What follows belongs to an exercise in optimizing a design on an open flow for small area; a production flow would make more cautious choices.
At most, simulation tests tie the RTL to the original design; equivalence was not proved.
Not every run is shown, and edits may drop behaviour that the tests do not exercise.
Function not checked in run 4: the RTL went through the layout flow alone.

$ cat flow/config.mk
export PLATFORM = sky130hd
export DESIGN_NAME = VM
export DESIGN_NICKNAME = VM
export VERILOG_FILES = /design/flow/design.v
export SDC_FILE = /design/flow/constraint.sdc
export NUM_CORES = 4
export LEC_CHECK = 0
export CAP_MARGIN = 20
export CORE_MARGIN = 2
export CORE_UTILIZATION = 40
export SLEW_MARGIN = 20
$ cat flow/constraint.sdc
create_clock -name core_clock -period 8.0 [get_ports {i_clk}]
set_input_delay 1.6000 -clock core_clock [delete_from_list [all_inputs] [get_ports {i_clk}]]
set_output_delay 1.6000 -clock core_clock [all_outputs]
set_load 0.01 [all_outputs]
$ cat flow/design.v
`timescale 1ns/1ps
module VM(		i_clk, 
				i_rst_n,
				i_buy,
				i_product,
				i_money, 
				o_busy,
				o_no_change,
				o_not_enough, 
				o_other_product,
				o_change,
				o_strobe_ch,
				o_product, 
				o_strobe_pr,
				o_empty
				);
parameter   CASH_WIDTH = 10 ;				
parameter   [CASH_WIDTH-1:0]CASH_100   = 100 ;
parameter   [CASH_WIDTH-1:0]CASH_50    = 100 ;
parameter   [CASH_WIDTH-1:0]CASH_20    = 100 ;
parameter   [CASH_WIDTH-1:0]CASH_10    = 100 ;
parameter   [CASH_WIDTH-1:0]CASH_5     = 100 ;
parameter   [CASH_WIDTH-1:0]CASH_2     = 100 ;
parameter   [CASH_WIDTH-1:0]CASH_1     = 100 ;
parameter   [CASH_WIDTH-1:0]CASH_05    = 100 ;
parameter   [CASH_WIDTH-1:0]CASH_025   = 100 ;
parameter   [CASH_WIDTH-1:0]CASH_01    = 100 ;
parameter   [CASH_WIDTH-1:0]CASH_005   = 100 ;
parameter   [CASH_WIDTH-1:0]CASH_001   = 100 ;
parameter   AMOUNT_WIDTH = 6  ;
parameter   [AMOUNT_WIDTH-1:0]AMOUNT_ESPRESSO      = 6 ;
parameter   [AMOUNT_WIDTH-1:0]AMOUNT_AMERICANO     = 6 ;   
parameter   [AMOUNT_WIDTH-1:0]AMOUNT_LATTE         = 6 ;
parameter   [AMOUNT_WIDTH-1:0]AMOUNT_TEA           = 6 ;
parameter   [AMOUNT_WIDTH-1:0]AMOUNT_MILK          = 6 ;
parameter   [AMOUNT_WIDTH-1:0]AMOUNT_HOT_CHOCOLATE = 6 ;
parameter   [AMOUNT_WIDTH-1:0]AMOUNT_NUTS          = 6 ;
parameter   [AMOUNT_WIDTH-1:0]AMOUNT_SNICKERS      = 6 ;
parameter   [AMOUNT_WIDTH-1:0]AMOUNT_BOUNTY        = 6 ; 
parameter   [AMOUNT_WIDTH-1:0]AMOUNT_GUMS          = 8 ;
parameter   PRICE_ESPRESSO      = 1600 ;
parameter   PRICE_AMERICANO     = 1600 ;   
parameter   PRICE_LATTE         = 1600 ;
parameter   PRICE_TEA           = 1200 ;
parameter   PRICE_MILK          = 2100 ;
parameter   PRICE_HOT_CHOCOLATE = 1600 ;
parameter   PRICE_NUTS          = 1000 ;
parameter   PRICE_SNICKERS      = 2100 ;
parameter   PRICE_BOUNTY        = 2100 ; 
parameter   PRICE_GUMS          = 600 ;
localparam  ESPRESSO      = 1 ;
localparam  AMERICANO     = 2 ;   
localparam  LATTE         = 3 ;
localparam  TEA           = 4 ;
localparam  MILK          = 5 ;
localparam  HOT_CHOCOLATE = 6 ;
localparam  NUTS          = 7 ;
localparam  SNICKERS      = 8 ;
localparam  BOUNTY        = 9 ; 
localparam  GUMS          = 10;
localparam  START         = 1 ;
localparam  TAKE_ORDER    = 2 ;
localparam  TAKE_MONEY    = 3 ;
localparam  CHANGE_CALC   = 4 ;
localparam  CHANGE_SEL    = 5 ;
localparam  CASH_SEL      = 6 ;
localparam  GIVE_ORDER    = 7 ;
localparam  GIVE_MONEY    = 8 ;
localparam  EMPTY         = 9;
input			i_clk, i_rst_n, i_buy;
input	[3:0]	i_product;
input	[15:0]	i_money;
output reg			o_busy, o_no_change, o_not_enough, o_other_product,o_empty;
output reg	[3:0]	o_product;
output reg	[15:0]	o_change;
output reg			o_strobe_ch, o_strobe_pr;
reg [CASH_WIDTH-1:0] buf_add;
reg [CASH_WIDTH-1:0] cash_100,next_cash_100;
reg [CASH_WIDTH-1:0] cash_50,next_cash_50;
reg [CASH_WIDTH-1:0] cash_20,next_cash_20;
reg [CASH_WIDTH-1:0] cash_10,next_cash_10;
reg [CASH_WIDTH-1:0] cash_5,next_cash_5;
reg [CASH_WIDTH-1:0] cash_2,next_cash_2;
reg [CASH_WIDTH-1:0] cash_1,next_cash_1;
reg [CASH_WIDTH-1:0] cash_05,next_cash_05;
reg [CASH_WIDTH-1:0] cash_025,next_cash_025;
reg [CASH_WIDTH-1:0] cash_01,next_cash_01;
reg [CASH_WIDTH-1:0] cash_005,next_cash_005;
reg [CASH_WIDTH-1:0] cash_001,next_cash_001;
reg  [AMOUNT_WIDTH-1:0] buf_sub;  
reg  [AMOUNT_WIDTH-1:0] amount_espresso,espresso;
reg  [AMOUNT_WIDTH-1:0] amount_americano,americano;   
reg  [AMOUNT_WIDTH-1:0] amount_latte,latte;
reg  [AMOUNT_WIDTH-1:0] amount_tea,tea;
reg  [AMOUNT_WIDTH-1:0] amount_milk,milk;
reg  [AMOUNT_WIDTH-1:0] amount_hot_chokolate,hot_chokolate;
reg  [AMOUNT_WIDTH-1:0] amount_nuts,nuts;
reg  [AMOUNT_WIDTH-1:0] amount_snickers,snickers;
reg  [AMOUNT_WIDTH-1:0] amount_bounty,bounty; 
reg  [AMOUNT_WIDTH-1:0] amount_gums,gums;
reg	[5:0]	state;
reg			p_busy, p_no_change, p_not_enough, p_other_product,p_empty;
reg	[3:0]	p_product;
reg	[15:0]	p_change;
reg			p_strobe_ch, p_strobe_pr;
reg	[5:0]	next_state;
reg			next_p_busy, next_p_no_change, next_p_not_enough, next_p_other_product,next_p_empty;
reg	[3:0]	next_p_product;
reg	[15:0]	next_p_change;
reg			next_p_strobe_ch, next_p_strobe_pr;
reg	[15:0]    		payment,next_payment;
reg	[15:0]			change,next_change;
reg	[CASH_WIDTH-1:0]	amount, next_amount;
reg	[15:0]			price,next_price;
reg	[15:0]			try,next_try;
reg	[15:0]			change_sel,next_change_sel;
reg	[3:0]			r_product, next_r_product;  
reg	[9:0]			empty,next_empty;  
always @(posedge i_clk, negedge i_rst_n) begin
	if(!i_rst_n)begin
		cash_100	<= CASH_100;
		cash_50   <= CASH_50;
		cash_20   <= CASH_20;
		cash_10   <= CASH_10;
		cash_5    <= CASH_5;
		cash_2    <= CASH_2;
		cash_1    <= CASH_1;
		cash_05   <= CASH_05;
		cash_025  <= CASH_025;
		cash_01   <= CASH_01;
		cash_005  <= CASH_005;
		cash_001  <= CASH_001;
		amount_espresso      <= AMOUNT_ESPRESSO;
		amount_americano     <= AMOUNT_AMERICANO;   
		amount_latte         <= AMOUNT_LATTE;
		amount_tea           <= AMOUNT_TEA;
		amount_milk          <= AMOUNT_MILK;
		amount_hot_chokolate <= AMOUNT_HOT_CHOCOLATE;
		amount_nuts          <= AMOUNT_NUTS;
		amount_snickers      <= AMOUNT_SNICKERS;
		amount_bounty        <= AMOUNT_BOUNTY; 
		amount_gums          <= AMOUNT_GUMS;
		state           <= START;
		p_busy          <=  0;
		p_no_change     <=  0;
		p_not_enough    <=  0;
		p_other_product <=  0;
		p_product       <=  0;
		p_change        <=  0;
		p_strobe_ch     <=  0;
		p_strobe_pr     <=  0;
		p_empty         <=0 ;
		payment       <= 0;
		change        <= 0;
		amount        <= CASH_100;
		price         <= 0;
		try           <= 0;
		change_sel    <= 10000;
		r_product     <= 0;
		empty         <= 10'b11_1111_1111;
	end
	else	begin
		amount_espresso      <= espresso;
		amount_americano     <= americano;   
		amount_latte         <= latte;
		amount_tea           <= tea;
		amount_milk          <= milk;
		amount_hot_chokolate <= hot_chokolate;
		amount_nuts          <= nuts;
		amount_snickers      <= snickers;
		amount_bounty        <= bounty; 
		amount_gums          <= gums;
		cash_100  <= next_cash_100;
		cash_50   <= next_cash_50;
		cash_20   <= next_cash_20;
		cash_10   <= next_cash_10;
		cash_5    <= next_cash_5;
		cash_2    <= next_cash_2;
		cash_1    <= next_cash_1;
		cash_05   <= next_cash_05;
		cash_025  <= next_cash_025;
		cash_01   <= next_cash_01;
		cash_005  <= next_cash_005;
		cash_001  <= next_cash_001;
		state           <= next_state;
		p_busy          <= next_p_busy;
		p_no_change     <= next_p_no_change;
		p_not_enough    <= next_p_not_enough;
		p_other_product <= next_p_other_product;
		p_product       <= next_p_product;
		p_change        <= next_p_change;
		p_strobe_ch     <= next_p_strobe_ch;
		p_strobe_pr     <= next_p_strobe_pr;
		p_empty         <= next_p_empty;
		payment       <= next_payment;
		change        <= next_change;
		amount        <= next_amount;
		price         <= next_price;
		try           <= next_try;
		change_sel    <= next_change_sel;
		r_product     <= next_r_product;
		empty         <= next_empty;
	end
end
always@* begin
	espresso      = amount_espresso;
	americano     = amount_americano;   
	latte         = amount_latte;
	tea           = amount_tea;
	milk          = amount_milk;
	hot_chokolate = amount_hot_chokolate;
	nuts          = amount_nuts;
	snickers      = amount_snickers;
	bounty        = amount_bounty; 
	gums          = amount_gums;
	next_cash_100 = cash_100; 
	next_cash_50  = cash_50;
	next_cash_20  = cash_20;
	next_cash_10  = cash_10;
	next_cash_5   = cash_5;
	next_cash_2   = cash_2;
	next_cash_1   = cash_1;
	next_cash_05  = cash_05;
	next_cash_025 = cash_025;
	next_cash_01  = cash_01;
	next_cash_005 = cash_005;
	next_cash_001 = cash_001;
	next_state		= state;
	next_p_busy         = p_busy;
	next_p_no_change    = p_no_change;
	next_p_not_enough   = p_not_enough;
	next_p_other_product= p_other_product;
	next_p_product      = p_product;
	next_p_change       = p_change;
	next_p_strobe_ch    = p_strobe_ch;
	next_p_strobe_pr    = p_strobe_pr;
	next_p_empty        = p_empty;
	next_payment        = payment;
	next_change         = change;  
	next_amount         = amount;
	next_price          = price;
	next_try            = try;
	next_change_sel     = change_sel;
	next_r_product      = r_product;
	next_empty          = empty;
	buf_sub			=0;
	buf_add			=0;
	case(state)
		START       :	begin			                	       
						if(empty==0) begin 
							next_p_empty=~(|empty); 
							next_state = EMPTY; 
							next_p_busy= 1; 
						end 
						else begin 
							if( i_buy == 1) begin 
								next_state = TAKE_ORDER; 
								next_p_busy  = 1; 
								next_payment = 0; 
							end 
						end 
					end
		TAKE_ORDER  :	begin 
						next_r_product = i_product; 
						case (next_r_product) 
							ESPRESSO      : buf_sub = espresso; 
							AMERICANO     : buf_sub = americano; 
							LATTE         : buf_sub = latte; 
							TEA           : buf_sub = tea; 
							MILK          : buf_sub = milk; 
							HOT_CHOCOLATE : buf_sub = hot_chokolate; 
							NUTS          : buf_sub = nuts; 
							SNICKERS      : buf_sub = snickers; 
							BOUNTY        : buf_sub = bounty; 
							GUMS          : buf_sub = gums; 
							default       : buf_sub = 0; 
						endcase
						if( buf_sub != 0 )	begin 
							buf_sub = buf_sub - 1'b1; 
							next_empty     = empty;
							case (next_r_product) 
							ESPRESSO      :	begin 
												espresso       = buf_sub; 
												next_price     = PRICE_ESPRESSO; 
												next_empty[ESPRESSO-1]  =|buf_sub; 
											end
							AMERICANO     :	begin 
												americano      = buf_sub; 
												next_price     = PRICE_AMERICANO; 
												next_empty[AMERICANO-1]  =|buf_sub; 
											end 
							LATTE         :	begin 
												latte          = buf_sub; 
												next_price     = PRICE_LATTE; 
												next_empty[LATTE-1]  =|buf_sub; 
											end 
							TEA           :	begin 
												tea            = buf_sub; 
												next_price     = PRICE_TEA; 
												next_empty[TEA-1]  =|buf_sub; 
											end 
							MILK          :	begin 
												milk           = buf_sub; 
												next_price     = PRICE_MILK; 
												next_empty[MILK-1]  =|buf_sub; 
											end 
							HOT_CHOCOLATE :	begin 
												hot_chokolate  = buf_sub; 
												next_price     = PRICE_HOT_CHOCOLATE; 
												next_empty[HOT_CHOCOLATE-1]  =|buf_sub; 
											end 
							NUTS          :	begin 
												nuts           = buf_sub; 
												next_price     = PRICE_NUTS; 
												next_empty[NUTS-1]  =|buf_sub; 
											end 
							SNICKERS      :	begin 
												snickers       = buf_sub; 
												next_price     = PRICE_SNICKERS; 
												next_empty[SNICKERS-1]  =|buf_sub; 
											end 
							BOUNTY        :	begin 
												bounty         = buf_sub; 
												next_price     = PRICE_BOUNTY; 
												next_empty[BOUNTY-1]  =|buf_sub; 
												end  
							GUMS          :	begin 
												gums           = buf_sub; 
												next_price     = PRICE_GUMS; 
												next_empty[GUMS-1]  =|buf_sub; 
											end 
							default       :	begin 
												buf_sub        = 0; 
											end
							endcase
							next_state = TAKE_MONEY;
							next_p_other_product = 0;
						end
						else	begin
							next_p_other_product = 1; 
						end
					end
		TAKE_MONEY  :	begin
						next_payment = payment + i_money;
						if( next_payment >= price )	begin
							next_state = CHANGE_CALC;
							next_p_not_enough = 0;
						end
						else	begin
							next_p_not_enough = 1;
						end
						case(i_money)
							10000 :    buf_add = cash_100;
							5000  :    buf_add = cash_50;
							2000  :    buf_add = cash_20;
							1000  :    buf_add = cash_10;
							500   :    buf_add = cash_5;
							200   :    buf_add = cash_2;
							100   :    buf_add = cash_1;
							50    :    buf_add = cash_05;
							25    :    buf_add = cash_025;
							10    :    buf_add = cash_01;
							5     :    buf_add = cash_005;
							1     :    buf_add = cash_001;
							default:	 buf_add=0;
						endcase
						buf_add = buf_add + 1'b1;
						case(i_money)
							10000 :    next_cash_100  = buf_add;
							5000  :    next_cash_50   = buf_add;
							2000  :    next_cash_20   = buf_add;
							1000  :    next_cash_10   = buf_add;
							500   :    next_cash_5    = buf_add;
							200   :    next_cash_2    = buf_add;
							100   :    next_cash_1    = buf_add;
							50    :    next_cash_05   = buf_add;
							25    :    next_cash_025  = buf_add;
							10    :    next_cash_01   = buf_add;
							5     :    next_cash_05   = buf_add;
							1     :    next_cash_001  = buf_add;
							default:	 buf_add=0;						  
						endcase
					end
		CHANGE_CALC :	begin
						next_change = payment - price;
						next_state = CHANGE_SEL;
					end               
		CHANGE_SEL  :	begin
						next_try = change - change_sel; 
                    		if( ( change >= next_try ) && ( amount > 0 ) ) begin 
                    			next_p_change = change_sel; 
                    			next_change = next_try; 
                    			next_amount = amount - 1'b1 ; 
                    		end 
                    		else begin 
                    			next_p_change = 0; 
                    			next_change = change; 
                    			next_amount = amount; 
                    			next_state = CASH_SEL; 
                    		end 
                    	end
		CASH_SEL    :	begin 
                    		case(change_sel) 
                    		10000:	begin 
                    					next_change_sel = 5000; 
                    					if( p_strobe_ch == 1 ) next_cash_100   = amount; 
                    					next_amount     = cash_50; 
                    				end
						5000 :	begin 
                    					next_change_sel = 2000; 
                    					if( p_strobe_ch == 1 ) next_cash_50    = amount; 
                    					next_amount     = cash_20; 
                    				end 
                    		2000 :	begin 
                    					next_change_sel = 1000; 
                    					if( p_strobe_ch == 1 ) next_cash_20    = amount; 
                    					next_amount     = cash_10; 
                    			end
						1000 :	begin 
                    					next_change_sel = 500; 
                    					if( p_strobe_ch == 1 ) next_cash_10    = amount; 
                    					next_amount     = cash_5; 
                    				end
						500  :	begin 
                    					next_change_sel = 200; 
                    					if( p_strobe_ch == 1 ) next_cash_5     = amount; 
                    					next_amount     = cash_2; 
                    				end
						200  :	begin 
                    					next_change_sel = 100; 
                    					if( p_strobe_ch == 1 ) next_cash_2     = amount; 
                    					next_amount     = cash_1; 
                    				end
						100  :	begin 
                    					next_change_sel = 50; 
                    					if( p_strobe_ch == 1 ) next_cash_1     = amount; 
                    					next_amount     = cash_05; 
                    				end 
                    		50   :	begin 
                    					next_change_sel = 25; 
                    					if( p_strobe_ch == 1 ) next_cash_05    = amount; 
                    					next_amount     = cash_025; 
                    				end 
                    		25   :	begin 
                    					next_change_sel = 10; 
                    					if( p_strobe_ch == 1 ) next_cash_025   = amount; 
                    					next_amount     = cash_01; 
                    				end 
                    		10   :	begin 
                    					next_change_sel = 5; 
                    					if( p_strobe_ch == 1 ) next_cash_01    = amount; 
                    					next_amount     = cash_005; 
                    				end 
                    		5    :	begin 
                    					next_change_sel = 1; 
                    					if( p_strobe_ch == 1 ) next_cash_005   = amount; 
                    					next_amount     = cash_001; 
                    				end 
                    		1    :	begin 
                    					next_change_sel = 10000; 
                    					if( p_strobe_ch == 1 ) next_cash_001   = amount; 
                    					next_amount     = cash_100; 
                    				end 
                    		default: 	next_state = START; 
                    		endcase
						if( ( change_sel == 1 ) && ( change != 0 ) ) begin
							next_state = CHANGE_SEL;
							next_change = payment;
							next_p_strobe_ch = 1;
							next_p_no_change = 1;
						end                       
						else begin
							if ( change == 0 ) begin
								next_change_sel = 10000;
								next_amount     = cash_100;
								if( p_strobe_ch == 1 ) begin
									next_state = START;
									next_p_strobe_ch = 0;
									next_p_no_change = 0;
									next_p_busy = 0;
								end
								else	begin
									next_state = GIVE_ORDER;
									next_p_strobe_pr = 1;
									next_p_product = r_product;
								end
							end
							else	begin
								next_state = CHANGE_SEL;
							end
						end
					end
		GIVE_ORDER:	begin
						next_p_strobe_pr = 0;
						next_p_product = 0;                 
						next_state = CHANGE_CALC;
						next_p_strobe_ch = 1;
					end
		EMPTY     :	begin next_state = EMPTY;
					end
	endcase
end				
always@*	begin
	o_busy=p_busy;
	o_no_change=p_no_change;
	o_not_enough=p_not_enough; 
	o_other_product=p_other_product;
	o_change=p_change;
	o_strobe_ch=p_strobe_ch;
	o_product=p_product; 
	o_strobe_pr=p_strobe_pr;
	o_empty = p_empty;
end				
endmodule
$ cat flow/run.sh
#!/bin/bash
# synth_recipe.tcl (not shown) runs the flow's synth.tcl, then flattens the netlist and writes it again
# the make line also repeats each setting of config.mk as NAME=value (left out here)
make -C /OpenROAD-flow-scripts/flow DESIGN_CONFIG=/design/flow/config.mk WORK_HOME=/design/flow/orfs CLKGATE_MAP_FILE= SYNTH_SCRIPT=/design/flow/synth_recipe.tcl finish
==> metrics.log, run 1 <==
[metrics] worst-case clock skew: 0.0199 ns
[metrics] area taken by flip-flops and latches: 7370 um2
[metrics] Synth Area per Inst: 9.40 um2
[metrics] Slew @ Worst Pin: 1.07 ns
[metrics] type of the most critical hold path: register to register
[metrics] cells taking the most area after synthesis: dfrtp_1 30%, dfstp_2 11%, mux2_2 6.9%, ha_1 4.9%, nand2_1 4.2%
[metrics] Crit Path Class: primary input to register
[metrics] routed wire length per instance: 25.1 um
[metrics] Non-Clock Buffer Count: 89
[metrics] dominant kind of cell by area: multi-input combinational cells
[metrics] most frequently used flop master after synthesis: dfrtp_1
[metrics] Worst path slowest cell: clkdlybuf4s50_1
[metrics] total of clock buffers placed in the layout: 52
[metrics] Worst setup EP type: register
[metrics] number of flops mapped to enable cells by yosys: 0
[metrics] final estimated routing congestion in global placement: 0.946
[metrics] mean number of vias per cell: 6.29
[metrics] area fraction of the dominant cell type after synthesis: 30.1%
[metrics] Ys Warns: 1
[metrics] standard-cell row count: 77
[metrics] delay of the slowest cell on the worst path: 0.74 ns
[metrics] Fmax achieved: 0.171 GHz
[metrics] hold-fix buffers at CTS: 0
[metrics] clock latency on the worst-skew pair: 0.56 ns
[metrics] setup-violating endpoint count in the final report: 0
[metrics] Pins Over Slew Limit: 0
[metrics] count of unresolved DRC violations after routing: 0
[metrics] headroom to the max-slew limit: 28.7%
[metrics] total negative slack: 0 ns
[metrics] number of inserted diodes: 0
[metrics] level count of the clock H-tree: 2
[metrics] x dimension of the die: 216 um
[metrics] Non-clock buffering overhead: 3.99%
[metrics] clock-pin slew reported for the worst setup and hold paths after clock tree synthesis: 0.06 ns
[metrics] combined area of the multi-input logic cells: 10100 um2
[metrics] CTS sink cnt: 291
[metrics] Post-Synthesis Cells: 1921
[metrics] proportion of synthesized flip-flops having asynchronous set or reset: 100%
[metrics] final period utilization: 73.2%
[metrics] relative area change from synthesis to final layout: 12.3%
[metrics] initial cell density of the core: 40.6%
[metrics] initial antenna violation count: 1
[metrics] worst hold slack: 0.472 ns
[metrics] Worst Min Path Start: p_change[11]
[metrics] status: no timing/DRC/antenna violations
[metrics] Max-Cap Viols: 0
[metrics] cells along the critical path: clkdlybuf4s50_1, nor3b_1, buf_4, nand4bb_1, a21oi_1, a21oi_1, and3_1, o2111ai_1, ha_1, inv_1, nor4_2, buf_4, nand3_1, xor2_1, o221ai_1
[metrics] TritonCTS clock tree: done
[metrics] cell area after synthesis: 18100 um2
[metrics] endpoint of the most critical register-to-register path: amount[1]
[metrics] endpoint of the worst hold-timing path: p_change[11]
run 1: sequential cells by signal (all words and copies together) (netlist names), 8 cells and up:
register,flops
amount,10
cash_001,10
cash_005,10
cash_01,10
cash_025,10
cash_05,10
cash_1,10
cash_10,10
cash_100,10
cash_2,10
cash_20,10
cash_5,10
cash_50,10
change,16
change_sel,16
empty,10
p_change,16
payment,16
price,8
run 1: metal layers:
layer  vias up  GRT usage [%]  share of wire (%)
li1       7184              -                  -
met1      7908           37.1                 43
met2       781           43.1                 45
met3       147           5.49                8.8
met4         0           9.95                3.4
met5         -              0                  0
run 1: stage by stage:
step / setup WS, ns / instances / area (um2) / util (%)
2_1_floorplan: 3.30 / 1921 / 18100 / -
3_3_place_gp: 1.75 / 2481 / 19200 / 43.2
3_5_place_dp: 1.69 / 2481 / 19200 / 43.2
4_1_cts: 2.20 / 2545 / 20300 / 45.6
5_1_grt: 1.54 / 2545 / 20300 / 45.7
6_report: 2.14 / 2545 / 20300 / 45.7
run 1: worst max-delay path by stage:
stage | start | endpoint | slack (ns) | cells past startpoint
2_1_floorplan | i_product[0] | empty[7] | 3.30 | 12
3_3_place_gp | i_money[2] | cash_01[8] | 1.75 | 15
3_5_place_dp | i_money[2] | cash_025[7] | 1.69 | 10
4_1_cts | change_sel[1] | amount[1] | 2.20 | 20
5_1_grt | change_sel[1] | amount[1] | 1.54 | 20
6_report | i_money[2] | cash_10[8] | 2.14 | 15
run 1: cells by family after synthesis:
logic type | count (synthesis) | synth area share, %
xor+xnor | 50 | 2.50
fa+ha+maj | 74 | 5.24
flops | 291 | 40.9
mux | 132 | 8.30
buf+inv | 172 | 3.74
simple gates | 674 | 19.0
compound gates | 528 | 20.4
run 1: cell usage in the layout, fill, tap and decap left out, types with 47 or more instances in the layout:
master / instances
inv_1: 50
nor2_1: 171
a21oi_1: 121
ha_1: 70
dfrtp_1: 217
mux2_2: 110
o21ai_0: 83
a22o_1: 48
nand2_1: 202
clkdlybuf4s50_1: 48
dfstp_2: 74
nand3_1: 47
run 1: critical path, delay by kind of cell:
| family | cells | cell delay, ns |
|---|---|---|
| simple gates | 5 | 1.45 |
| buf+inv | 4 | 1.25 |
| compound gates | 4 | 0.93 |
| xor+xnor | 1 | 0.74 |
| fa+ha+maj | 1 | 0.25 |
**Run 1: M1 wires**

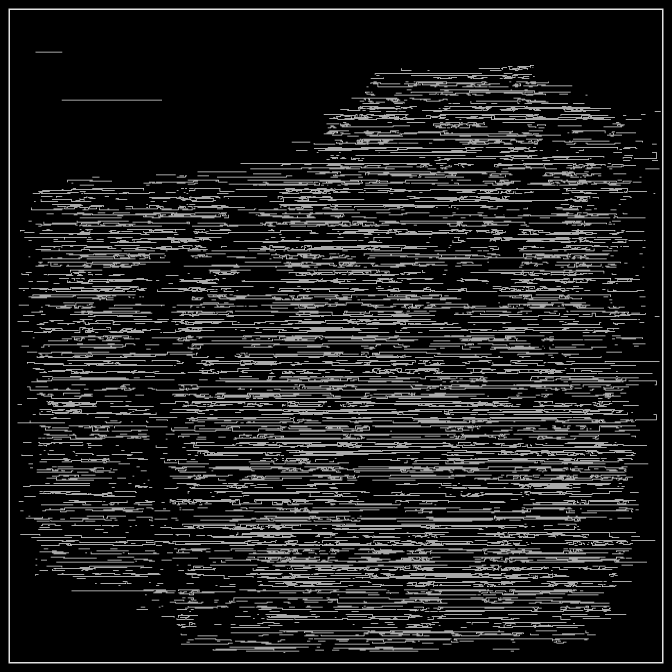
share of all routed wire: 43%
longest straight run: 62.6 um
wire length on this layer: 27.4 mm
detailed-route wire length: 63900 um
global routing met1 resource utilization: 37.1%
Via Count: 16020

**Run 1: signal wires on met2**

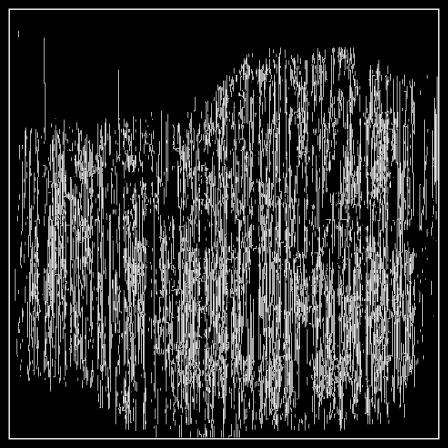
wire length on this layer: 28.6 mm
nets with wire on the layer: 1696
longest straight run: 86.5 um
share of all routed wire: 45%
main direction: vertical
met2 Track Usage GR: 43.1%

**Run 1: M3 wires**

Scale bar: 50 um.
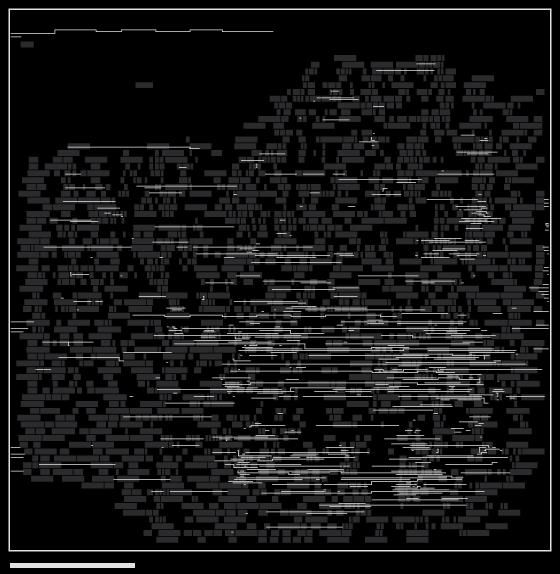
share of all routed wire: 8.8%
wire length on this layer: 5630 um
main direction: horizontal
longest straight run: 122 um
nets with wire on the layer: 241
global routing usage on met3: 5.49%

## Run 2: files that changed since run 1, shown whole
==> flow/design.v <==
`timescale 1ns/1ps
module VM(i_clk, i_rst_n, i_buy, i_product, i_money,
          o_busy, o_no_change, o_not_enough, o_other_product,
          o_change, o_strobe_ch, o_product, o_strobe_pr, o_empty);
input           i_clk, i_rst_n, i_buy;
input   [3:0]   i_product;
input   [15:0]  i_money;
output          o_busy, o_no_change, o_not_enough, o_other_product, o_empty;
output  [3:0]   o_product;
output  [15:0]  o_change;
output          o_strobe_ch, o_strobe_pr;
localparam [2:0] S_START = 3'd0,
                 S_ORDER = 3'd1,
                 S_MONEY = 3'd2,
                 S_CALC  = 3'd3,
                 S_SEL   = 3'd4,
                 S_CASH  = 3'd5,
                 S_GIVE  = 3'd6,
                 S_EMPTY = 3'd7;
reg [2:0]  st;
reg        ne, op, pcv, sc, nc;
reg [3:0]  idx;             
reg [9:0]  amount;
reg [15:0] x, y;            
reg [3:0]  rp;              
reg [9:0]  c0, c1, c2, c3, c4, c5, c6, c7, c8, c9, c11;
reg [6:0]  c10;             
reg [2:0]  a1, a2, a3, a4, a5, a6, a7, a8, a9;
reg [3:0]  a10;
wire st_start = st == S_START;
wire st_order = st == S_ORDER;
wire st_money = st == S_MONEY;
wire st_calc  = st == S_CALC;
wire st_sel   = st == S_SEL;
wire st_cash  = st == S_CASH;
wire st_give  = st == S_GIVE;
wire st_empty = st == S_EMPTY;
wire [10:1] nz = {|a10, |a9, |a8, |a7, |a6, |a5, |a4, |a3, |a2, |a1};
wire all_zero = ~|nz;
reg  avail;
always @* begin
    case (i_product)
        4'd1: avail = nz[1];
        4'd2: avail = nz[2];
        4'd3: avail = nz[3];
        4'd4: avail = nz[4];
        4'd5: avail = nz[5];
        4'd6: avail = nz[6];
        4'd7: avail = nz[7];
        4'd8: avail = nz[8];
        4'd9: avail = nz[9];
        4'd10: avail = nz[10];
        default: avail = 1'b0;
    endcase
end
wire take = st_order & avail;
reg [15:0] price;
always @* begin
    case (rp)
        4'd4:  price = 16'd1200;
        4'd5, 4'd8, 4'd9: price = 16'd2100;
        4'd7:  price = 16'd1000;
        4'd10: price = 16'd600;
        default: price = 16'd1600;
    endcase
end
reg [15:0] denom;
always @* begin
    case (idx)
        4'd0:  denom = 16'd10000;
        4'd1:  denom = 16'd5000;
        4'd2:  denom = 16'd2000;
        4'd3:  denom = 16'd1000;
        4'd4:  denom = 16'd500;
        4'd5:  denom = 16'd200;
        4'd6:  denom = 16'd100;
        4'd7:  denom = 16'd50;
        4'd8:  denom = 16'd25;
        4'd9:  denom = 16'd10;
        4'd10: denom = 16'd5;
        default: denom = 16'd1;
    endcase
end
wire [15:0] k  = st_calc ? price : denom;
wire [15:0] b  = st_money ? i_money : ~k;
wire [16:0] s  = {1'b0, x} + {1'b0, b} + {16'd0, ~st_money};
wire        ge_price = s[15:0] >= price;
wire        amt_nz = |amount;
wire        succ = s[16] & amt_nz;            
wire        z = ~|x;                          
wire [11:0] ihot;
genvar gi;
generate for (gi = 0; gi < 12; gi = gi + 1) begin : g_ih
    assign ihot[gi] = idx == gi;
end endgenerate
wire last = ihot[11];
wire [11:0] nhot = {ihot[10:0] & {11{~z}}, last | z};
wire [11:0] mhot;
assign mhot[0]  = i_money == 16'd10000;
assign mhot[1]  = i_money == 16'd5000;
assign mhot[2]  = i_money == 16'd2000;
assign mhot[3]  = i_money == 16'd1000;
assign mhot[4]  = i_money == 16'd500;
assign mhot[5]  = i_money == 16'd200;
assign mhot[6]  = i_money == 16'd100;
assign mhot[7]  = i_money == 16'd50;
assign mhot[8]  = i_money == 16'd25;
assign mhot[9]  = i_money == 16'd10;
assign mhot[10] = i_money == 16'd5;
assign mhot[11] = i_money == 16'd1;
wire [11:0] whot = {mhot[11], 1'b0, mhot[9:8], mhot[7] | mhot[10], mhot[6:0]};
wire [11:0] rs = st_money ? mhot : nhot;
wire [9:0] r = ({10{rs[0]}}  & c0)  | ({10{rs[1]}}  & c1)  | ({10{rs[2]}}  & c2)  |
               ({10{rs[3]}}  & c3)  | ({10{rs[4]}}  & c4)  | ({10{rs[5]}}  & c5)  |
               ({10{rs[6]}}  & c6)  | ({10{rs[7]}}  & c7)  | ({10{rs[8]}}  & c8)  |
               ({10{rs[9]}}  & c9)  | ({10{rs[10]}} & {3'd0, c10}) | ({10{rs[11]}} & c11);
wire [9:0] w = st_money ? r + 10'd1 : amount;
wire [11:0] we = ({12{st_money}} & whot) | ({12{st_cash & sc}} & ihot);
always @(posedge i_clk, negedge i_rst_n) begin
    if (!i_rst_n) begin
        c0 <= 10'd100; c1 <= 10'd100; c2 <= 10'd100; c3 <= 10'd100;
        c4 <= 10'd100; c5 <= 10'd100; c6 <= 10'd100; c7 <= 10'd100;
        c8 <= 10'd100; c9 <= 10'd100; c10 <= 7'd100; c11 <= 10'd100;
    end else begin
        if (we[0])  c0  <= w;
        if (we[1])  c1  <= w;
        if (we[2])  c2  <= w;
        if (we[3])  c3  <= w;
        if (we[4])  c4  <= w;
        if (we[5])  c5  <= w;
        if (we[6])  c6  <= w;
        if (we[7])  c7  <= w;
        if (we[8])  c8  <= w;
        if (we[9])  c9  <= w;
        if (we[10]) c10 <= w[6:0];
        if (we[11]) c11 <= w;
    end
end
always @(posedge i_clk, negedge i_rst_n) begin
    if (!i_rst_n) begin
        a1 <= 3'd6; a2 <= 3'd6; a3 <= 3'd6; a4 <= 3'd6; a5 <= 3'd6;
        a6 <= 3'd6; a7 <= 3'd6; a8 <= 3'd6; a9 <= 3'd6; a10 <= 4'd8;
    end else if (take) begin
        case (i_product)
            4'd1: a1 <= a1 - 3'd1;
            4'd2: a2 <= a2 - 3'd1;
            4'd3: a3 <= a3 - 3'd1;
            4'd4: a4 <= a4 - 3'd1;
            4'd5: a5 <= a5 - 3'd1;
            4'd6: a6 <= a6 - 3'd1;
            4'd7: a7 <= a7 - 3'd1;
            4'd8: a8 <= a8 - 3'd1;
            4'd9: a9 <= a9 - 3'd1;
            4'd10: a10 <= a10 - 4'd1;
            default: ;
        endcase
    end
end
always @(posedge i_clk, negedge i_rst_n) begin
    if (!i_rst_n) begin
        amount <= 10'd100;
        idx    <= 4'd0;
    end else begin
        if (st_cash) begin
            amount <= r;
            idx    <= (last | z) ? 4'd0 : idx + 4'd1;
        end else if (st_sel & succ)
            amount <= amount - 10'd1;
    end
end
always @(posedge i_clk) begin
    if (st_order) rp <= i_product;
    if (st_money) y <= s[15:0];
    if (st_order)
        x <= 16'd0;
    else if (st_money | st_calc | (st_sel & succ))
        x <= s[15:0];
    else if (st_cash & nhot[0])
        x <= y;
end
always @(posedge i_clk, negedge i_rst_n) begin
    if (!i_rst_n) begin
        st  <= S_START;
        ne  <= 1'b0;
        op  <= 1'b0;
        pcv <= 1'b0;
        sc  <= 1'b0;
        nc  <= 1'b0;
    end else begin
        ne  <= st_money & ~ge_price;
        op  <= st_order & ~avail;
        pcv <= st_sel & succ;
        case (st)
            S_START: if (all_zero) st <= S_EMPTY;
                     else if (i_buy) st <= S_ORDER;
            S_ORDER: if (avail) st <= S_MONEY;
            S_MONEY: if (ge_price) st <= S_CALC;
            S_CALC:  st <= S_SEL;
            S_SEL:   if (~succ) st <= S_CASH;
            S_CASH:  begin
                if (last & ~z) begin
                    st <= S_SEL; sc <= 1'b1; nc <= 1'b1;
                end else if (z) begin
                    if (sc) begin
                        st <= S_START; sc <= 1'b0; nc <= 1'b0;
                    end else
                        st <= S_GIVE;
                end else
                    st <= S_SEL;
            end
            S_GIVE:  begin st <= S_CALC; sc <= 1'b1; end
            default: ;
        endcase
    end
end
assign o_busy          = ~st_start;
assign o_empty         = st_empty;
assign o_strobe_pr     = st_give;
assign o_product       = {4{st_give}} & rp;
assign o_change        = {16{pcv}} & denom;
assign o_strobe_ch     = sc;
assign o_no_change     = nc;
assign o_not_enough    = ne;
assign o_other_product = op;
endmodule
**Run 2: M1 wires**

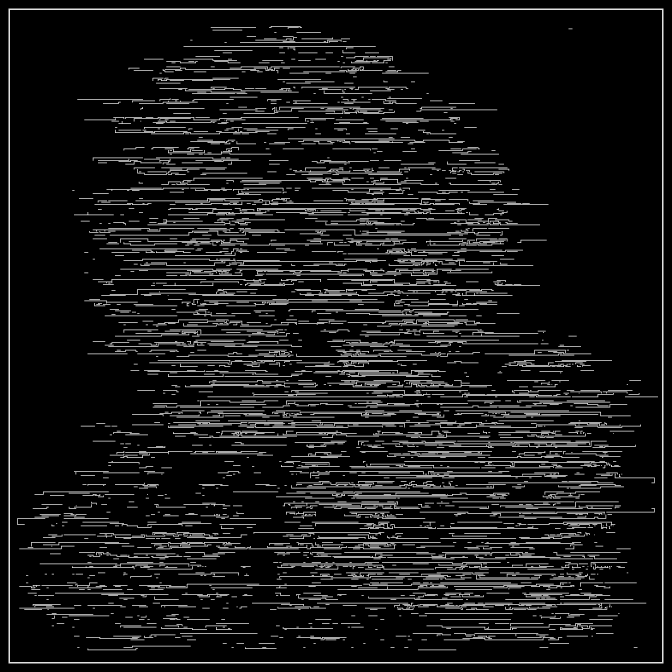
nets with wire on the layer: 1273
share of all routed wire: 46%
main direction: horizontal

**Run 2: M3 wires**

Scale bar: 50 um.
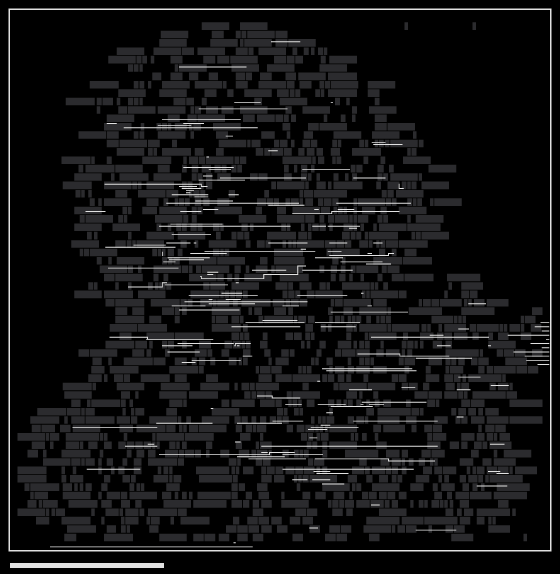
nets with wire on the layer: 117
share of all routed wire: 6.3%
wire length on this layer: 2080 um
main direction: horizontal
Via Count: 9559
detailed-route wire length: 33000 um
global routing usage on met3: 3.11%

**Run 2: clock wiring as the flow saved it**

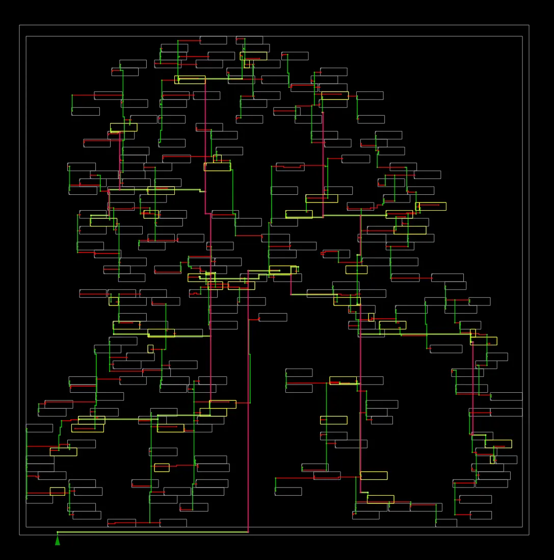
total of clock buffers placed in the layout: 35
clock latency on the worst-skew pair: 0.54 ns

==> metrics.log, run 2 <==
[metrics] final estimated routing congestion in global placement: 0.905
[metrics] final period utilization: 75.5%
[metrics] Ys Warns: 1
[metrics] worst hold slack: 0.478 ns
[metrics] count of unresolved DRC violations after routing: 0
[metrics] mean number of vias per cell: 5.71
[metrics] delay of the slowest cell on the worst path: 0.90 ns
[metrics] TritonCTS clock tree: done
[metrics] cells along the critical path: or3b_1, buf_4, inv_2, fa_1, fa_1, nor2b_1, o21ai_0, a21o_1, a21oi_1, a21o_1, a21oi_1, xnor2_1, ha_1, a21o_1, a211o_1, or3_1, o41ai_1, mux2i_1
[metrics] Post-Place Cells: 1628
[metrics] number of flops mapped to enable cells by yosys: 20
[metrics] headroom to the max-slew limit: 23.1%
[metrics] Finished Cell Area: 13500 um2
[metrics] most frequent cells in the layout: 129 x o21ai_0, 121 x nor2_1, 112 x dfrtp_1
[metrics] area fraction of the dominant cell type after synthesis: 23.9%
[metrics] status: no timing/DRC/antenna violations
[metrics] standard-cell row count: 62
[metrics] cell area after synthesis: 11700 um2
[metrics] Max-Cap Viols: 0
[metrics] x dimension of the die: 175 um
[metrics] relative area change from synthesis to final layout: 15.3%
[metrics] Worst path slowest cell: dfrtp_1
[metrics] xor-xnor portion of the synthesized cell area: 3.29%
[metrics] Post-Synthesis Cells: 1243
[metrics] Fmax achieved: 0.165 GHz
[metrics] dominant combinational cell family by area after synthesis: simple AND/OR/NAND/NOR gates
[metrics] CP bufs+invs: 2
[metrics] hold-fix buffers at CTS: 0
[metrics] type of the most critical hold path: register to register
[metrics] cells taking the most area after synthesis: dfrtp_1 24%, dfstp_2 13%, ha_1 5.8%, mux2_2 5.7%, o21ai_0 5.5%
[metrics] proportion of synthesized flip-flops having asynchronous set or reset: 82.5%
[metrics] level count of the clock H-tree: 1
[metrics] Slew @ Worst Pin: 1.14 ns
[metrics] most common cell after layout, fill and taps aside: o21ai_0
[metrics] placed standard-cell area: 12600 um2
[metrics] setup-violating endpoint count in the final report: 0
[metrics] clock-pin slew reported for the worst setup and hold paths after clock tree synthesis: 0.06 ns
[metrics] initial antenna violation count: 0
[metrics] most frequently used flop master after synthesis: dfrtp_1
[metrics] DP Worst Slack: 1.28 ns
[metrics] simple-gate share of the synthesized area: 18.0%
[metrics] Util after Layout: 47.0%
[metrics] routed wire length per instance: 19.7 um
[metrics] Synth Area in Compound Gates: 16.5%
[metrics] Final WS setup: 1.96 ns
[metrics] Worst setup EP type: register
[run 2: changes by cell type in the layout (fill, tap and decap cells not counted), moves of 26 or more]
cell and change:
mux2_2 -51, nor2_1 -50, a21oi_1 -48, a22o_1 -39, nand3_1 -26, nand2_1 -109, o21ai_0 +46, dfrtp_1 -105
o221ai_1 -29
[run 2: final cells by class]
cell class	instances	area [um2]	area share [%]
tap	384	480	3.55
timing repair buffer	67	639	4.73
inverter	61	229	1.69
sequential	206	5250	38.8
multi-input combinational	911	6010	44.4
clock inverter	10	146	1.08
clock buffer	35	767	5.67
[run 2: final timing paths]
kind / from / end / slack, ns / cells past startpoint
min in group asynchronous: i_rst_n / a3[0] / 1.14 / 1
worst max register to register: st[0] / st[2] / 1.96 / 18
worst min-delay path: y[2] / x[2] / 0.48 / 1
worst min register to register: y[2] / x[2] / 0.48 / 1
worst max-delay path: st[0] / st[2] / 1.96 / 18
max in group asynchronous: i_rst_n / c0[6] / 5.52 / 3
[run 2: layer usage]
| layer | vias to the layer above | wire length, um | global-route usage (%) |
|---|---|---|---|
| met5 | - | 0 | 0 |
| met4 | 0 | 634 | 5.56 |
| met3 | 42 | 2080 | 3.11 |
| met2 | 340 | 15100 | 33.9 |
| met1 | 4657 | 15200 | 31.4 |
| li1 | 4520 | - | - |
[run 2: worst register-to-register path, stage by stage, from the launching register on]
cell and delay, ns:
dfrtp_1 0.90, or3b_1 0.21, buf_4 0.33, inv_2 0.41, fa_1 0.57, fa_1 0.42
nor2b_1 0.12, o21ai_0 0.11, a21o_1 0.24, a21oi_1 0.21, a21o_1 0.15, a21oi_1 0.07
xnor2_1 0.28, ha_1 0.31, a21o_1 0.18, a211o_1 0.27, or3_1 0.40, o41ai_1 0.53
mux2i_1 0.26
**Run 2: signal wires on met2**

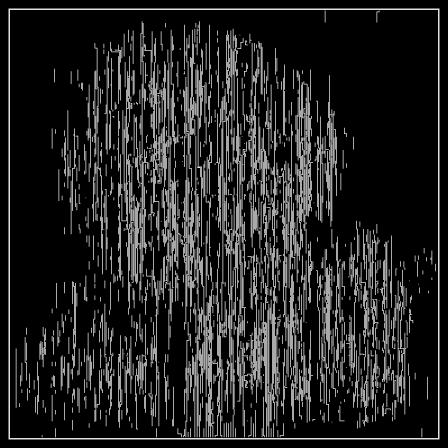

--- run 3 (diff from run 2) ---
--- a/flow/design.v
+++ b/flow/design.v
@@ -21,12 +21,11 @@
 reg        ne, op, pcv, sc, nc;
 reg [3:0]  idx;             
 reg [9:0]  amount;
+wire [9:0] ab = {ab[8:0] & ~amount[8:0], 1'b1};
 reg [15:0] x, y;            
 reg [3:0]  rp;              
 reg [9:0]  c0, c1, c2, c3, c4, c5, c6, c7, c8, c9, c11;
 reg [6:0]  c10;             
-reg [2:0]  a1, a2, a3, a4, a5, a6, a7, a8, a9;
-reg [3:0]  a10;
 wire st_start = st == S_START;
 wire st_order = st == S_ORDER;
 wire st_money = st == S_MONEY;
@@ -35,7 +34,10 @@
 wire st_cash  = st == S_CASH;
 wire st_give  = st == S_GIVE;
 wire st_empty = st == S_EMPTY;
-wire [10:1] nz = {|a10, |a9, |a8, |a7, |a6, |a5, |a4, |a3, |a2, |a1};
+reg [2:0]  u1, u2, u3, u4, u5, u6, u7, u8, u9;
+reg [3:0]  u10;
+wire [10:1] nz = {~u10[3], ~(u9[2]&u9[1]), ~(u8[2]&u8[1]), ~(u7[2]&u7[1]), ~(u6[2]&u6[1]),
+                  ~(u5[2]&u5[1]), ~(u4[2]&u4[1]), ~(u3[2]&u3[1]), ~(u2[2]&u2[1]), ~(u1[2]&u1[1])};
 wire all_zero = ~|nz;
 reg  avail;
 always @* begin
@@ -54,6 +56,28 @@
     endcase
 end
 wire take = st_order & avail;
+wire [10:1] e;
+genvar i;
+generate for (i = 1; i <= 10; i = i + 1) begin : g_e
+    assign e[i] = take & (i_product == i);
+end endgenerate
+always @(posedge i_clk, negedge i_rst_n) begin
+    if (!i_rst_n) begin
+        u1 <= 0; u2 <= 0; u3 <= 0; u4 <= 0; u5 <= 0;
+        u6 <= 0; u7 <= 0; u8 <= 0; u9 <= 0; u10 <= 0;
+    end else begin
+        u1 <= u1 ^ ({u1[1]&u1[0], u1[0], 1'b1} & {3{e[1]}});
+        u2 <= u2 ^ ({u2[1]&u2[0], u2[0], 1'b1} & {3{e[2]}});
+        u3 <= u3 ^ ({u3[1]&u3[0], u3[0], 1'b1} & {3{e[3]}});
+        u4 <= u4 ^ ({u4[1]&u4[0], u4[0], 1'b1} & {3{e[4]}});
+        u5 <= u5 ^ ({u5[1]&u5[0], u5[0], 1'b1} & {3{e[5]}});
+        u6 <= u6 ^ ({u6[1]&u6[0], u6[0], 1'b1} & {3{e[6]}});
+        u7 <= u7 ^ ({u7[1]&u7[0], u7[0], 1'b1} & {3{e[7]}});
+        u8 <= u8 ^ ({u8[1]&u8[0], u8[0], 1'b1} & {3{e[8]}});
+        u9 <= u9 ^ ({u9[1]&u9[0], u9[0], 1'b1} & {3{e[9]}});
+        u10 <= u10 ^ ({u10[2]&u10[1]&u10[0], u10[1]&u10[0], u10[0], 1'b1} & {4{e[10]}});
+    end
+end
 reg [15:0] price;
 always @* begin
     case (rp)
@@ -83,8 +107,22 @@
 end
 wire [15:0] k  = st_calc ? price : denom;
 wire [15:0] b  = st_money ? i_money : ~k;
-wire [16:0] s  = {1'b0, x} + {1'b0, b} + {16'd0, ~st_money};
-wire        ge_price = s[15:0] >= price;
+wire [16:0] cy;
+wire [15:0] s0 = x ^ b;
+assign cy[0] = ~st_money;
+genvar ai;
+generate for (ai = 0; ai < 16; ai = ai + 1) begin : g_add
+    assign cy[ai+1] = (x[ai] & b[ai]) | (cy[ai] & s0[ai]);
+end endgenerate
+wire [16:0] s = {cy[16], s0 ^ cy[15:0]};
+reg         ge_lo;
+integer gj;
+always @* begin
+    ge_lo = 1'b1;
+    for (gj = 0; gj < 12; gj = gj + 1)
+        ge_lo = (s[gj] & ~price[gj]) | (~(s[gj] ^ price[gj]) & ge_lo);
+end
+wire        ge_price = (|s[15:12]) | ge_lo;
 wire        amt_nz = |amount;
 wire        succ = s[16] & amt_nz;            
 wire        z = ~|x;                          
@@ -114,7 +152,8 @@
                ({10{rs[3]}}  & c3)  | ({10{rs[4]}}  & c4)  | ({10{rs[5]}}  & c5)  |
                ({10{rs[6]}}  & c6)  | ({10{rs[7]}}  & c7)  | ({10{rs[8]}}  & c8)  |
                ({10{rs[9]}}  & c9)  | ({10{rs[10]}} & {3'd0, c10}) | ({10{rs[11]}} & c11);
-wire [9:0] w = st_money ? r + 10'd1 : amount;
+wire [9:0] rc = {rc[8:0] & r[8:0], 1'b1};
+wire [9:0] w = st_money ? r ^ rc : amount;
 wire [11:0] we = ({12{st_money}} & whot) | ({12{st_cash & sc}} & ihot);
 always @(posedge i_clk, negedge i_rst_n) begin
     if (!i_rst_n) begin
@@ -138,34 +177,14 @@
 end
 always @(posedge i_clk, negedge i_rst_n) begin
     if (!i_rst_n) begin
-        a1 <= 3'd6; a2 <= 3'd6; a3 <= 3'd6; a4 <= 3'd6; a5 <= 3'd6;
-        a6 <= 3'd6; a7 <= 3'd6; a8 <= 3'd6; a9 <= 3'd6; a10 <= 4'd8;
-    end else if (take) begin
-        case (i_product)
-            4'd1: a1 <= a1 - 3'd1;
-            4'd2: a2 <= a2 - 3'd1;
-            4'd3: a3 <= a3 - 3'd1;
-            4'd4: a4 <= a4 - 3'd1;
-            4'd5: a5 <= a5 - 3'd1;
-            4'd6: a6 <= a6 - 3'd1;
-            4'd7: a7 <= a7 - 3'd1;
-            4'd8: a8 <= a8 - 3'd1;
-            4'd9: a9 <= a9 - 3'd1;
-            4'd10: a10 <= a10 - 4'd1;
-            default: ;
-        endcase
-    end
-end
-always @(posedge i_clk, negedge i_rst_n) begin
-    if (!i_rst_n) begin
         amount <= 10'd100;
         idx    <= 4'd0;
     end else begin
         if (st_cash) begin
             amount <= r;
-            idx    <= (last | z) ? 4'd0 : idx + 4'd1;
+            idx    <= (last | z) ? 4'd0 : idx ^ {&idx[2:0], &idx[1:0], idx[0], 1'b1};
         end else if (st_sel & succ)
-            amount <= amount - 10'd1;
+            amount <= amount ^ ab;
     end
 end
 always @(posedge i_clk) begin
--- a/flow/config.mk
+++ b/flow/config.mk
@@ -7,5 +7,8 @@
 export LEC_CHECK = 0
 export CAP_MARGIN = 20
 export CORE_MARGIN = 2
-export CORE_UTILIZATION = 40
+export CORE_UTILIZATION = 60
+export CTS_BUF_LIST = sky130_fd_sc_hd__clkbuf_8
+export CTS_CLUSTER_DIAMETER = 50
+export CTS_CLUSTER_SIZE = 20
 export SLEW_MARGIN = 20
**Run 3: signal wires on met2**

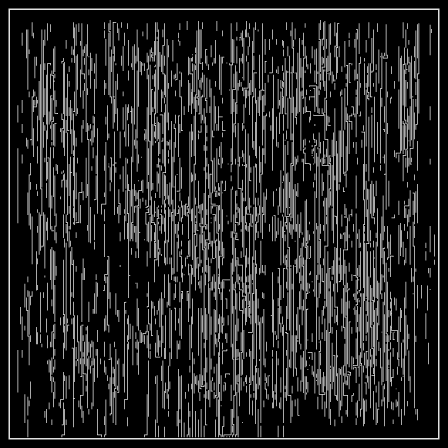
main direction: vertical
wire length on this layer: 13200 um
nets with wire on the layer: 1023
share of all routed wire: 45%
longest straight run: 52.4 um
Via Count: 8775
met2 Track Usage GR: 45.7%

**Run 3: M3 wires**

Scale bar: 50 um.
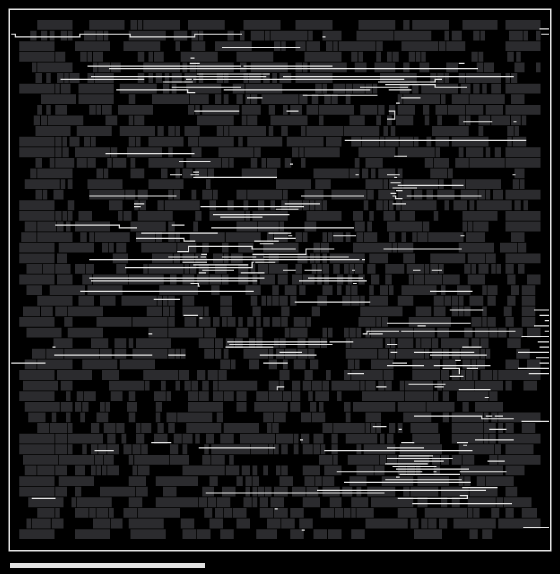
longest straight run: 94.3 um
wire length on this layer: 2330 um

==> metrics.log, run 3 <==
[metrics] most common cell after layout, fill and taps aside: nor2_1
[metrics] initial antenna violation count: 0
[metrics] Worst path slowest cell: or4_4
[metrics] level count of the clock H-tree: 1
[metrics] most frequent cells in the layout: 157 x nor2_1, 131 x dfrtp_1, 115 x a21oi_1
[metrics] number of flops mapped to enable cells by yosys: 20
[metrics] Ys Warns: 1
[metrics] x dimension of the die: 138 um
[metrics] cell area after synthesis: 10900 um2
[metrics] Worst setup EP type: register
[metrics] Fmax achieved: 0.123 GHz
[metrics] hold-fix buffers at CTS: 0
[metrics] dominant combinational cell family by area after synthesis: compound AO/OA/AOI/OAI gates
[metrics] Post-Synthesis Cells: 1112
[metrics] xor-xnor portion of the synthesized cell area: 1.22%
[metrics] Post-Place Cells: 1355
[metrics] final period utilization: 101%
[metrics] layout checks that failed: negative setup slack
[metrics] area fraction of the dominant cell type after synthesis: 30.2%
[metrics] number of inserted diodes: 0
[metrics] Synth Area per Inst: 9.76 um2
[metrics] worst hold slack: 0.468 ns
[metrics] Crit Path Class: primary input to register
[metrics] Final WS setup: -0.111 ns
[metrics] global routing met1 resource utilization: 45.7%
[metrics] Finished Cell Area: 12300 um2
[metrics] cells taking the most area after synthesis: dfrtp_1 30%, dfstp_2 9.4%, nor2_1 5.6%, edfxtp_1 5.5%, a21oi_1 5.4%
[metrics] sum of net half-perimeters after detailed placement: 20400 um
[metrics] clock latency on the worst-skew pair: 0.55 ns
[metrics] detailed-route wire length: 29600 um
[metrics] TritonCTS clock tree: done
[metrics] setup-violating endpoint count in the final report: 12
[metrics] first-pass GRT wire length: 46600 um
[metrics] Util after Layout: 69.2%
[metrics] placed standard-cell area: 11700 um2
[metrics] proportion of synthesized flip-flops having asynchronous set or reset: 82.5%
[metrics] final non-filler cell total: 1403
[metrics] standard-cell row count: 49
[metrics] initial cell density of the core: 60.8%
[metrics] Synth Area in Adders: 7.68%
[metrics] biggest registers after layout: x: 16 flops, y: 16 flops
[metrics] status: failed layout checks
[metrics] headroom to the max-slew limit: 27.3%
[metrics] routed wire length per instance: 21.1 um
[metrics] delay of the slowest cell on the worst path: 0.45 ns
[metrics] relative area change from synthesis to final layout: 13.8%
[metrics] Max-Cap Viols: 0
[metrics] mean number of vias per cell: 6.25
[metrics] multiplexer share of the synthesized area: 2.43%
[metrics] busiest layer in global routing: met1
[metrics] clock-pin slew reported for the worst setup and hold paths after clock tree synthesis: 0.10 ns
[metrics] most frequently used flop master after synthesis: dfrtp_1
[metrics] count of unresolved DRC violations after routing: 0
[metrics] Slew @ Worst Pin: 1.09 ns
[metrics] Synth Area in Compound Gates: 18.3%
[metrics] final estimated routing congestion in global placement: 0.918
[metrics] simple-gate share of the synthesized area: 18.0%
[metrics] type of the most critical hold path: register to register
**Run 3: clock wiring as the flow saved it**

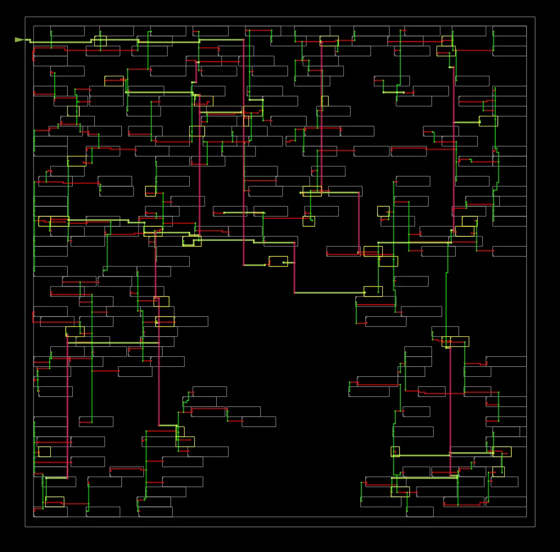
layout sequential cell count: 206
CTS sink cnt: 206
worst-case clock skew: 0.0172 ns
clock buffer count from CTS: 22

[run 3: cell types whose count changed after synthesis, moves of 27 or more]
cell,before,now
nor2_1,121,163
a22oi_1,10,37
mux2_2,59,11
a21oi_1,74,117
o21ai_0,129,36
xnor2_1,33,1
[run 3: cell type report]
cell class | count | area (um2)
Timing Repair Buffer | 88 | 851
Tap cell | 229 | 287
Clock inverter | 17 | 138
Multi-Input combinational cell | 798 | 5370
Inverter | 42 | 160
Sequential cell | 206 | 5220
Fill cell | 1400 | 5490
Clock buffer | 23 | 317
[run 3: routing by layer]
layer,wire length (um),up-vias
li1,-,4095
met2,13200,344
met5,0,-
met3,2330,76
met4,849,0
met1,13200,4260
[run 3: per-stage QoR]
stage               setup WS [ns]  setup TNS (ns)
detailed placement          -1.07          -28.24
CTS                        -0.147          -0.435
global placement           -0.974          -25.23
global route               -0.370           -6.20
floorplan                  -0.174           -1.04
finish                     -0.111          -0.535
[run 3: final timing paths]
kind	startpoint	end	slack (ns)	cells past startpoint
setup / recovery	i_money[0]	st[0]	-0.11	27
max in group asynchronous	i_rst_n	u8[0]	5.61	3
hold / removal	u10[1]	u10[1]	0.47	1
hold reg to reg	u10[1]	u10[1]	0.47	1
setup reg to reg	idx[0]	st[0]	0.34	27
min in group asynchronous	i_rst_n	amount[3]	1.13	1
[run 3: cell families (layout without fill, tap and decap cells)]
family                     count (synthesis)  in the layout
buffers and inverters                    110            170
other                                      1              3
adders and majority gates                 57             57
xor gates and xnor gates                  13             13
DFF                                      206            206
muxes                                     25             25
and+or+nand+nor                          403            403
AOI/OAI and AO/OA                        297            297
[run 3: repair_timing]
item / in CTS / in global routing
endpoints found under the setup margin: 30 / 30
resized for setup: 10 / 20
setup buffers: 2 / 4
cloned: 0 / 2
pin swaps: 3 / 17
[run 3: critical path, delay by kind of cell]
kind / cells / cell delay [ns]
buffers and inverters: 5 / 0.33
adders and majority gates: 16 / 5.10
AOI/OAI and AO/OA: 4 / 0.67
and+or+nand+nor: 2 / 0.83
--- run 4 (diff from run 3) ---
--- a/flow/design.v
+++ b/flow/design.v
@@ -34,50 +34,9 @@
 wire st_cash  = st == S_CASH;
 wire st_give  = st == S_GIVE;
 wire st_empty = st == S_EMPTY;
-reg [2:0]  u1, u2, u3, u4, u5, u6, u7, u8, u9;
-reg [3:0]  u10;
-wire [10:1] nz = {~u10[3], ~(u9[2]&u9[1]), ~(u8[2]&u8[1]), ~(u7[2]&u7[1]), ~(u6[2]&u6[1]),
-                  ~(u5[2]&u5[1]), ~(u4[2]&u4[1]), ~(u3[2]&u3[1]), ~(u2[2]&u2[1]), ~(u1[2]&u1[1])};
-wire all_zero = ~|nz;
-reg  avail;
-always @* begin
-    case (i_product)
-        4'd1: avail = nz[1];
-        4'd2: avail = nz[2];
-        4'd3: avail = nz[3];
-        4'd4: avail = nz[4];
-        4'd5: avail = nz[5];
-        4'd6: avail = nz[6];
-        4'd7: avail = nz[7];
-        4'd8: avail = nz[8];
-        4'd9: avail = nz[9];
-        4'd10: avail = nz[10];
-        default: avail = 1'b0;
-    endcase
-end
+wire avail, all_zero;
 wire take = st_order & avail;
-wire [10:1] e;
-genvar i;
-generate for (i = 1; i <= 10; i = i + 1) begin : g_e
-    assign e[i] = take & (i_product == i);
-end endgenerate
-always @(posedge i_clk, negedge i_rst_n) begin
-    if (!i_rst_n) begin
-        u1 <= 0; u2 <= 0; u3 <= 0; u4 <= 0; u5 <= 0;
-        u6 <= 0; u7 <= 0; u8 <= 0; u9 <= 0; u10 <= 0;
-    end else begin
-        u1 <= u1 ^ ({u1[1]&u1[0], u1[0], 1'b1} & {3{e[1]}});
-        u2 <= u2 ^ ({u2[1]&u2[0], u2[0], 1'b1} & {3{e[2]}});
-        u3 <= u3 ^ ({u3[1]&u3[0], u3[0], 1'b1} & {3{e[3]}});
-        u4 <= u4 ^ ({u4[1]&u4[0], u4[0], 1'b1} & {3{e[4]}});
-        u5 <= u5 ^ ({u5[1]&u5[0], u5[0], 1'b1} & {3{e[5]}});
-        u6 <= u6 ^ ({u6[1]&u6[0], u6[0], 1'b1} & {3{e[6]}});
-        u7 <= u7 ^ ({u7[1]&u7[0], u7[0], 1'b1} & {3{e[7]}});
-        u8 <= u8 ^ ({u8[1]&u8[0], u8[0], 1'b1} & {3{e[8]}});
-        u9 <= u9 ^ ({u9[1]&u9[0], u9[0], 1'b1} & {3{e[9]}});
-        u10 <= u10 ^ ({u10[2]&u10[1]&u10[0], u10[1]&u10[0], u10[0], 1'b1} & {4{e[10]}});
-    end
-end
+vm_stock u_stock(.i_clk(i_clk), .i_rst_n(i_rst_n), .take(take), .i_product(i_product), .avail(avail), .all_zero(all_zero));
 reg [15:0] price;
 always @* begin
     case (rp)
@@ -242,3 +201,47 @@
 assign o_not_enough    = ne;
 assign o_other_product = op;
 endmodule
+module vm_stock(input i_clk, input i_rst_n, input take, input [3:0] i_product, output reg avail, output all_zero);
+reg [2:0]  u1, u2, u3, u4, u5, u6, u7, u8, u9;
+reg [3:0]  u10;
+wire [10:1] nz = {~u10[3], ~(u9[2]&u9[1]), ~(u8[2]&u8[1]), ~(u7[2]&u7[1]), ~(u6[2]&u6[1]),
+                  ~(u5[2]&u5[1]), ~(u4[2]&u4[1]), ~(u3[2]&u3[1]), ~(u2[2]&u2[1]), ~(u1[2]&u1[1])};
+assign all_zero = ~|nz;
+always @* begin
+    case (i_product)
+        4'd1: avail = nz[1];
+        4'd2: avail = nz[2];
+        4'd3: avail = nz[3];
+        4'd4: avail = nz[4];
+        4'd5: avail = nz[5];
+        4'd6: avail = nz[6];
+        4'd7: avail = nz[7];
+        4'd8: avail = nz[8];
+        4'd9: avail = nz[9];
+        4'd10: avail = nz[10];
+        default: avail = 1'b0;
+    endcase
+end
+wire [10:1] e;
+genvar i;
+generate for (i = 1; i <= 10; i = i + 1) begin : g_e
+    assign e[i] = take & (i_product == i);
+end endgenerate
+always @(posedge i_clk, negedge i_rst_n) begin
+    if (!i_rst_n) begin
+        u1 <= 0; u2 <= 0; u3 <= 0; u4 <= 0; u5 <= 0;
+        u6 <= 0; u7 <= 0; u8 <= 0; u9 <= 0; u10 <= 0;
+    end else begin
+        u1 <= u1 ^ ({u1[1]&u1[0], u1[0], 1'b1} & {3{e[1]}});
+        u2 <= u2 ^ ({u2[1]&u2[0], u2[0], 1'b1} & {3{e[2]}});
+        u3 <= u3 ^ ({u3[1]&u3[0], u3[0], 1'b1} & {3{e[3]}});
+        u4 <= u4 ^ ({u4[1]&u4[0], u4[0], 1'b1} & {3{e[4]}});
+        u5 <= u5 ^ ({u5[1]&u5[0], u5[0], 1'b1} & {3{e[5]}});
+        u6 <= u6 ^ ({u6[1]&u6[0], u6[0], 1'b1} & {3{e[6]}});
+        u7 <= u7 ^ ({u7[1]&u7[0], u7[0], 1'b1} & {3{e[7]}});
+        u8 <= u8 ^ ({u8[1]&u8[0], u8[0], 1'b1} & {3{e[8]}});
+        u9 <= u9 ^ ({u9[1]&u9[0], u9[0], 1'b1} & {3{e[9]}});
+        u10 <= u10 ^ ({u10[2]&u10[1]&u10[0], u10[1]&u10[0], u10[0], 1'b1} & {4{e[10]}});
+    end
+end
+endmodule
==> flow/config.mk (replaced) <==
export PLATFORM = sky130hd
export DESIGN_NAME = VM
export DESIGN_NICKNAME = VM
export VERILOG_FILES = /design/flow/design.v
export SDC_FILE = /design/flow/constraint.sdc
export NUM_CORES = 4
export LEC_CHECK = 0
export CAP_MARGIN = 20
export CORE_MARGIN = 2
export CORE_UTILIZATION = 40
export SLEW_MARGIN = 20
**Run 4: metal 4**

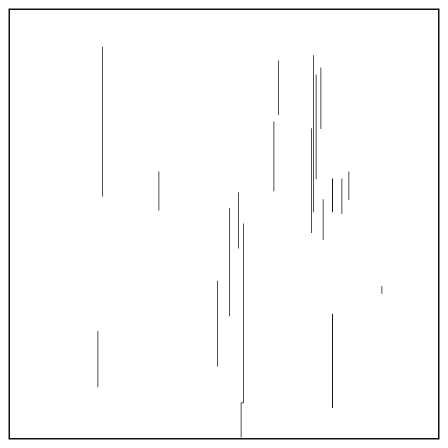
wire length on this layer: 584 um
nets with wire on the layer: 14
main direction: vertical
detailed-route wire length: 30000 um
Via Count: 8610

**Run 4: M1 wires**

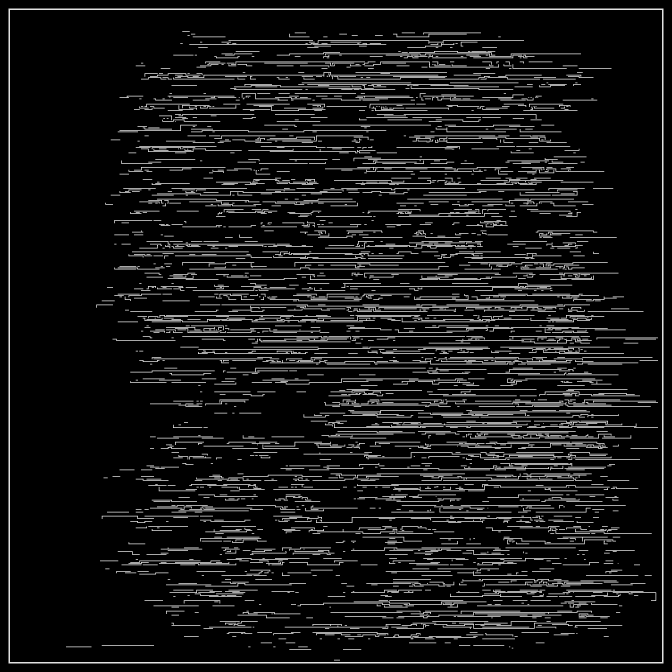
nets with wire on the layer: 1131
main direction: horizontal

==> metrics.log, run 4 <==
[metrics] most frequently used flop master after synthesis: dfrtp_1
[metrics] Crit Path Class: primary input to register
[metrics] routed wire length per instance: 20.2 um
[metrics] standard-cell row count: 59
[metrics] status: no timing/DRC/antenna violations
[metrics] mean number of vias per cell: 5.79
[metrics] TritonCTS clock tree: done
[metrics] cells taking the most area after synthesis: dfrtp_1 31%, dfstp_2 9.5%, edfxtp_1 5.6%, nor2_1 4.9%, a21oi_1 4.9%
[metrics] Max-Cap Viols: 0
[metrics] Pins Over Slew Limit: 0
[metrics] Global Route Usage Sum: 21.3%
[metrics] cell area after synthesis: 10700 um2
[metrics] type of the most critical hold path: register to register
[metrics] headroom to the max-slew limit: 28.6%
[metrics] clock latency on the worst-skew pair: 0.51 ns
[metrics] proportion of synthesized flip-flops having asynchronous set or reset: 82.5%
[metrics] most common cell after layout, fill and taps aside: nor2_1
[metrics] layout cell share with drive strength beyond 1: 18.3%
[metrics] Fmax achieved: 0.130 GHz
[metrics] detailed router's first-iteration violation count: 927
[metrics] first-pass GRT wire length: 47500 um
[metrics] clock-pin slew reported for the worst setup and hold paths after clock tree synthesis: 0.06 ns
[metrics] # port buffers: 46
[metrics] final estimated routing congestion in global placement: 0.862
[metrics] number of detailed-route iterations in the first pass: 6
[metrics] dominant combinational cell family by area after synthesis: compound AO/OA/AOI/OAI gates
[metrics] count of unresolved DRC violations after routing: 0
[metrics] setup-violating endpoint count in the final report: 0
[metrics] count of different cell masters after synthesis: 79
[metrics] total negative slack: 0 ns
[metrics] synthesis-stage register bit count: 206
[metrics] worst-case clock skew: 0.0260 ns
[metrics] sum of net half-perimeters after detailed placement: 20600 um
[metrics] Post-Synthesis Cells: 1075
[metrics] initial cell density of the core: 41.0%
[metrics] relative area change from synthesis to final layout: 17.5%
[metrics] worst hold slack: 0.455 ns
[metrics] Slew @ Worst Pin: 1.06 ns
[metrics] sequential area share after synthesis: 48.6%
[metrics] biggest registers after layout: x: 16 flops, y: 16 flops
[metrics] final period utilization: 96.5%
[metrics] xor-xnor portion of the synthesized cell area: 1.14%
[metrics] final hold violation count: 0
[metrics] Final WS setup: 0.279 ns
[metrics] most frequent cells in the layout: 139 x nor2_1, 131 x dfrtp_1, 101 x a21oi_1
[metrics] Post-Place Cells: 1438
[metrics] area fraction of the dominant cell type after synthesis: 30.5%
[metrics] Synth Area per Inst: 9.99 um2
[metrics] Synth Area in Adders: 7.76%
[metrics] Worst setup EP type: register
[metrics] delay of the slowest cell on the worst path: 0.39 ns
[metrics] Synth Area in Compound Gates: 17.9%
[metrics] simple-gate share of the synthesized area: 16.5%
[metrics] DP Worst Slack: -0.656 ns
[metrics] number of inserted diodes: 0
[metrics] Finished Cell Area: 12600 um2
[metrics] initial antenna violation count: 0
[metrics] startpoint type of the worst setup path: primary input
[metrics] Util after Layout: 48.2%
[metrics] final non-filler cell total: 1486
[metrics] Most Frequent Cell on Critical Path: fa_2
[metrics] Total Nets Final: 1215
[metrics] Ys Warns: 2
[metrics] multiplexer share of the synthesized area: 4.23%
[metrics] placed standard-cell area: 11700 um2
[metrics] number of flops mapped to enable cells by yosys: 20
[metrics] CTS sink cnt: 206
[metrics] level count of the clock H-tree: 1
[metrics] x dimension of the die: 168 um
[metrics] clock buffer count from CTS: 22
[metrics] Worst path slowest cell: fa_2
**Run 4: signal wires on met2**

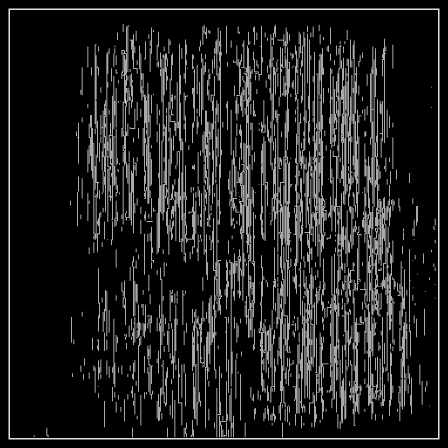
share of all routed wire: 45%
main direction: vertical
nets with wire on the layer: 1015
wire length on this layer: 13500 um
met2 Track Usage GR: 32.9%

-- run 4: cell families (layout without fill, tap and decap cells) --
logic type | count (synthesis) | after routing
adder cells (fa/ha/maj) | 57 | 57
buffers and inverters | 101 | 174
multiplexers | 41 | 41
XOR/XNOR | 14 | 14
AND/OR/NAND/NOR | 369 | 370
other | 1 | 3
AO/OA/AOI/OAI | 286 | 286
flip-flops | 206 | 206
-- run 4: area by class of cell --
class / count / area, um2
Clock buffer: 35 / 659
Tap cell: 335 / 419
Timing Repair Buffer: 95 / 860
Fill cell: 2402 / 13600
Clock inverter: 5 / 41.3
Inverter: 39 / 146
Sequential cell: 206 / 5220
Multi-Input combinational cell: 771 / 5270
-- run 4: what timing repair did --
item / 4_1_cts / 5_1_grt
setup endpoints to repair: 26 / 29
cloned: 1 / 0
resized for setup: 32 / 5
hold buffers: 0 / 0
pin swaps: 29 / 13
setup buffers: 5 / 2
-- run 4: path summary, 6_finish.rpt --
check	from	end	slack (ns)	cells after the start
max	i_money[0]	amount[1]	0.28	29
min	u_stock.u10[1]	u_stock.u10[1]	0.46	1
max reg2reg	st[0]	amount[1]	0.53	29
min reg2reg	u_stock.u10[1]	u_stock.u10[1]	0.46	1
max in group asynchronous	i_rst_n	u_stock.u6[2]	5.82	2
min in group asynchronous	i_rst_n	nc	1.01	1
-- run 4: layer usage --
metal  vias up  GRT usage (%)  wire length [um]
met5         -              0                 0
li1       4022              -                 -
met1      4262           31.4             14000
met2       282           32.9             13500
met3        44           3.31              2030
met4         0           5.14               584
-- run 4: critical path, delay by kind of cell --
kind / cells / cell delay, ns
adders and majority gates: 16 / 5.12
buffers and inverters: 8 / 0.77
AOI/OAI and AO/OA: 2 / 0.31
and+or+nand+nor: 3 / 0.30
## Run 5: files that changed since run 4, shown whole
removed: flow/run.sh
==> flow/design.v <==
`timescale 1ns/1ps
module VM(i_clk, i_rst_n, i_buy, i_product, i_money,
          o_busy, o_no_change, o_not_enough, o_other_product,
          o_change, o_strobe_ch, o_product, o_strobe_pr, o_empty);
input           i_clk, i_rst_n, i_buy;
input   [3:0]   i_product;
input   [15:0]  i_money;
output          o_busy, o_no_change, o_not_enough, o_other_product, o_empty;
output  [3:0]   o_product;
output  [15:0]  o_change;
output          o_strobe_ch, o_strobe_pr;
localparam [2:0] S_START = 3'd0,
                 S_ORDER = 3'd1,
                 S_MONEY = 3'd2,
                 S_CALC  = 3'd3,
                 S_SEL   = 3'd4,
                 S_CASH  = 3'd5,
                 S_GIVE  = 3'd6,
                 S_EMPTY = 3'd7;
reg [2:0]  st;
reg        ne, op, pcv, sc, nc;
reg [3:0]  idx;             
reg [9:0]  amount;
wire [9:0] ab = {ab[8:0] & ~amount[8:0], 1'b1};
reg [15:0] x, y;            
reg [3:0]  rp;              
reg [9:0]  c0, c1, c2, c3, c4, c5, c6, c7, c8, c9, c11;
reg [6:0]  c10;             
wire st_start = st == S_START;
wire st_order = st == S_ORDER;
wire st_money = st == S_MONEY;
wire st_calc  = st == S_CALC;
wire st_sel   = st == S_SEL;
wire st_cash  = st == S_CASH;
wire st_give  = st == S_GIVE;
wire st_empty = st == S_EMPTY;
reg [2:0]  u1, u2, u3, u4, u5, u6, u7, u8, u9;
reg [3:0]  u10;
wire [10:1] nz = {~u10[3], ~(u9[2]&u9[1]), ~(u8[2]&u8[1]), ~(u7[2]&u7[1]), ~(u6[2]&u6[1]),
                  ~(u5[2]&u5[1]), ~(u4[2]&u4[1]), ~(u3[2]&u3[1]), ~(u2[2]&u2[1]), ~(u1[2]&u1[1])};
wire all_zero = ~|nz;
reg  avail;
always @* begin
    case (i_product)
        4'd1: avail = nz[1];
        4'd2: avail = nz[2];
        4'd3: avail = nz[3];
        4'd4: avail = nz[4];
        4'd5: avail = nz[5];
        4'd6: avail = nz[6];
        4'd7: avail = nz[7];
        4'd8: avail = nz[8];
        4'd9: avail = nz[9];
        4'd10: avail = nz[10];
        default: avail = 1'b0;
    endcase
end
wire take = st_order & avail;
wire [10:1] e;
genvar i;
generate for (i = 1; i <= 10; i = i + 1) begin : g_e
    assign e[i] = take & (i_product == i);
end endgenerate
always @(posedge i_clk, negedge i_rst_n) begin
    if (!i_rst_n) begin
        u1 <= 0; u2 <= 0; u3 <= 0; u4 <= 0; u5 <= 0;
        u6 <= 0; u7 <= 0; u8 <= 0; u9 <= 0; u10 <= 0;
    end else begin
        u1 <= u1 ^ ({u1[1]&u1[0], u1[0], 1'b1} & {3{e[1]}});
        u2 <= u2 ^ ({u2[1]&u2[0], u2[0], 1'b1} & {3{e[2]}});
        u3 <= u3 ^ ({u3[1]&u3[0], u3[0], 1'b1} & {3{e[3]}});
        u4 <= u4 ^ ({u4[1]&u4[0], u4[0], 1'b1} & {3{e[4]}});
        u5 <= u5 ^ ({u5[1]&u5[0], u5[0], 1'b1} & {3{e[5]}});
        u6 <= u6 ^ ({u6[1]&u6[0], u6[0], 1'b1} & {3{e[6]}});
        u7 <= u7 ^ ({u7[1]&u7[0], u7[0], 1'b1} & {3{e[7]}});
        u8 <= u8 ^ ({u8[1]&u8[0], u8[0], 1'b1} & {3{e[8]}});
        u9 <= u9 ^ ({u9[1]&u9[0], u9[0], 1'b1} & {3{e[9]}});
        u10 <= u10 ^ ({u10[2]&u10[1]&u10[0], u10[1]&u10[0], u10[0], 1'b1} & {4{e[10]}});
    end
end
reg [15:0] price;
always @* begin
    case (rp)
        4'd4:  price = 16'd1200;
        4'd5, 4'd8, 4'd9: price = 16'd2100;
        4'd7:  price = 16'd1000;
        4'd10: price = 16'd600;
        default: price = 16'd1600;
    endcase
end
reg [15:0] denom;
always @* begin
    case (idx)
        4'd0:  denom = 16'd10000;
        4'd1:  denom = 16'd5000;
        4'd2:  denom = 16'd2000;
        4'd3:  denom = 16'd1000;
        4'd4:  denom = 16'd500;
        4'd5:  denom = 16'd200;
        4'd6:  denom = 16'd100;
        4'd7:  denom = 16'd50;
        4'd8:  denom = 16'd25;
        4'd9:  denom = 16'd10;
        4'd10: denom = 16'd5;
        default: denom = 16'd1;
    endcase
end
wire [15:0] k  = st_calc ? price : denom;
wire [15:0] b  = st_money ? i_money : ~k;
wire [15:0] s0 = x ^ b;
wire [15:0] g0 = x & b;
wire [8:0]  cl;                   
wire [8:0]  ch0, ch1;             
assign cl[0]  = ~st_money;
assign ch0[0] = 1'b0;
assign ch1[0] = 1'b1;
genvar ai;
generate for (ai = 0; ai < 8; ai = ai + 1) begin : g_add
    assign cl[ai+1]  = g0[ai]   | (cl[ai]  & s0[ai]);
    assign ch0[ai+1] = g0[ai+8] | (ch0[ai] & s0[ai+8]);
    assign ch1[ai+1] = g0[ai+8] | (ch1[ai] & s0[ai+8]);
end endgenerate
wire [7:0]  sh = cl[8] ? s0[15:8] ^ ch1[7:0] : s0[15:8] ^ ch0[7:0];
wire        co = cl[8] ? ch1[8] : ch0[8];
wire [16:0] s = {co, sh, s0[7:0] ^ cl[7:0]};
reg         ge_lo;
integer gj;
always @* begin
    ge_lo = 1'b1;
    for (gj = 0; gj < 12; gj = gj + 1)
        ge_lo = (s[gj] & ~price[gj]) | (~(s[gj] ^ price[gj]) & ge_lo);
end
wire        ge_price = (|s[15:12]) | ge_lo;
wire        amt_nz = |amount;
wire        succ = s[16] & amt_nz;            
wire        z = ~|x;                          
wire [11:0] ihot;
genvar gi;
generate for (gi = 0; gi < 12; gi = gi + 1) begin : g_ih
    assign ihot[gi] = idx == gi;
end endgenerate
wire last = ihot[11];
wire [11:0] nhot = {ihot[10:0] & {11{~z}}, last | z};
wire [11:0] mhot;
assign mhot[0]  = i_money == 16'd10000;
assign mhot[1]  = i_money == 16'd5000;
assign mhot[2]  = i_money == 16'd2000;
assign mhot[3]  = i_money == 16'd1000;
assign mhot[4]  = i_money == 16'd500;
assign mhot[5]  = i_money == 16'd200;
assign mhot[6]  = i_money == 16'd100;
assign mhot[7]  = i_money == 16'd50;
assign mhot[8]  = i_money == 16'd25;
assign mhot[9]  = i_money == 16'd10;
assign mhot[10] = i_money == 16'd5;
assign mhot[11] = i_money == 16'd1;
wire [11:0] whot = {mhot[11], 1'b0, mhot[9:8], mhot[7] | mhot[10], mhot[6:0]};
wire [11:0] rs = st_money ? mhot : nhot;
wire [9:0] r = ({10{rs[0]}}  & c0)  | ({10{rs[1]}}  & c1)  | ({10{rs[2]}}  & c2)  |
               ({10{rs[3]}}  & c3)  | ({10{rs[4]}}  & c4)  | ({10{rs[5]}}  & c5)  |
               ({10{rs[6]}}  & c6)  | ({10{rs[7]}}  & c7)  | ({10{rs[8]}}  & c8)  |
               ({10{rs[9]}}  & c9)  | ({10{rs[10]}} & {3'd0, c10}) | ({10{rs[11]}} & c11);
wire [9:0] rc = {rc[8:0] & r[8:0], 1'b1};
wire [9:0] w = st_money ? r ^ rc : amount;
wire [11:0] we = ({12{st_money}} & whot) | ({12{st_cash & sc}} & ihot);
always @(posedge i_clk, negedge i_rst_n) begin
    if (!i_rst_n) begin
        c0 <= 10'd100; c1 <= 10'd100; c2 <= 10'd100; c3 <= 10'd100;
        c4 <= 10'd100; c5 <= 10'd100; c6 <= 10'd100; c7 <= 10'd100;
        c8 <= 10'd100; c9 <= 10'd100; c10 <= 7'd100; c11 <= 10'd100;
    end else begin
        if (we[0])  c0  <= w;
        if (we[1])  c1  <= w;
        if (we[2])  c2  <= w;
        if (we[3])  c3  <= w;
        if (we[4])  c4  <= w;
        if (we[5])  c5  <= w;
        if (we[6])  c6  <= w;
        if (we[7])  c7  <= w;
        if (we[8])  c8  <= w;
        if (we[9])  c9  <= w;
        if (we[10]) c10 <= w[6:0];
        if (we[11]) c11 <= w;
    end
end
always @(posedge i_clk, negedge i_rst_n) begin
    if (!i_rst_n) begin
        amount <= 10'd100;
        idx    <= 4'd0;
    end else begin
        if (st_cash) begin
            amount <= r;
            idx    <= (last | z) ? 4'd0 : idx ^ {&idx[2:0], &idx[1:0], idx[0], 1'b1};
        end else if (st_sel & succ)
            amount <= amount ^ ab;
    end
end
always @(posedge i_clk) begin
    if (st_order) rp <= i_product;
    if (st_money) y <= s[15:0];
    if (st_order)
        x <= 16'd0;
    else if (st_money | st_calc | (st_sel & succ))
        x <= s[15:0];
    else if (st_cash & nhot[0])
        x <= y;
end
always @(posedge i_clk, negedge i_rst_n) begin
    if (!i_rst_n) begin
        st  <= S_START;
        ne  <= 1'b0;
        op  <= 1'b0;
        pcv <= 1'b0;
        sc  <= 1'b0;
        nc  <= 1'b0;
    end else begin
        ne  <= st_money & ~ge_price;
        op  <= st_order & ~avail;
        pcv <= st_sel & succ;
        case (st)
            S_START: if (all_zero) st <= S_EMPTY;
                     else if (i_buy) st <= S_ORDER;
            S_ORDER: if (avail) st <= S_MONEY;
            S_MONEY: if (ge_price) st <= S_CALC;
            S_CALC:  st <= S_SEL;
            S_SEL:   if (~succ) st <= S_CASH;
            S_CASH:  begin
                if (last & ~z) begin
                    st <= S_SEL; sc <= 1'b1; nc <= 1'b1;
                end else if (z) begin
                    if (sc) begin
                        st <= S_START; sc <= 1'b0; nc <= 1'b0;
                    end else
                        st <= S_GIVE;
                end else
                    st <= S_SEL;
            end
            S_GIVE:  begin st <= S_CALC; sc <= 1'b1; end
            default: ;
        endcase
    end
end
assign o_busy          = ~st_start;
assign o_empty         = st_empty;
assign o_strobe_pr     = st_give;
assign o_product       = {4{st_give}} & rp;
assign o_change        = {16{pcv}} & denom;
assign o_strobe_ch     = sc;
assign o_no_change     = nc;
assign o_not_enough    = ne;
assign o_other_product = op;
endmodule
==> flow/flow/run.sh <==
#!/bin/bash
set -euo pipefail
W=$(cd "$(dirname "$0")/.." && pwd)
mkdir -p "$W/own"

# synthesis script: ORFS's synth.tcl with the ABC script swapped
sed "s|log_cmd abc {\*}\$abc_args|log_cmd abc -script $W/flow/abc.script {*}[lrange \$abc_args 2 end]|" \
  "$FLOW_HOME/scripts/synth.tcl" > "$W/own/synth.tcl"
grep -q "abc -script $W/flow/abc.script" "$W/own/synth.tcl"
sed "s|source \$::env(SCRIPTS_DIR)/synth.tcl|source $W/own/synth.tcl|" \
  "$W/synth_recipe.tcl" > "$W/own/synth_recipe.tcl"
grep -q "source $W/own/synth.tcl" "$W/own/synth_recipe.tcl"
sed "s|SYNTH_SCRIPT=[^ ]*|SYNTH_SCRIPT=$W/own/synth_recipe.tcl|" "$W/standard.sh" > "$W/own/standard.sh"
grep -q "SYNTH_SCRIPT=$W/own/synth_recipe.tcl" "$W/own/standard.sh"

cd "$W"
bash "$W/own/standard.sh" \
  "BUFFER_PORTS_ARGS=-buffer_cell sky130_fd_sc_hd__buf_2" \
  "CTS_ARGS=-sink_clustering_enable -repair_clock_nets -sink_clustering_size 20 -sink_clustering_max_diameter 50 -buf_list sky130_fd_sc_hd__clkbuf_8 -dont_use_dummy_load" \
  finish > "$W/flow.log" 2>&1
test -s "$W/out/final.def"
==> flow/flow/abc.script <==
strash
&get -n
&st
&dch
&nf -p
&put
topo
==> flow/standard.sh <==
#!/bin/bash
# synth_recipe.tcl (not shown) runs the flow's synth.tcl, then flattens the netlist and writes it again
# the make line also repeats each setting of config.mk as NAME=value (left out here)
make -C /OpenROAD-flow-scripts/flow DESIGN_CONFIG=/design/flow/config.mk WORK_HOME=/design/flow/orfs CLKGATE_MAP_FILE= SYNTH_SCRIPT=/design/flow/synth_recipe.tcl "${@:-finish}"
==> flow/config.mk <==
export PLATFORM = sky130hd
export DESIGN_NAME = VM
export DESIGN_NICKNAME = VM
export VERILOG_FILES = /design/flow/design.v
export SDC_FILE = /design/flow/constraint.sdc
export NUM_CORES = 4
export LEC_CHECK = 0
export CAP_MARGIN = 20
export CORE_MARGIN = 2
export CORE_UTILIZATION = 60
export SLEW_MARGIN = 20
==> metrics.log, run 5 <==
[metrics] CP bufs+invs: 4
[metrics] TritonCTS clock tree: done
[metrics] count of unresolved DRC violations after routing: 0
[metrics] area fraction of the dominant cell type after synthesis: 32.3%
[metrics] clock period minus final worst setup slack: 7.64 ns
[metrics] Total Nets Final: 1225
[metrics] Max-Cap Viols: 0
[metrics] Boundary Pins: 50
[metrics] CTS sink cnt: 206
[metrics] number of inserted diodes: 0
[metrics] Fmax achieved: 0.131 GHz
[metrics] top cells by instance count after synthesis: 132 x nor2_1, 131 x dfrtp_1, 116 x a21oi_1
[metrics] Pins Over Slew Limit: 0
[metrics] setup-violating endpoint count in the final report: 0
[metrics] most instantiated library cell after synthesis: nor2_1
[metrics] cell class contributing the biggest share of worst-path delay: adder cells
[metrics] detailed router's first-iteration violation count: 840
[metrics] Worst Path Max Fanout: 3
[metrics] number of flops mapped to enable cells by yosys: 20
[metrics] Post-Synthesis Cells: 1015
[metrics] unrepaired setup endpoints after global routing: false
[metrics] post-route antenna net violation count: 0
[metrics] mean number of vias per cell: 6.31
[metrics] Crit Path Class: primary input to register
[metrics] Util after Layout: 69.4%
[metrics] Post-Place Cells: 1336
[metrics] CTS Root Buffer Type: clkbuf_8
[metrics] standard-cell row count: 47
[metrics] initial antenna violation count: 0
[metrics] final hold violation count: 0
[metrics] most frequently used flop master after synthesis: dfrtp_1
[metrics] Worst path slowest cell: fa_1
[metrics] x dimension of the die: 134 um
[metrics] final estimated routing congestion in global placement: 0.920
[metrics] level count of the clock H-tree: 1
[metrics] startpoint type of the worst setup path: primary input
[metrics] Worst setup EP type: register
[metrics] final period utilization: 95.6%
[metrics] Synth Area per Inst: 9.99 um2
[metrics] layout cell share with drive strength beyond 1: 15.8%
[metrics] type of the most critical hold path: register to register
[metrics] biggest registers after layout: x: 16 flops, y: 16 flops
[metrics] sum of net half-perimeters after detailed placement: 19600 um
[metrics] arrival time reported for the critical path endpoint: 8.03 ns
[metrics] Slew @ Worst Pin: 1.15 ns
[metrics] clock-pin slew reported for the worst setup and hold paths after clock tree synthesis: 0.08 ns
[metrics] synthesis-stage register bit count: 206
[metrics] Ys Warns: 1
[metrics] cell area after synthesis: 10100 um2
[metrics] required time of the critical path: 8.39 ns
[metrics] maximum number of pins on one net before global-route repair: 65
[metrics] headroom to the max-slew limit: 22.7%
[metrics] remaining global-route overflow: 0
[metrics] number of buffers on the longest clock path: 3
[metrics] vertical die dimension: 134 um
[metrics] most frequent cells in the layout: 131 x nor2_1, 131 x dfrtp_1, 115 x a21oi_1
[metrics] total negative slack: 0 ns
[metrics] final non-filler cell total: 1362
[metrics] cells taking the most area after synthesis: dfrtp_1 32%, dfstp_2 10%, ha_1 6.0%, edfxtp_1 5.9%, a21oi_1 5.7%
[metrics] delay of the slowest cell on the worst path: 0.55 ns
[metrics] Final WS setup: 0.356 ns
[metrics] status: no timing/DRC/antenna violations
[metrics] sequential area share after synthesis: 51.5%
[metrics] # port buffers: 46
[metrics] relative area change from synthesis to final layout: 13.1%
[metrics] clock latency on the worst-skew pair: 0.55 ns
[metrics] via count of the first global-routing pass: 8222
[metrics] count of different cell masters after synthesis: 60
[metrics] area of the die: 18000 um2
[metrics] Most Frequent Cell on Critical Path: fa_1
[metrics] proportion of synthesized flip-flops having asynchronous set or reset: 82.5%
[metrics] routed wire length per instance: 20.8 um
[metrics] DP Worst Slack: -0.306 ns
[metrics] number of detailed-route iterations in the first pass: 7
[metrics] Global Route Usage Sum: 32.6%
[metrics] core area: 16500 um2
[metrics] first-pass GRT wire length: 45400 um
[metrics] initial cell density of the core: 61.4%
[metrics] cell type contributing the most total cell area after synthesis: dfrtp_1
[run 5: area by class of cell]
cell class,instances,area (um2)
well taps,220,275
clock buffers,23,317
fillers,1345,5060
multi-input cells,776,4840
flip-flops and latches,206,5220
repair buffers,105,687
inverters,32,120
[run 5: final timing paths]
kind,to,startpoint,slack (ns),cells past startpoint
max,st[1],i_money[0],0.36,27
max in group asynchronous,c8[1],i_rst_n,5.79,2
min,u10[2],u10[2],0.48,1
max reg2reg,st[1],idx[1],0.48,30
min reg2reg,u10[2],u10[2],0.48,1
min in group asynchronous,c2[7],i_rst_n,1.04,1
[run 5: repair_timing]
item | in CTS | in global routing
setup endpoints to repair | 0 | 14
resized for setup | 0 | 5
endpoints found under the hold margin | 0 | 0
buffers inserted | 0 | 1
hold buffers | 0 | 0
[run 5: routing by layer]
| layer | part of all wire, % | global-route usage [%] | wire, um | up-vias |
|---|---|---|---|---|
| met2 | 44 | 48.7 | 12500 | 415 |
| met5 | 0 | 0 | 0 | - |
| met4 | 2.7 | 8.45 | 753 | 0 |
| met1 | 44 | 49.9 | 12400 | 4132 |
| li1 | - | - | - | 3996 |
| met3 | 9.8 | 5.37 | 2770 | 58 |
[run 5: cell families after synthesis]
family          share of synthesized area [%]
mux                                     0.222
fa+ha+maj                                7.82
buf+inv                                  1.41
xor+xnor                                 1.81
other cells                            0.0370
simple gates                             17.4
compound gates                           19.8
flops                                    51.5
[run 5: worst reg2reg max path: cells and delay by family, from the launching register on]
family / cells / cell delay, ns
simple gates: 4 / 0.95
compound gates: 10 / 1.42
flops: 1 / 0.42
mux: 1 / 0.32
fa+ha+maj: 10 / 3.84
buf+inv: 5 / 0.49
[run 5: through the flow]
step           hold WS, ns  instance area (um2)
2_1_floorplan        0.437                10100
3_3_place_gp         0.456                11100
3_5_place_dp         0.464                11100
4_1_cts              0.483                11400
5_1_grt              0.508                11500
6_report             0.477                11500
**Run 5: metal 4**

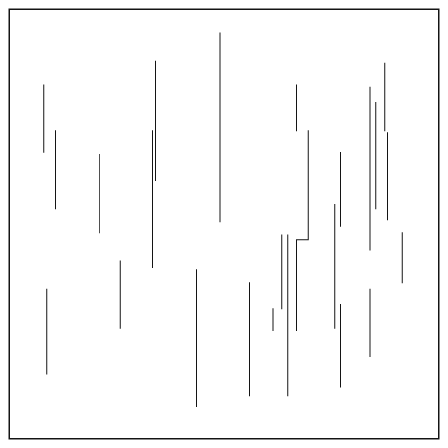
nets with wire on the layer: 19
longest straight run: 59.2 um
wire length on this layer: 753 um
Via Count: 8601
detailed-route wire length: 28400 um

**Run 5: clock wiring as the flow saved it**

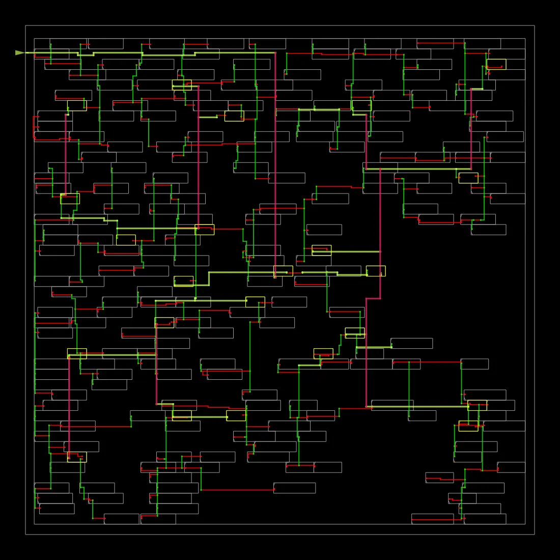
clock buffer count from CTS: 23
worst-case clock skew: 0.0661 ns

**Run 5: M3 wires**

Scale bar: 50 um.
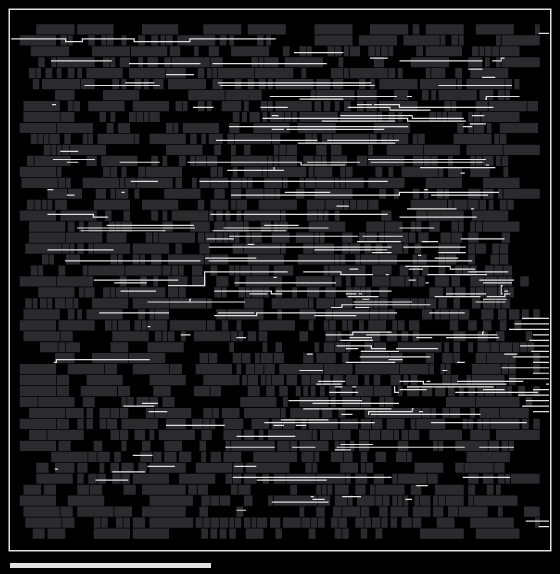
wire length on this layer: 2770 um
main direction: horizontal
share of all routed wire: 9.8%
longest straight run: 65.1 um
global routing usage on met3: 5.37%

--- run 6 (diff from run 5) ---
--- a/flow/flow/run.sh
+++ b/flow/flow/run.sh
@@ -16,6 +16,7 @@
 cd "$W"
 bash "$W/own/standard.sh" \
   "BUFFER_PORTS_ARGS=-buffer_cell sky130_fd_sc_hd__buf_2" \
-  "CTS_ARGS=-sink_clustering_enable -repair_clock_nets -sink_clustering_size 20 -sink_clustering_max_diameter 50 -buf_list sky130_fd_sc_hd__clkbuf_8 -dont_use_dummy_load" \
+  "CTS_ARGS=-sink_clustering_enable -repair_clock_nets -sink_clustering_size 20 -sink_clustering_max_diameter 60 -buf_list sky130_fd_sc_hd__clkbuf_8 -dont_use_dummy_load" \
+  RECOVER_POWER=100 \
   finish > "$W/flow.log" 2>&1
 test -s "$W/out/final.def"
--- a/flow/config.mk
+++ b/flow/config.mk
@@ -7,5 +7,5 @@
 export LEC_CHECK = 0
 export CAP_MARGIN = 20
 export CORE_MARGIN = 2
-export CORE_UTILIZATION = 60
+export CORE_UTILIZATION = 75
 export SLEW_MARGIN = 20
**Run 6: signal wires on met2**

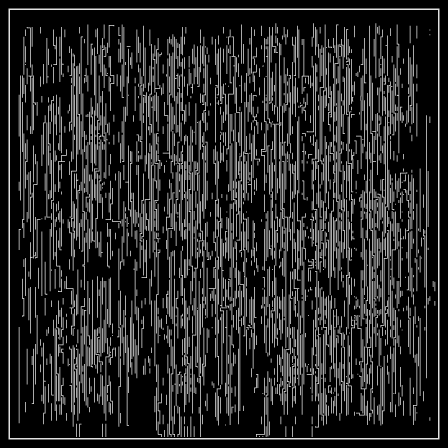
nets with wire on the layer: 1024
share of all routed wire: 45%
longest straight run: 73.8 um
main direction: vertical
wire length on this layer: 12100 um
met2 Track Usage GR: 56.2%
detailed-route wire length: 27100 um
Via Count: 8892

**Run 6: clock wiring as the flow saved it**

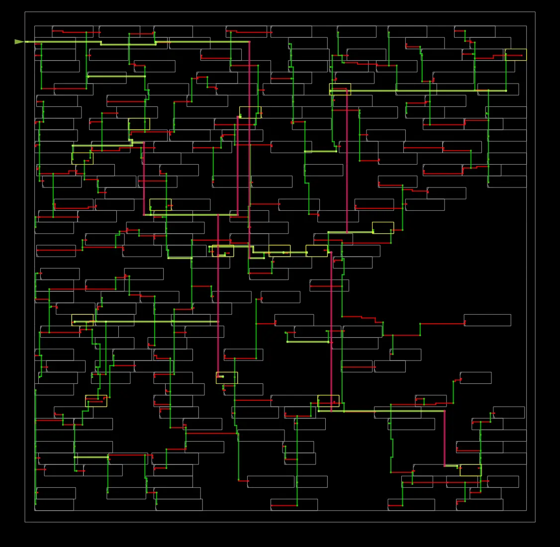
clock buffer count from CTS: 15
clock latency on the worst-skew pair: 0.51 ns
worst-case clock skew: 0.0398 ns

**Run 6: metal 4**

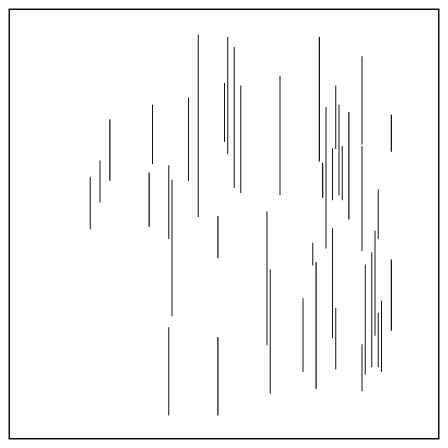
nets with wire on the layer: 35
main direction: vertical

==> metrics.log, run 6 <==
[metrics] Boundary Pins: 50
[metrics] CTS Root Buffer Type: clkbuf_8
[metrics] clock-pin slew reported for the worst setup and hold paths after clock tree synthesis: 0.10 ns
[metrics] Fmax achieved: 0.131 GHz
[metrics] first-pass GRT wire length: 43100 um
[metrics] number of buffers on the longest clock path: 3
[metrics] core area: 13200 um2
[metrics] most frequently used flop master after synthesis: dfrtp_1
[metrics] Worst Path Max Fanout: 3
[metrics] cells taking the most area after synthesis: dfrtp_1 32%, dfstp_2 10%, ha_1 6.0%, edfxtp_1 5.9%, a21oi_1 5.7%
[metrics] layout cell share with drive strength beyond 1: 10.9%
[metrics] Global Route Usage Sum: 37.9%
[metrics] biggest registers after layout: x: 16 flops, y: 16 flops
[metrics] Worst setup EP type: register
[metrics] level count of the clock H-tree: 1
[metrics] mean number of vias per cell: 6.83
[metrics] count of different cell masters after synthesis: 60
[metrics] remaining global-route overflow: 0
[metrics] required time of the critical path: 8.38 ns
[metrics] Worst Min Path Start: x[9]
[metrics] standard-cell row count: 42
[metrics] proportion of synthesized flip-flops having asynchronous set or reset: 82.5%
[metrics] final period utilization: 95.4%
[metrics] sequential area share after synthesis: 51.5%
[metrics] post-route antenna net violation count: 0
[metrics] initial cell density of the core: 76.6%
[metrics] # port buffers: 46
[metrics] detailed router's first-iteration violation count: 1174
[metrics] synthesis-stage register bit count: 206
[metrics] final hold violation count: 0
[metrics] start point of the critical path: i_money[0]
[metrics] cell type contributing the most total cell area after synthesis: dfrtp_1
[metrics] most instantiated library cell after synthesis: nor2_1
[metrics] DP Worst Slack: -0.291 ns
[metrics] routed wire length per instance: 20.8 um
[metrics] Pins Over Slew Limit: 207
[metrics] layout checks that failed: max-capacitance violations, max-slew violations
[metrics] Crit Reg-Reg Startpoint: st[1]
[metrics] number of flops mapped to enable cells by yosys: 20
[metrics] unrepaired setup endpoints after global routing: false
[metrics] area fraction of the dominant cell type after synthesis: 32.3%
[metrics] sum of net half-perimeters after detailed placement: 18500 um
[metrics] cell area after synthesis: 10100 um2
[metrics] relative area change from synthesis to final layout: 9.77%
[metrics] Final WS setup: 0.372 ns
[metrics] worst hold slack: 0.476 ns
[metrics] CTS sink cnt: 206
[metrics] most frequent cells in the layout: 131 x dfrtp_1, 130 x nor2_1, 114 x a21oi_1
[metrics] headroom to the max-slew limit: -209%
[metrics] type of the most critical hold path: register to register
[metrics] Slew @ Worst Pin: 4.63 ns
[metrics] Post-Synthesis Cells: 1015
[metrics] via count of the first global-routing pass: 8286
[metrics] status: failed layout checks
[metrics] Crit Path Class: primary input to register
[metrics] Post-Place Cells: 1285
[metrics] Max-Cap Viols: 3
[metrics] vertical die dimension: 120 um
[metrics] Synth Area per Inst: 9.99 um2
[metrics] initial antenna violation count: 0
[metrics] final non-filler cell total: 1301
[metrics] count of unresolved DRC violations after routing: 0
[metrics] TritonCTS clock tree: done
[metrics] setup-violating endpoint count in the final report: 0
[metrics] area of the die: 14500 um2
[metrics] startpoint type of the worst setup path: primary input
[metrics] Total Nets Final: 1208
[metrics] hold-fix buffers at CTS: 0
[metrics] Ys Warns: 1
[metrics] Util after Layout: 84.1%
[metrics] number of detailed-route iterations in the first pass: 6
[metrics] top cells by instance count after synthesis: 132 x nor2_1, 131 x dfrtp_1, 116 x a21oi_1
[metrics] clock period minus final worst setup slack: 7.63 ns
[metrics] reg-to-reg slack, setup: 0.49 ns
[metrics] x dimension of the die: 120 um
[metrics] arrival time reported for the critical path endpoint: 8.01 ns
[metrics] most common cell after layout, fill and taps aside: dfrtp_1
[metrics] final estimated routing congestion in global placement: 1.01
[metrics] maximum number of pins on one net before global-route repair: 88
[metrics] number of inserted diodes: 0
[run 6: kinds of logic after synthesis]
logic type,synth area share [%]
XOR/XNOR,1.81
buffers and inverters,1.41
AND/OR/NAND/NOR,17.4
adder cells (fa/ha/maj),7.82
other,0.0370
flip-flops,51.5
multiplexers,0.222
AO/OA/AOI/OAI,19.8
[run 6: through the flow]
step                      setup TNS (ns)  area (um2)
final                                  0       11100
after global routing                   0       11100
after CTS                              0       11200
after detailed placement           -3.40       11000
after global placement            -0.414       11000
after floorplan                        0       10100
[run 6: critical path, stage by stage]
cell and delay [ns]:
clkbuf_1 0.09, o22a_1 0.24, fa_1 0.42, fa_2 0.37
fa_1 0.42, fa_2 0.37, fa_1 0.42, fa_1 0.42
fa_1 0.40, clkinv_1 0.07, fa_2 0.21, nand2_1 0.05
o21ai_0 0.10, a21oi_1 0.12, o21bai_1 0.20, a21o_1 0.17
a21o_1 0.13, a21oi_1 0.09, clkinv_1 0.06, a21oi_2 0.06
fa_1 0.55, clkinv_1 0.09, or3_1 0.35, or4_1 0.43
a21oi_2 0.14, nor4_1 0.10, mux2_1 0.33
[run 6: what timing repair did]
item,in CTS,in global routing
endpoints found under the setup margin,0,13
setup buffers,0,1
gates resized for setup,0,7
[run 6: path summary, 6_finish.rpt]
| check | to | depth (start not counted) |
|---|---|---|
| max in group asynchronous | c10[0] | 2 |
| min in group asynchronous | c10[4] | 1 |
| setup reg to reg | st[1] | 28 |
| hold reg to reg | x[9] | 2 |
| setup / recovery | st[1] | 27 |
| hold / removal | x[9] | 2 |
[run 6: cell type report]
class	count	area, um2
fill	812	2110
inverter	32	120
clock buffer	15	206
sequential	206	5220
timing repair buffer	96	524
multi-input combinational	776	4840
tap	176	220
[run 6: layer usage]
layer  part of all wire (%)  track usage (%)  vias to the layer above
li1                       -                -                     3967
met1                     39             56.9                     4231
met2                     45             56.2                      598
met3                     13             7.88                       96
met4                    3.8             12.6                        0
met5                      0                0                        -
**Run 6: M3 wires**

Scale bar: 20 um.
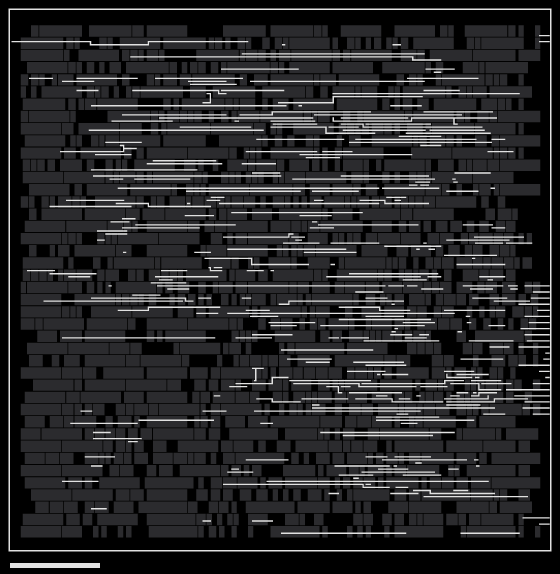

--- run 7 (diff from run 6) ---
--- a/flow/design.v
+++ b/flow/design.v
@@ -20,7 +20,9 @@
 reg [2:0]  st;
 reg        ne, op, pcv, sc, nc;
 reg [3:0]  idx;             
-reg [9:0]  amount;
+localparam [9:0] K100 = 10'd100;    
+reg [9:0]  amount_n;
+wire [9:0] amount = amount_n ^ K100;
 wire [9:0] ab = {ab[8:0] & ~amount[8:0], 1'b1};
 reg [15:0] x, y;            
 reg [3:0]  rp;              
@@ -156,18 +158,18 @@
 assign mhot[11] = i_money == 16'd1;
 wire [11:0] whot = {mhot[11], 1'b0, mhot[9:8], mhot[7] | mhot[10], mhot[6:0]};
 wire [11:0] rs = st_money ? mhot : nhot;
-wire [9:0] r = ({10{rs[0]}}  & c0)  | ({10{rs[1]}}  & c1)  | ({10{rs[2]}}  & c2)  |
+wire [9:0] r = K100 ^ (({10{rs[0]}}  & c0)  | ({10{rs[1]}}  & c1)  | ({10{rs[2]}}  & c2)  |
                ({10{rs[3]}}  & c3)  | ({10{rs[4]}}  & c4)  | ({10{rs[5]}}  & c5)  |
                ({10{rs[6]}}  & c6)  | ({10{rs[7]}}  & c7)  | ({10{rs[8]}}  & c8)  |
-               ({10{rs[9]}}  & c9)  | ({10{rs[10]}} & {3'd0, c10}) | ({10{rs[11]}} & c11);
+               ({10{rs[9]}}  & c9)  | ({10{rs[10]}} & {3'd0, c10}) | ({10{rs[11]}} & c11));
 wire [9:0] rc = {rc[8:0] & r[8:0], 1'b1};
-wire [9:0] w = st_money ? r ^ rc : amount;
+wire [9:0] w = st_money ? r ^ rc ^ K100 : amount_n;    
 wire [11:0] we = ({12{st_money}} & whot) | ({12{st_cash & sc}} & ihot);
 always @(posedge i_clk, negedge i_rst_n) begin
     if (!i_rst_n) begin
-        c0 <= 10'd100; c1 <= 10'd100; c2 <= 10'd100; c3 <= 10'd100;
-        c4 <= 10'd100; c5 <= 10'd100; c6 <= 10'd100; c7 <= 10'd100;
-        c8 <= 10'd100; c9 <= 10'd100; c10 <= 7'd100; c11 <= 10'd100;
+        c0 <= 10'd0; c1 <= 10'd0; c2 <= 10'd0; c3 <= 10'd0;
+        c4 <= 10'd0; c5 <= 10'd0; c6 <= 10'd0; c7 <= 10'd0;
+        c8 <= 10'd0; c9 <= 10'd0; c10 <= 7'd0; c11 <= 10'd0;
     end else begin
         if (we[0])  c0  <= w;
         if (we[1])  c1  <= w;
@@ -185,14 +187,14 @@
 end
 always @(posedge i_clk, negedge i_rst_n) begin
     if (!i_rst_n) begin
-        amount <= 10'd100;
+        amount_n <= 10'd0;
         idx    <= 4'd0;
     end else begin
         if (st_cash) begin
-            amount <= r;
+            amount_n <= r ^ K100;
             idx    <= (last | z) ? 4'd0 : idx ^ {&idx[2:0], &idx[1:0], idx[0], 1'b1};
         end else if (st_sel & succ)
-            amount <= amount ^ ab;
+            amount_n <= amount_n ^ ab;
     end
 end
 always @(posedge i_clk) begin
--- a/flow/flow/run.sh
+++ b/flow/flow/run.sh
@@ -17,6 +17,5 @@
 bash "$W/own/standard.sh" \
   "BUFFER_PORTS_ARGS=-buffer_cell sky130_fd_sc_hd__buf_2" \
   "CTS_ARGS=-sink_clustering_enable -repair_clock_nets -sink_clustering_size 20 -sink_clustering_max_diameter 60 -buf_list sky130_fd_sc_hd__clkbuf_8 -dont_use_dummy_load" \
-  RECOVER_POWER=100 \
   finish > "$W/flow.log" 2>&1
 test -s "$W/out/final.def"
**Run 7: M3 wires**

Scale bar: 20 um.
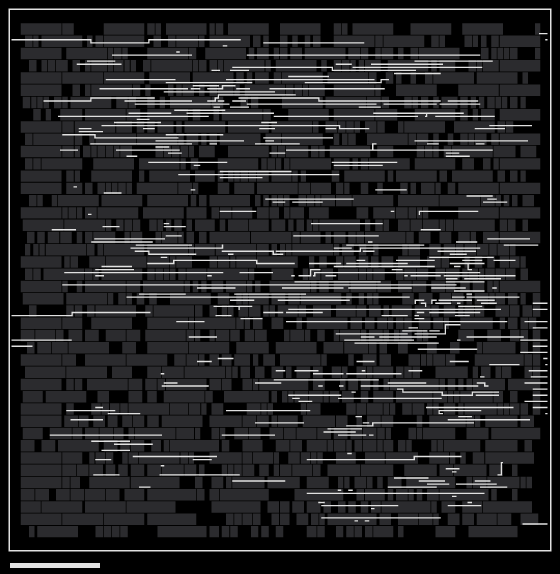
longest straight run: 87.2 um
wire length on this layer: 3160 um
global routing usage on met3: 10.2%
detailed-route wire length: 28100 um

**Run 7: metal 4**

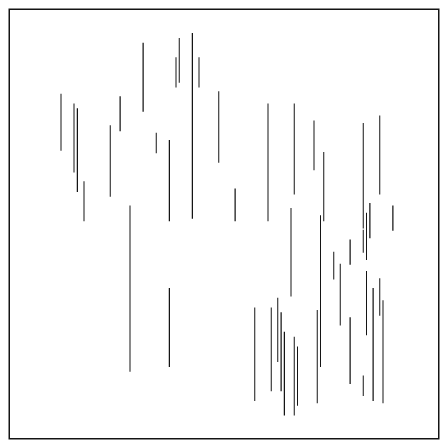
longest straight run: 51.7 um
wire length on this layer: 883 um
share of all routed wire: 3.1%

==> metrics.log, run 7 <==
[metrics] CTS Root Buffer Type: clkbuf_8
[metrics] Via Count: 8863
[metrics] number of flops mapped to enable cells by yosys: 20
[metrics] headroom to the max-slew limit: 24.4%
[metrics] Final WS setup: 0.254 ns
[metrics] worst hold slack: 0.473 ns
[metrics] Post-Place Cells: 1269
[metrics] x dimension of the die: 120 um
[metrics] depth of the most critical reg-to-reg path: 28
[metrics] Pins Over Slew Limit: 0
[metrics] reg-to-reg slack, setup: 0.37 ns
[metrics] status: no timing/DRC/antenna violations
[metrics] initial cell density of the core: 76.3%
[metrics] Worst Path Max Fanout: 4
[metrics] final estimated routing congestion in global placement: 0.948
[metrics] sum of net half-perimeters after detailed placement: 19600 um
[metrics] synthesis-stage register bit count: 206
[metrics] CTS sink cnt: 206
[metrics] area of the die: 14400 um2
[metrics] clock period minus final worst setup slack: 7.75 ns
[metrics] clock-pin slew reported for the worst setup and hold paths after clock tree synthesis: 0.12 ns
[metrics] setup-violating endpoint count in the final report: 0
[metrics] Most Frequent Cell on Critical Path: fa_1
[metrics] startpoint type of the worst setup path: primary input
[metrics] final hold violation count: 0
[metrics] CP bufs+invs: 4
[metrics] Post-Synthesis Cells: 1011
[metrics] Boundary Pins: 50
[metrics] required time of the critical path: 8.40 ns
[metrics] start point of the critical path: i_money[0]
[metrics] vertical die dimension: 120 um
[metrics] number of buffers on the longest clock path: 3
[metrics] initial antenna violation count: 0
[metrics] number of inserted diodes: 0
[metrics] Worst Min Path Start: y[8]
[metrics] Stages on worst setup path: 26
[metrics] Slew @ Worst Pin: 1.13 ns
[metrics] most frequent cells in the layout: 170 x dfrtp_1, 152 x nor2_1, 112 x nand2_1
[metrics] proportion of synthesized flip-flops having asynchronous set or reset: 82.5%
[metrics] type of the most critical hold path: register to register
[metrics] Util after Layout: 83.7%
[metrics] standard-cell row count: 42
[metrics] maximum number of pins on one net before global-route repair: 76
[metrics] WHS Path Cells: 2
[metrics] layout cell share with drive strength beyond 1: 9.93%
[metrics] Synth Area per Inst: 9.95 um2
[metrics] Worst path slowest cell: or4_1
[metrics] DP Worst Slack: -0.406 ns
[metrics] Global Route Usage Sum: 40.4%
[metrics] cell type contributing the most total cell area after synthesis: dfrtp_1
[metrics] Max-Cap Viols: 0
[metrics] count of unresolved DRC violations after routing: 0
[metrics] biggest registers after layout: x: 16 flops, y: 16 flops
[metrics] cell area after synthesis: 10100 um2
[metrics] sequential area share after synthesis: 51.4%
[metrics] Worst setup EP type: register
[metrics] mean number of vias per cell: 6.90
[metrics] relative area change from synthesis to final layout: 9.79%
[metrics] Total Nets Final: 1191
[metrics] # port buffers: 46
[metrics] level count of the clock H-tree: 1
[metrics] most frequently used flop master after synthesis: dfrtp_1
[metrics] final non-filler cell total: 1284
[metrics] clock buffer count from CTS: 15
[metrics] arrival time reported for the critical path endpoint: 8.15 ns
[metrics] most common cell after layout, fill and taps aside: dfrtp_1
[metrics] core area: 13200 um2
[metrics] area fraction of the dominant cell type after synthesis: 42.3%
[metrics] final period utilization: 96.8%
[metrics] remaining global-route overflow: 0
[metrics] top cells by instance count after synthesis: 170 x dfrtp_1, 152 x nor2_1, 112 x nand2_1
[metrics] post-route antenna net violation count: 0
[metrics] Fmax achieved: 0.129 GHz
[metrics] clock latency on the worst-skew pair: 0.51 ns
[metrics] Ys Warns: 1
[metrics] most instantiated library cell after synthesis: dfrtp_1
[metrics] cells taking the most area after synthesis: dfrtp_1 42%, ha_1 6.1%, edfxtp_1 6.0%, nor2_1 5.7%, a21oi_1 5.1%
[metrics] cell class contributing the biggest share of worst-path delay: adder cells
[metrics] Crit Path Class: primary input to register
[metrics] first-pass GRT wire length: 45300 um
[metrics] unrepaired setup endpoints after global routing: false
**Run 7: clock wiring as the flow saved it**

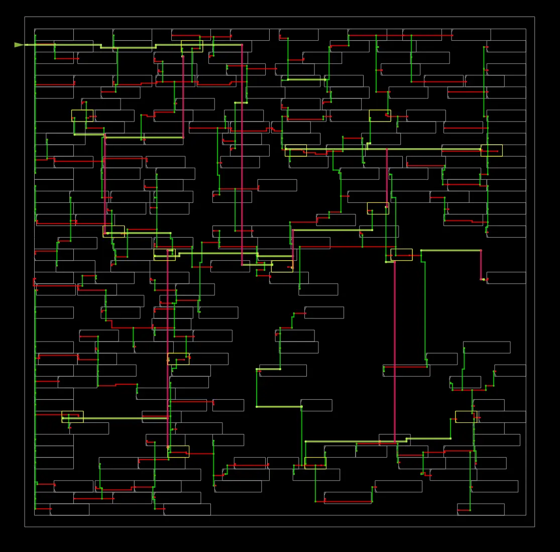
total of clock buffers placed in the layout: 15
worst-case clock skew: 0.0394 ns

[run 7: worst paths after layout]
check                        end
min                         x[8]
max                        st[1]
max in group asynchronous  c1[0]
max reg2reg                st[1]
min in group asynchronous  c8[9]
min reg2reg                 x[8]
[run 7: area by class of cell]
type                       count  area, um2
inverter                      27        101
multi-input combinational    777       4830
sequential                   206       5170
timing repair buffer          83        514
clock buffer                  15        206
fill                         795       2140
tap                          176        220
[run 7: worst reg2reg max path: cells and delay by family, from the launching register on]
kind	cells	cell delay, ns
AOI/OAI and AO/OA	9	1.42
adders and majority gates	9	3.65
buffers and inverters	3	0.22
DFF	1	0.48
muxes	1	0.31
and+or+nand+nor	6	1.46
[run 7: metrics by stage]
| step | TNS [ns] | instance area, um2 |
|---|---|---|
| final | 0 | 11000 |
| after global routing | 0 | 11000 |
| after CTS | 0 | 11000 |
| after detailed placement | -1.51 | 10800 |
| after global placement | -0.164 | 10800 |
| after floorplan | 0 | 10100 |
[run 7: kinds of logic after synthesis]
family / synth area share [%]
AND/OR/NAND/NOR: 17.7
AO/OA/AOI/OAI: 19.5
other: 0.0373
flip-flops: 51.4
XOR/XNOR: 1.83
buffers and inverters: 1.23
adder cells (fa/ha/maj): 7.88
multiplexers: 0.323
[run 7: metal layers]
metal	global-route usage, %	vias to the layer above	wire [um]	share of wire [%]
li1	-	3944	-	-
met1	56.2	4248	10900	39
met2	63.5	571	13200	47
met3	10.2	100	3160	11
met4	12.3	0	883	3.1
met5	0	-	0	0
[run 7: timing repair]
action / CTS / global route
gates resized for setup: 0 / 6
buffers inserted: 0 / 0
setup endpoints to repair: 0 / 17
endpoints found under the hold margin: 0 / 0
hold buffers: 0 / 0

[separate check: timing with driven ports]
In the flow no input, the clock included, has a driving cell. The finished layouts below were timed again as built, in two steps.
Step 1 (the two cells are an assumption about what drives the block):
set clk [get_ports {i_clk}]
set_driving_cell -lib_cell sky130_fd_sc_hd__clkbuf_16 $clk
set_driving_cell -lib_cell sky130_fd_sc_hd__buf_2 [delete_from_list [all_inputs] $clk]
Step 2 also shifts input and output timing later by t, the mid clock arrival at the registers, as if the neighbouring blocks saw the same clock.
a / b / c = no drivers / after step 1 / after step 2; a / b = the first two.
run | t, ns | slack for setup (ns) | latest minus earliest clock arrival (ns)
run 1 | 0.605 | 2.141 / 2.172 / 1.567 | 0.023 / 0.023
run 2 | 0.580 | 1.956 / 1.956 / 1.451 | 0.011 / 0.012
run 3 | 0.583 | -0.111 / -0.106 / -0.688 | 0.017 / 0.017
run 4 | 0.544 | 0.279 / 0.298 / -0.245 | 0.027 / 0.027
run 5 | 0.556 | 0.356 / 0.377 / -0.179 | 0.066 / 0.066
run 6 | 0.525 | 0.372 / 0.390 / -0.135 | 0.040 / 0.040
run 7 | 0.530 | 0.254 / 0.275 / -0.255 | 0.039 / 0.039
The setup slack of run 3, which loses most, moves by +0.005 ns with the drivers and by -0.577 ns with both steps.
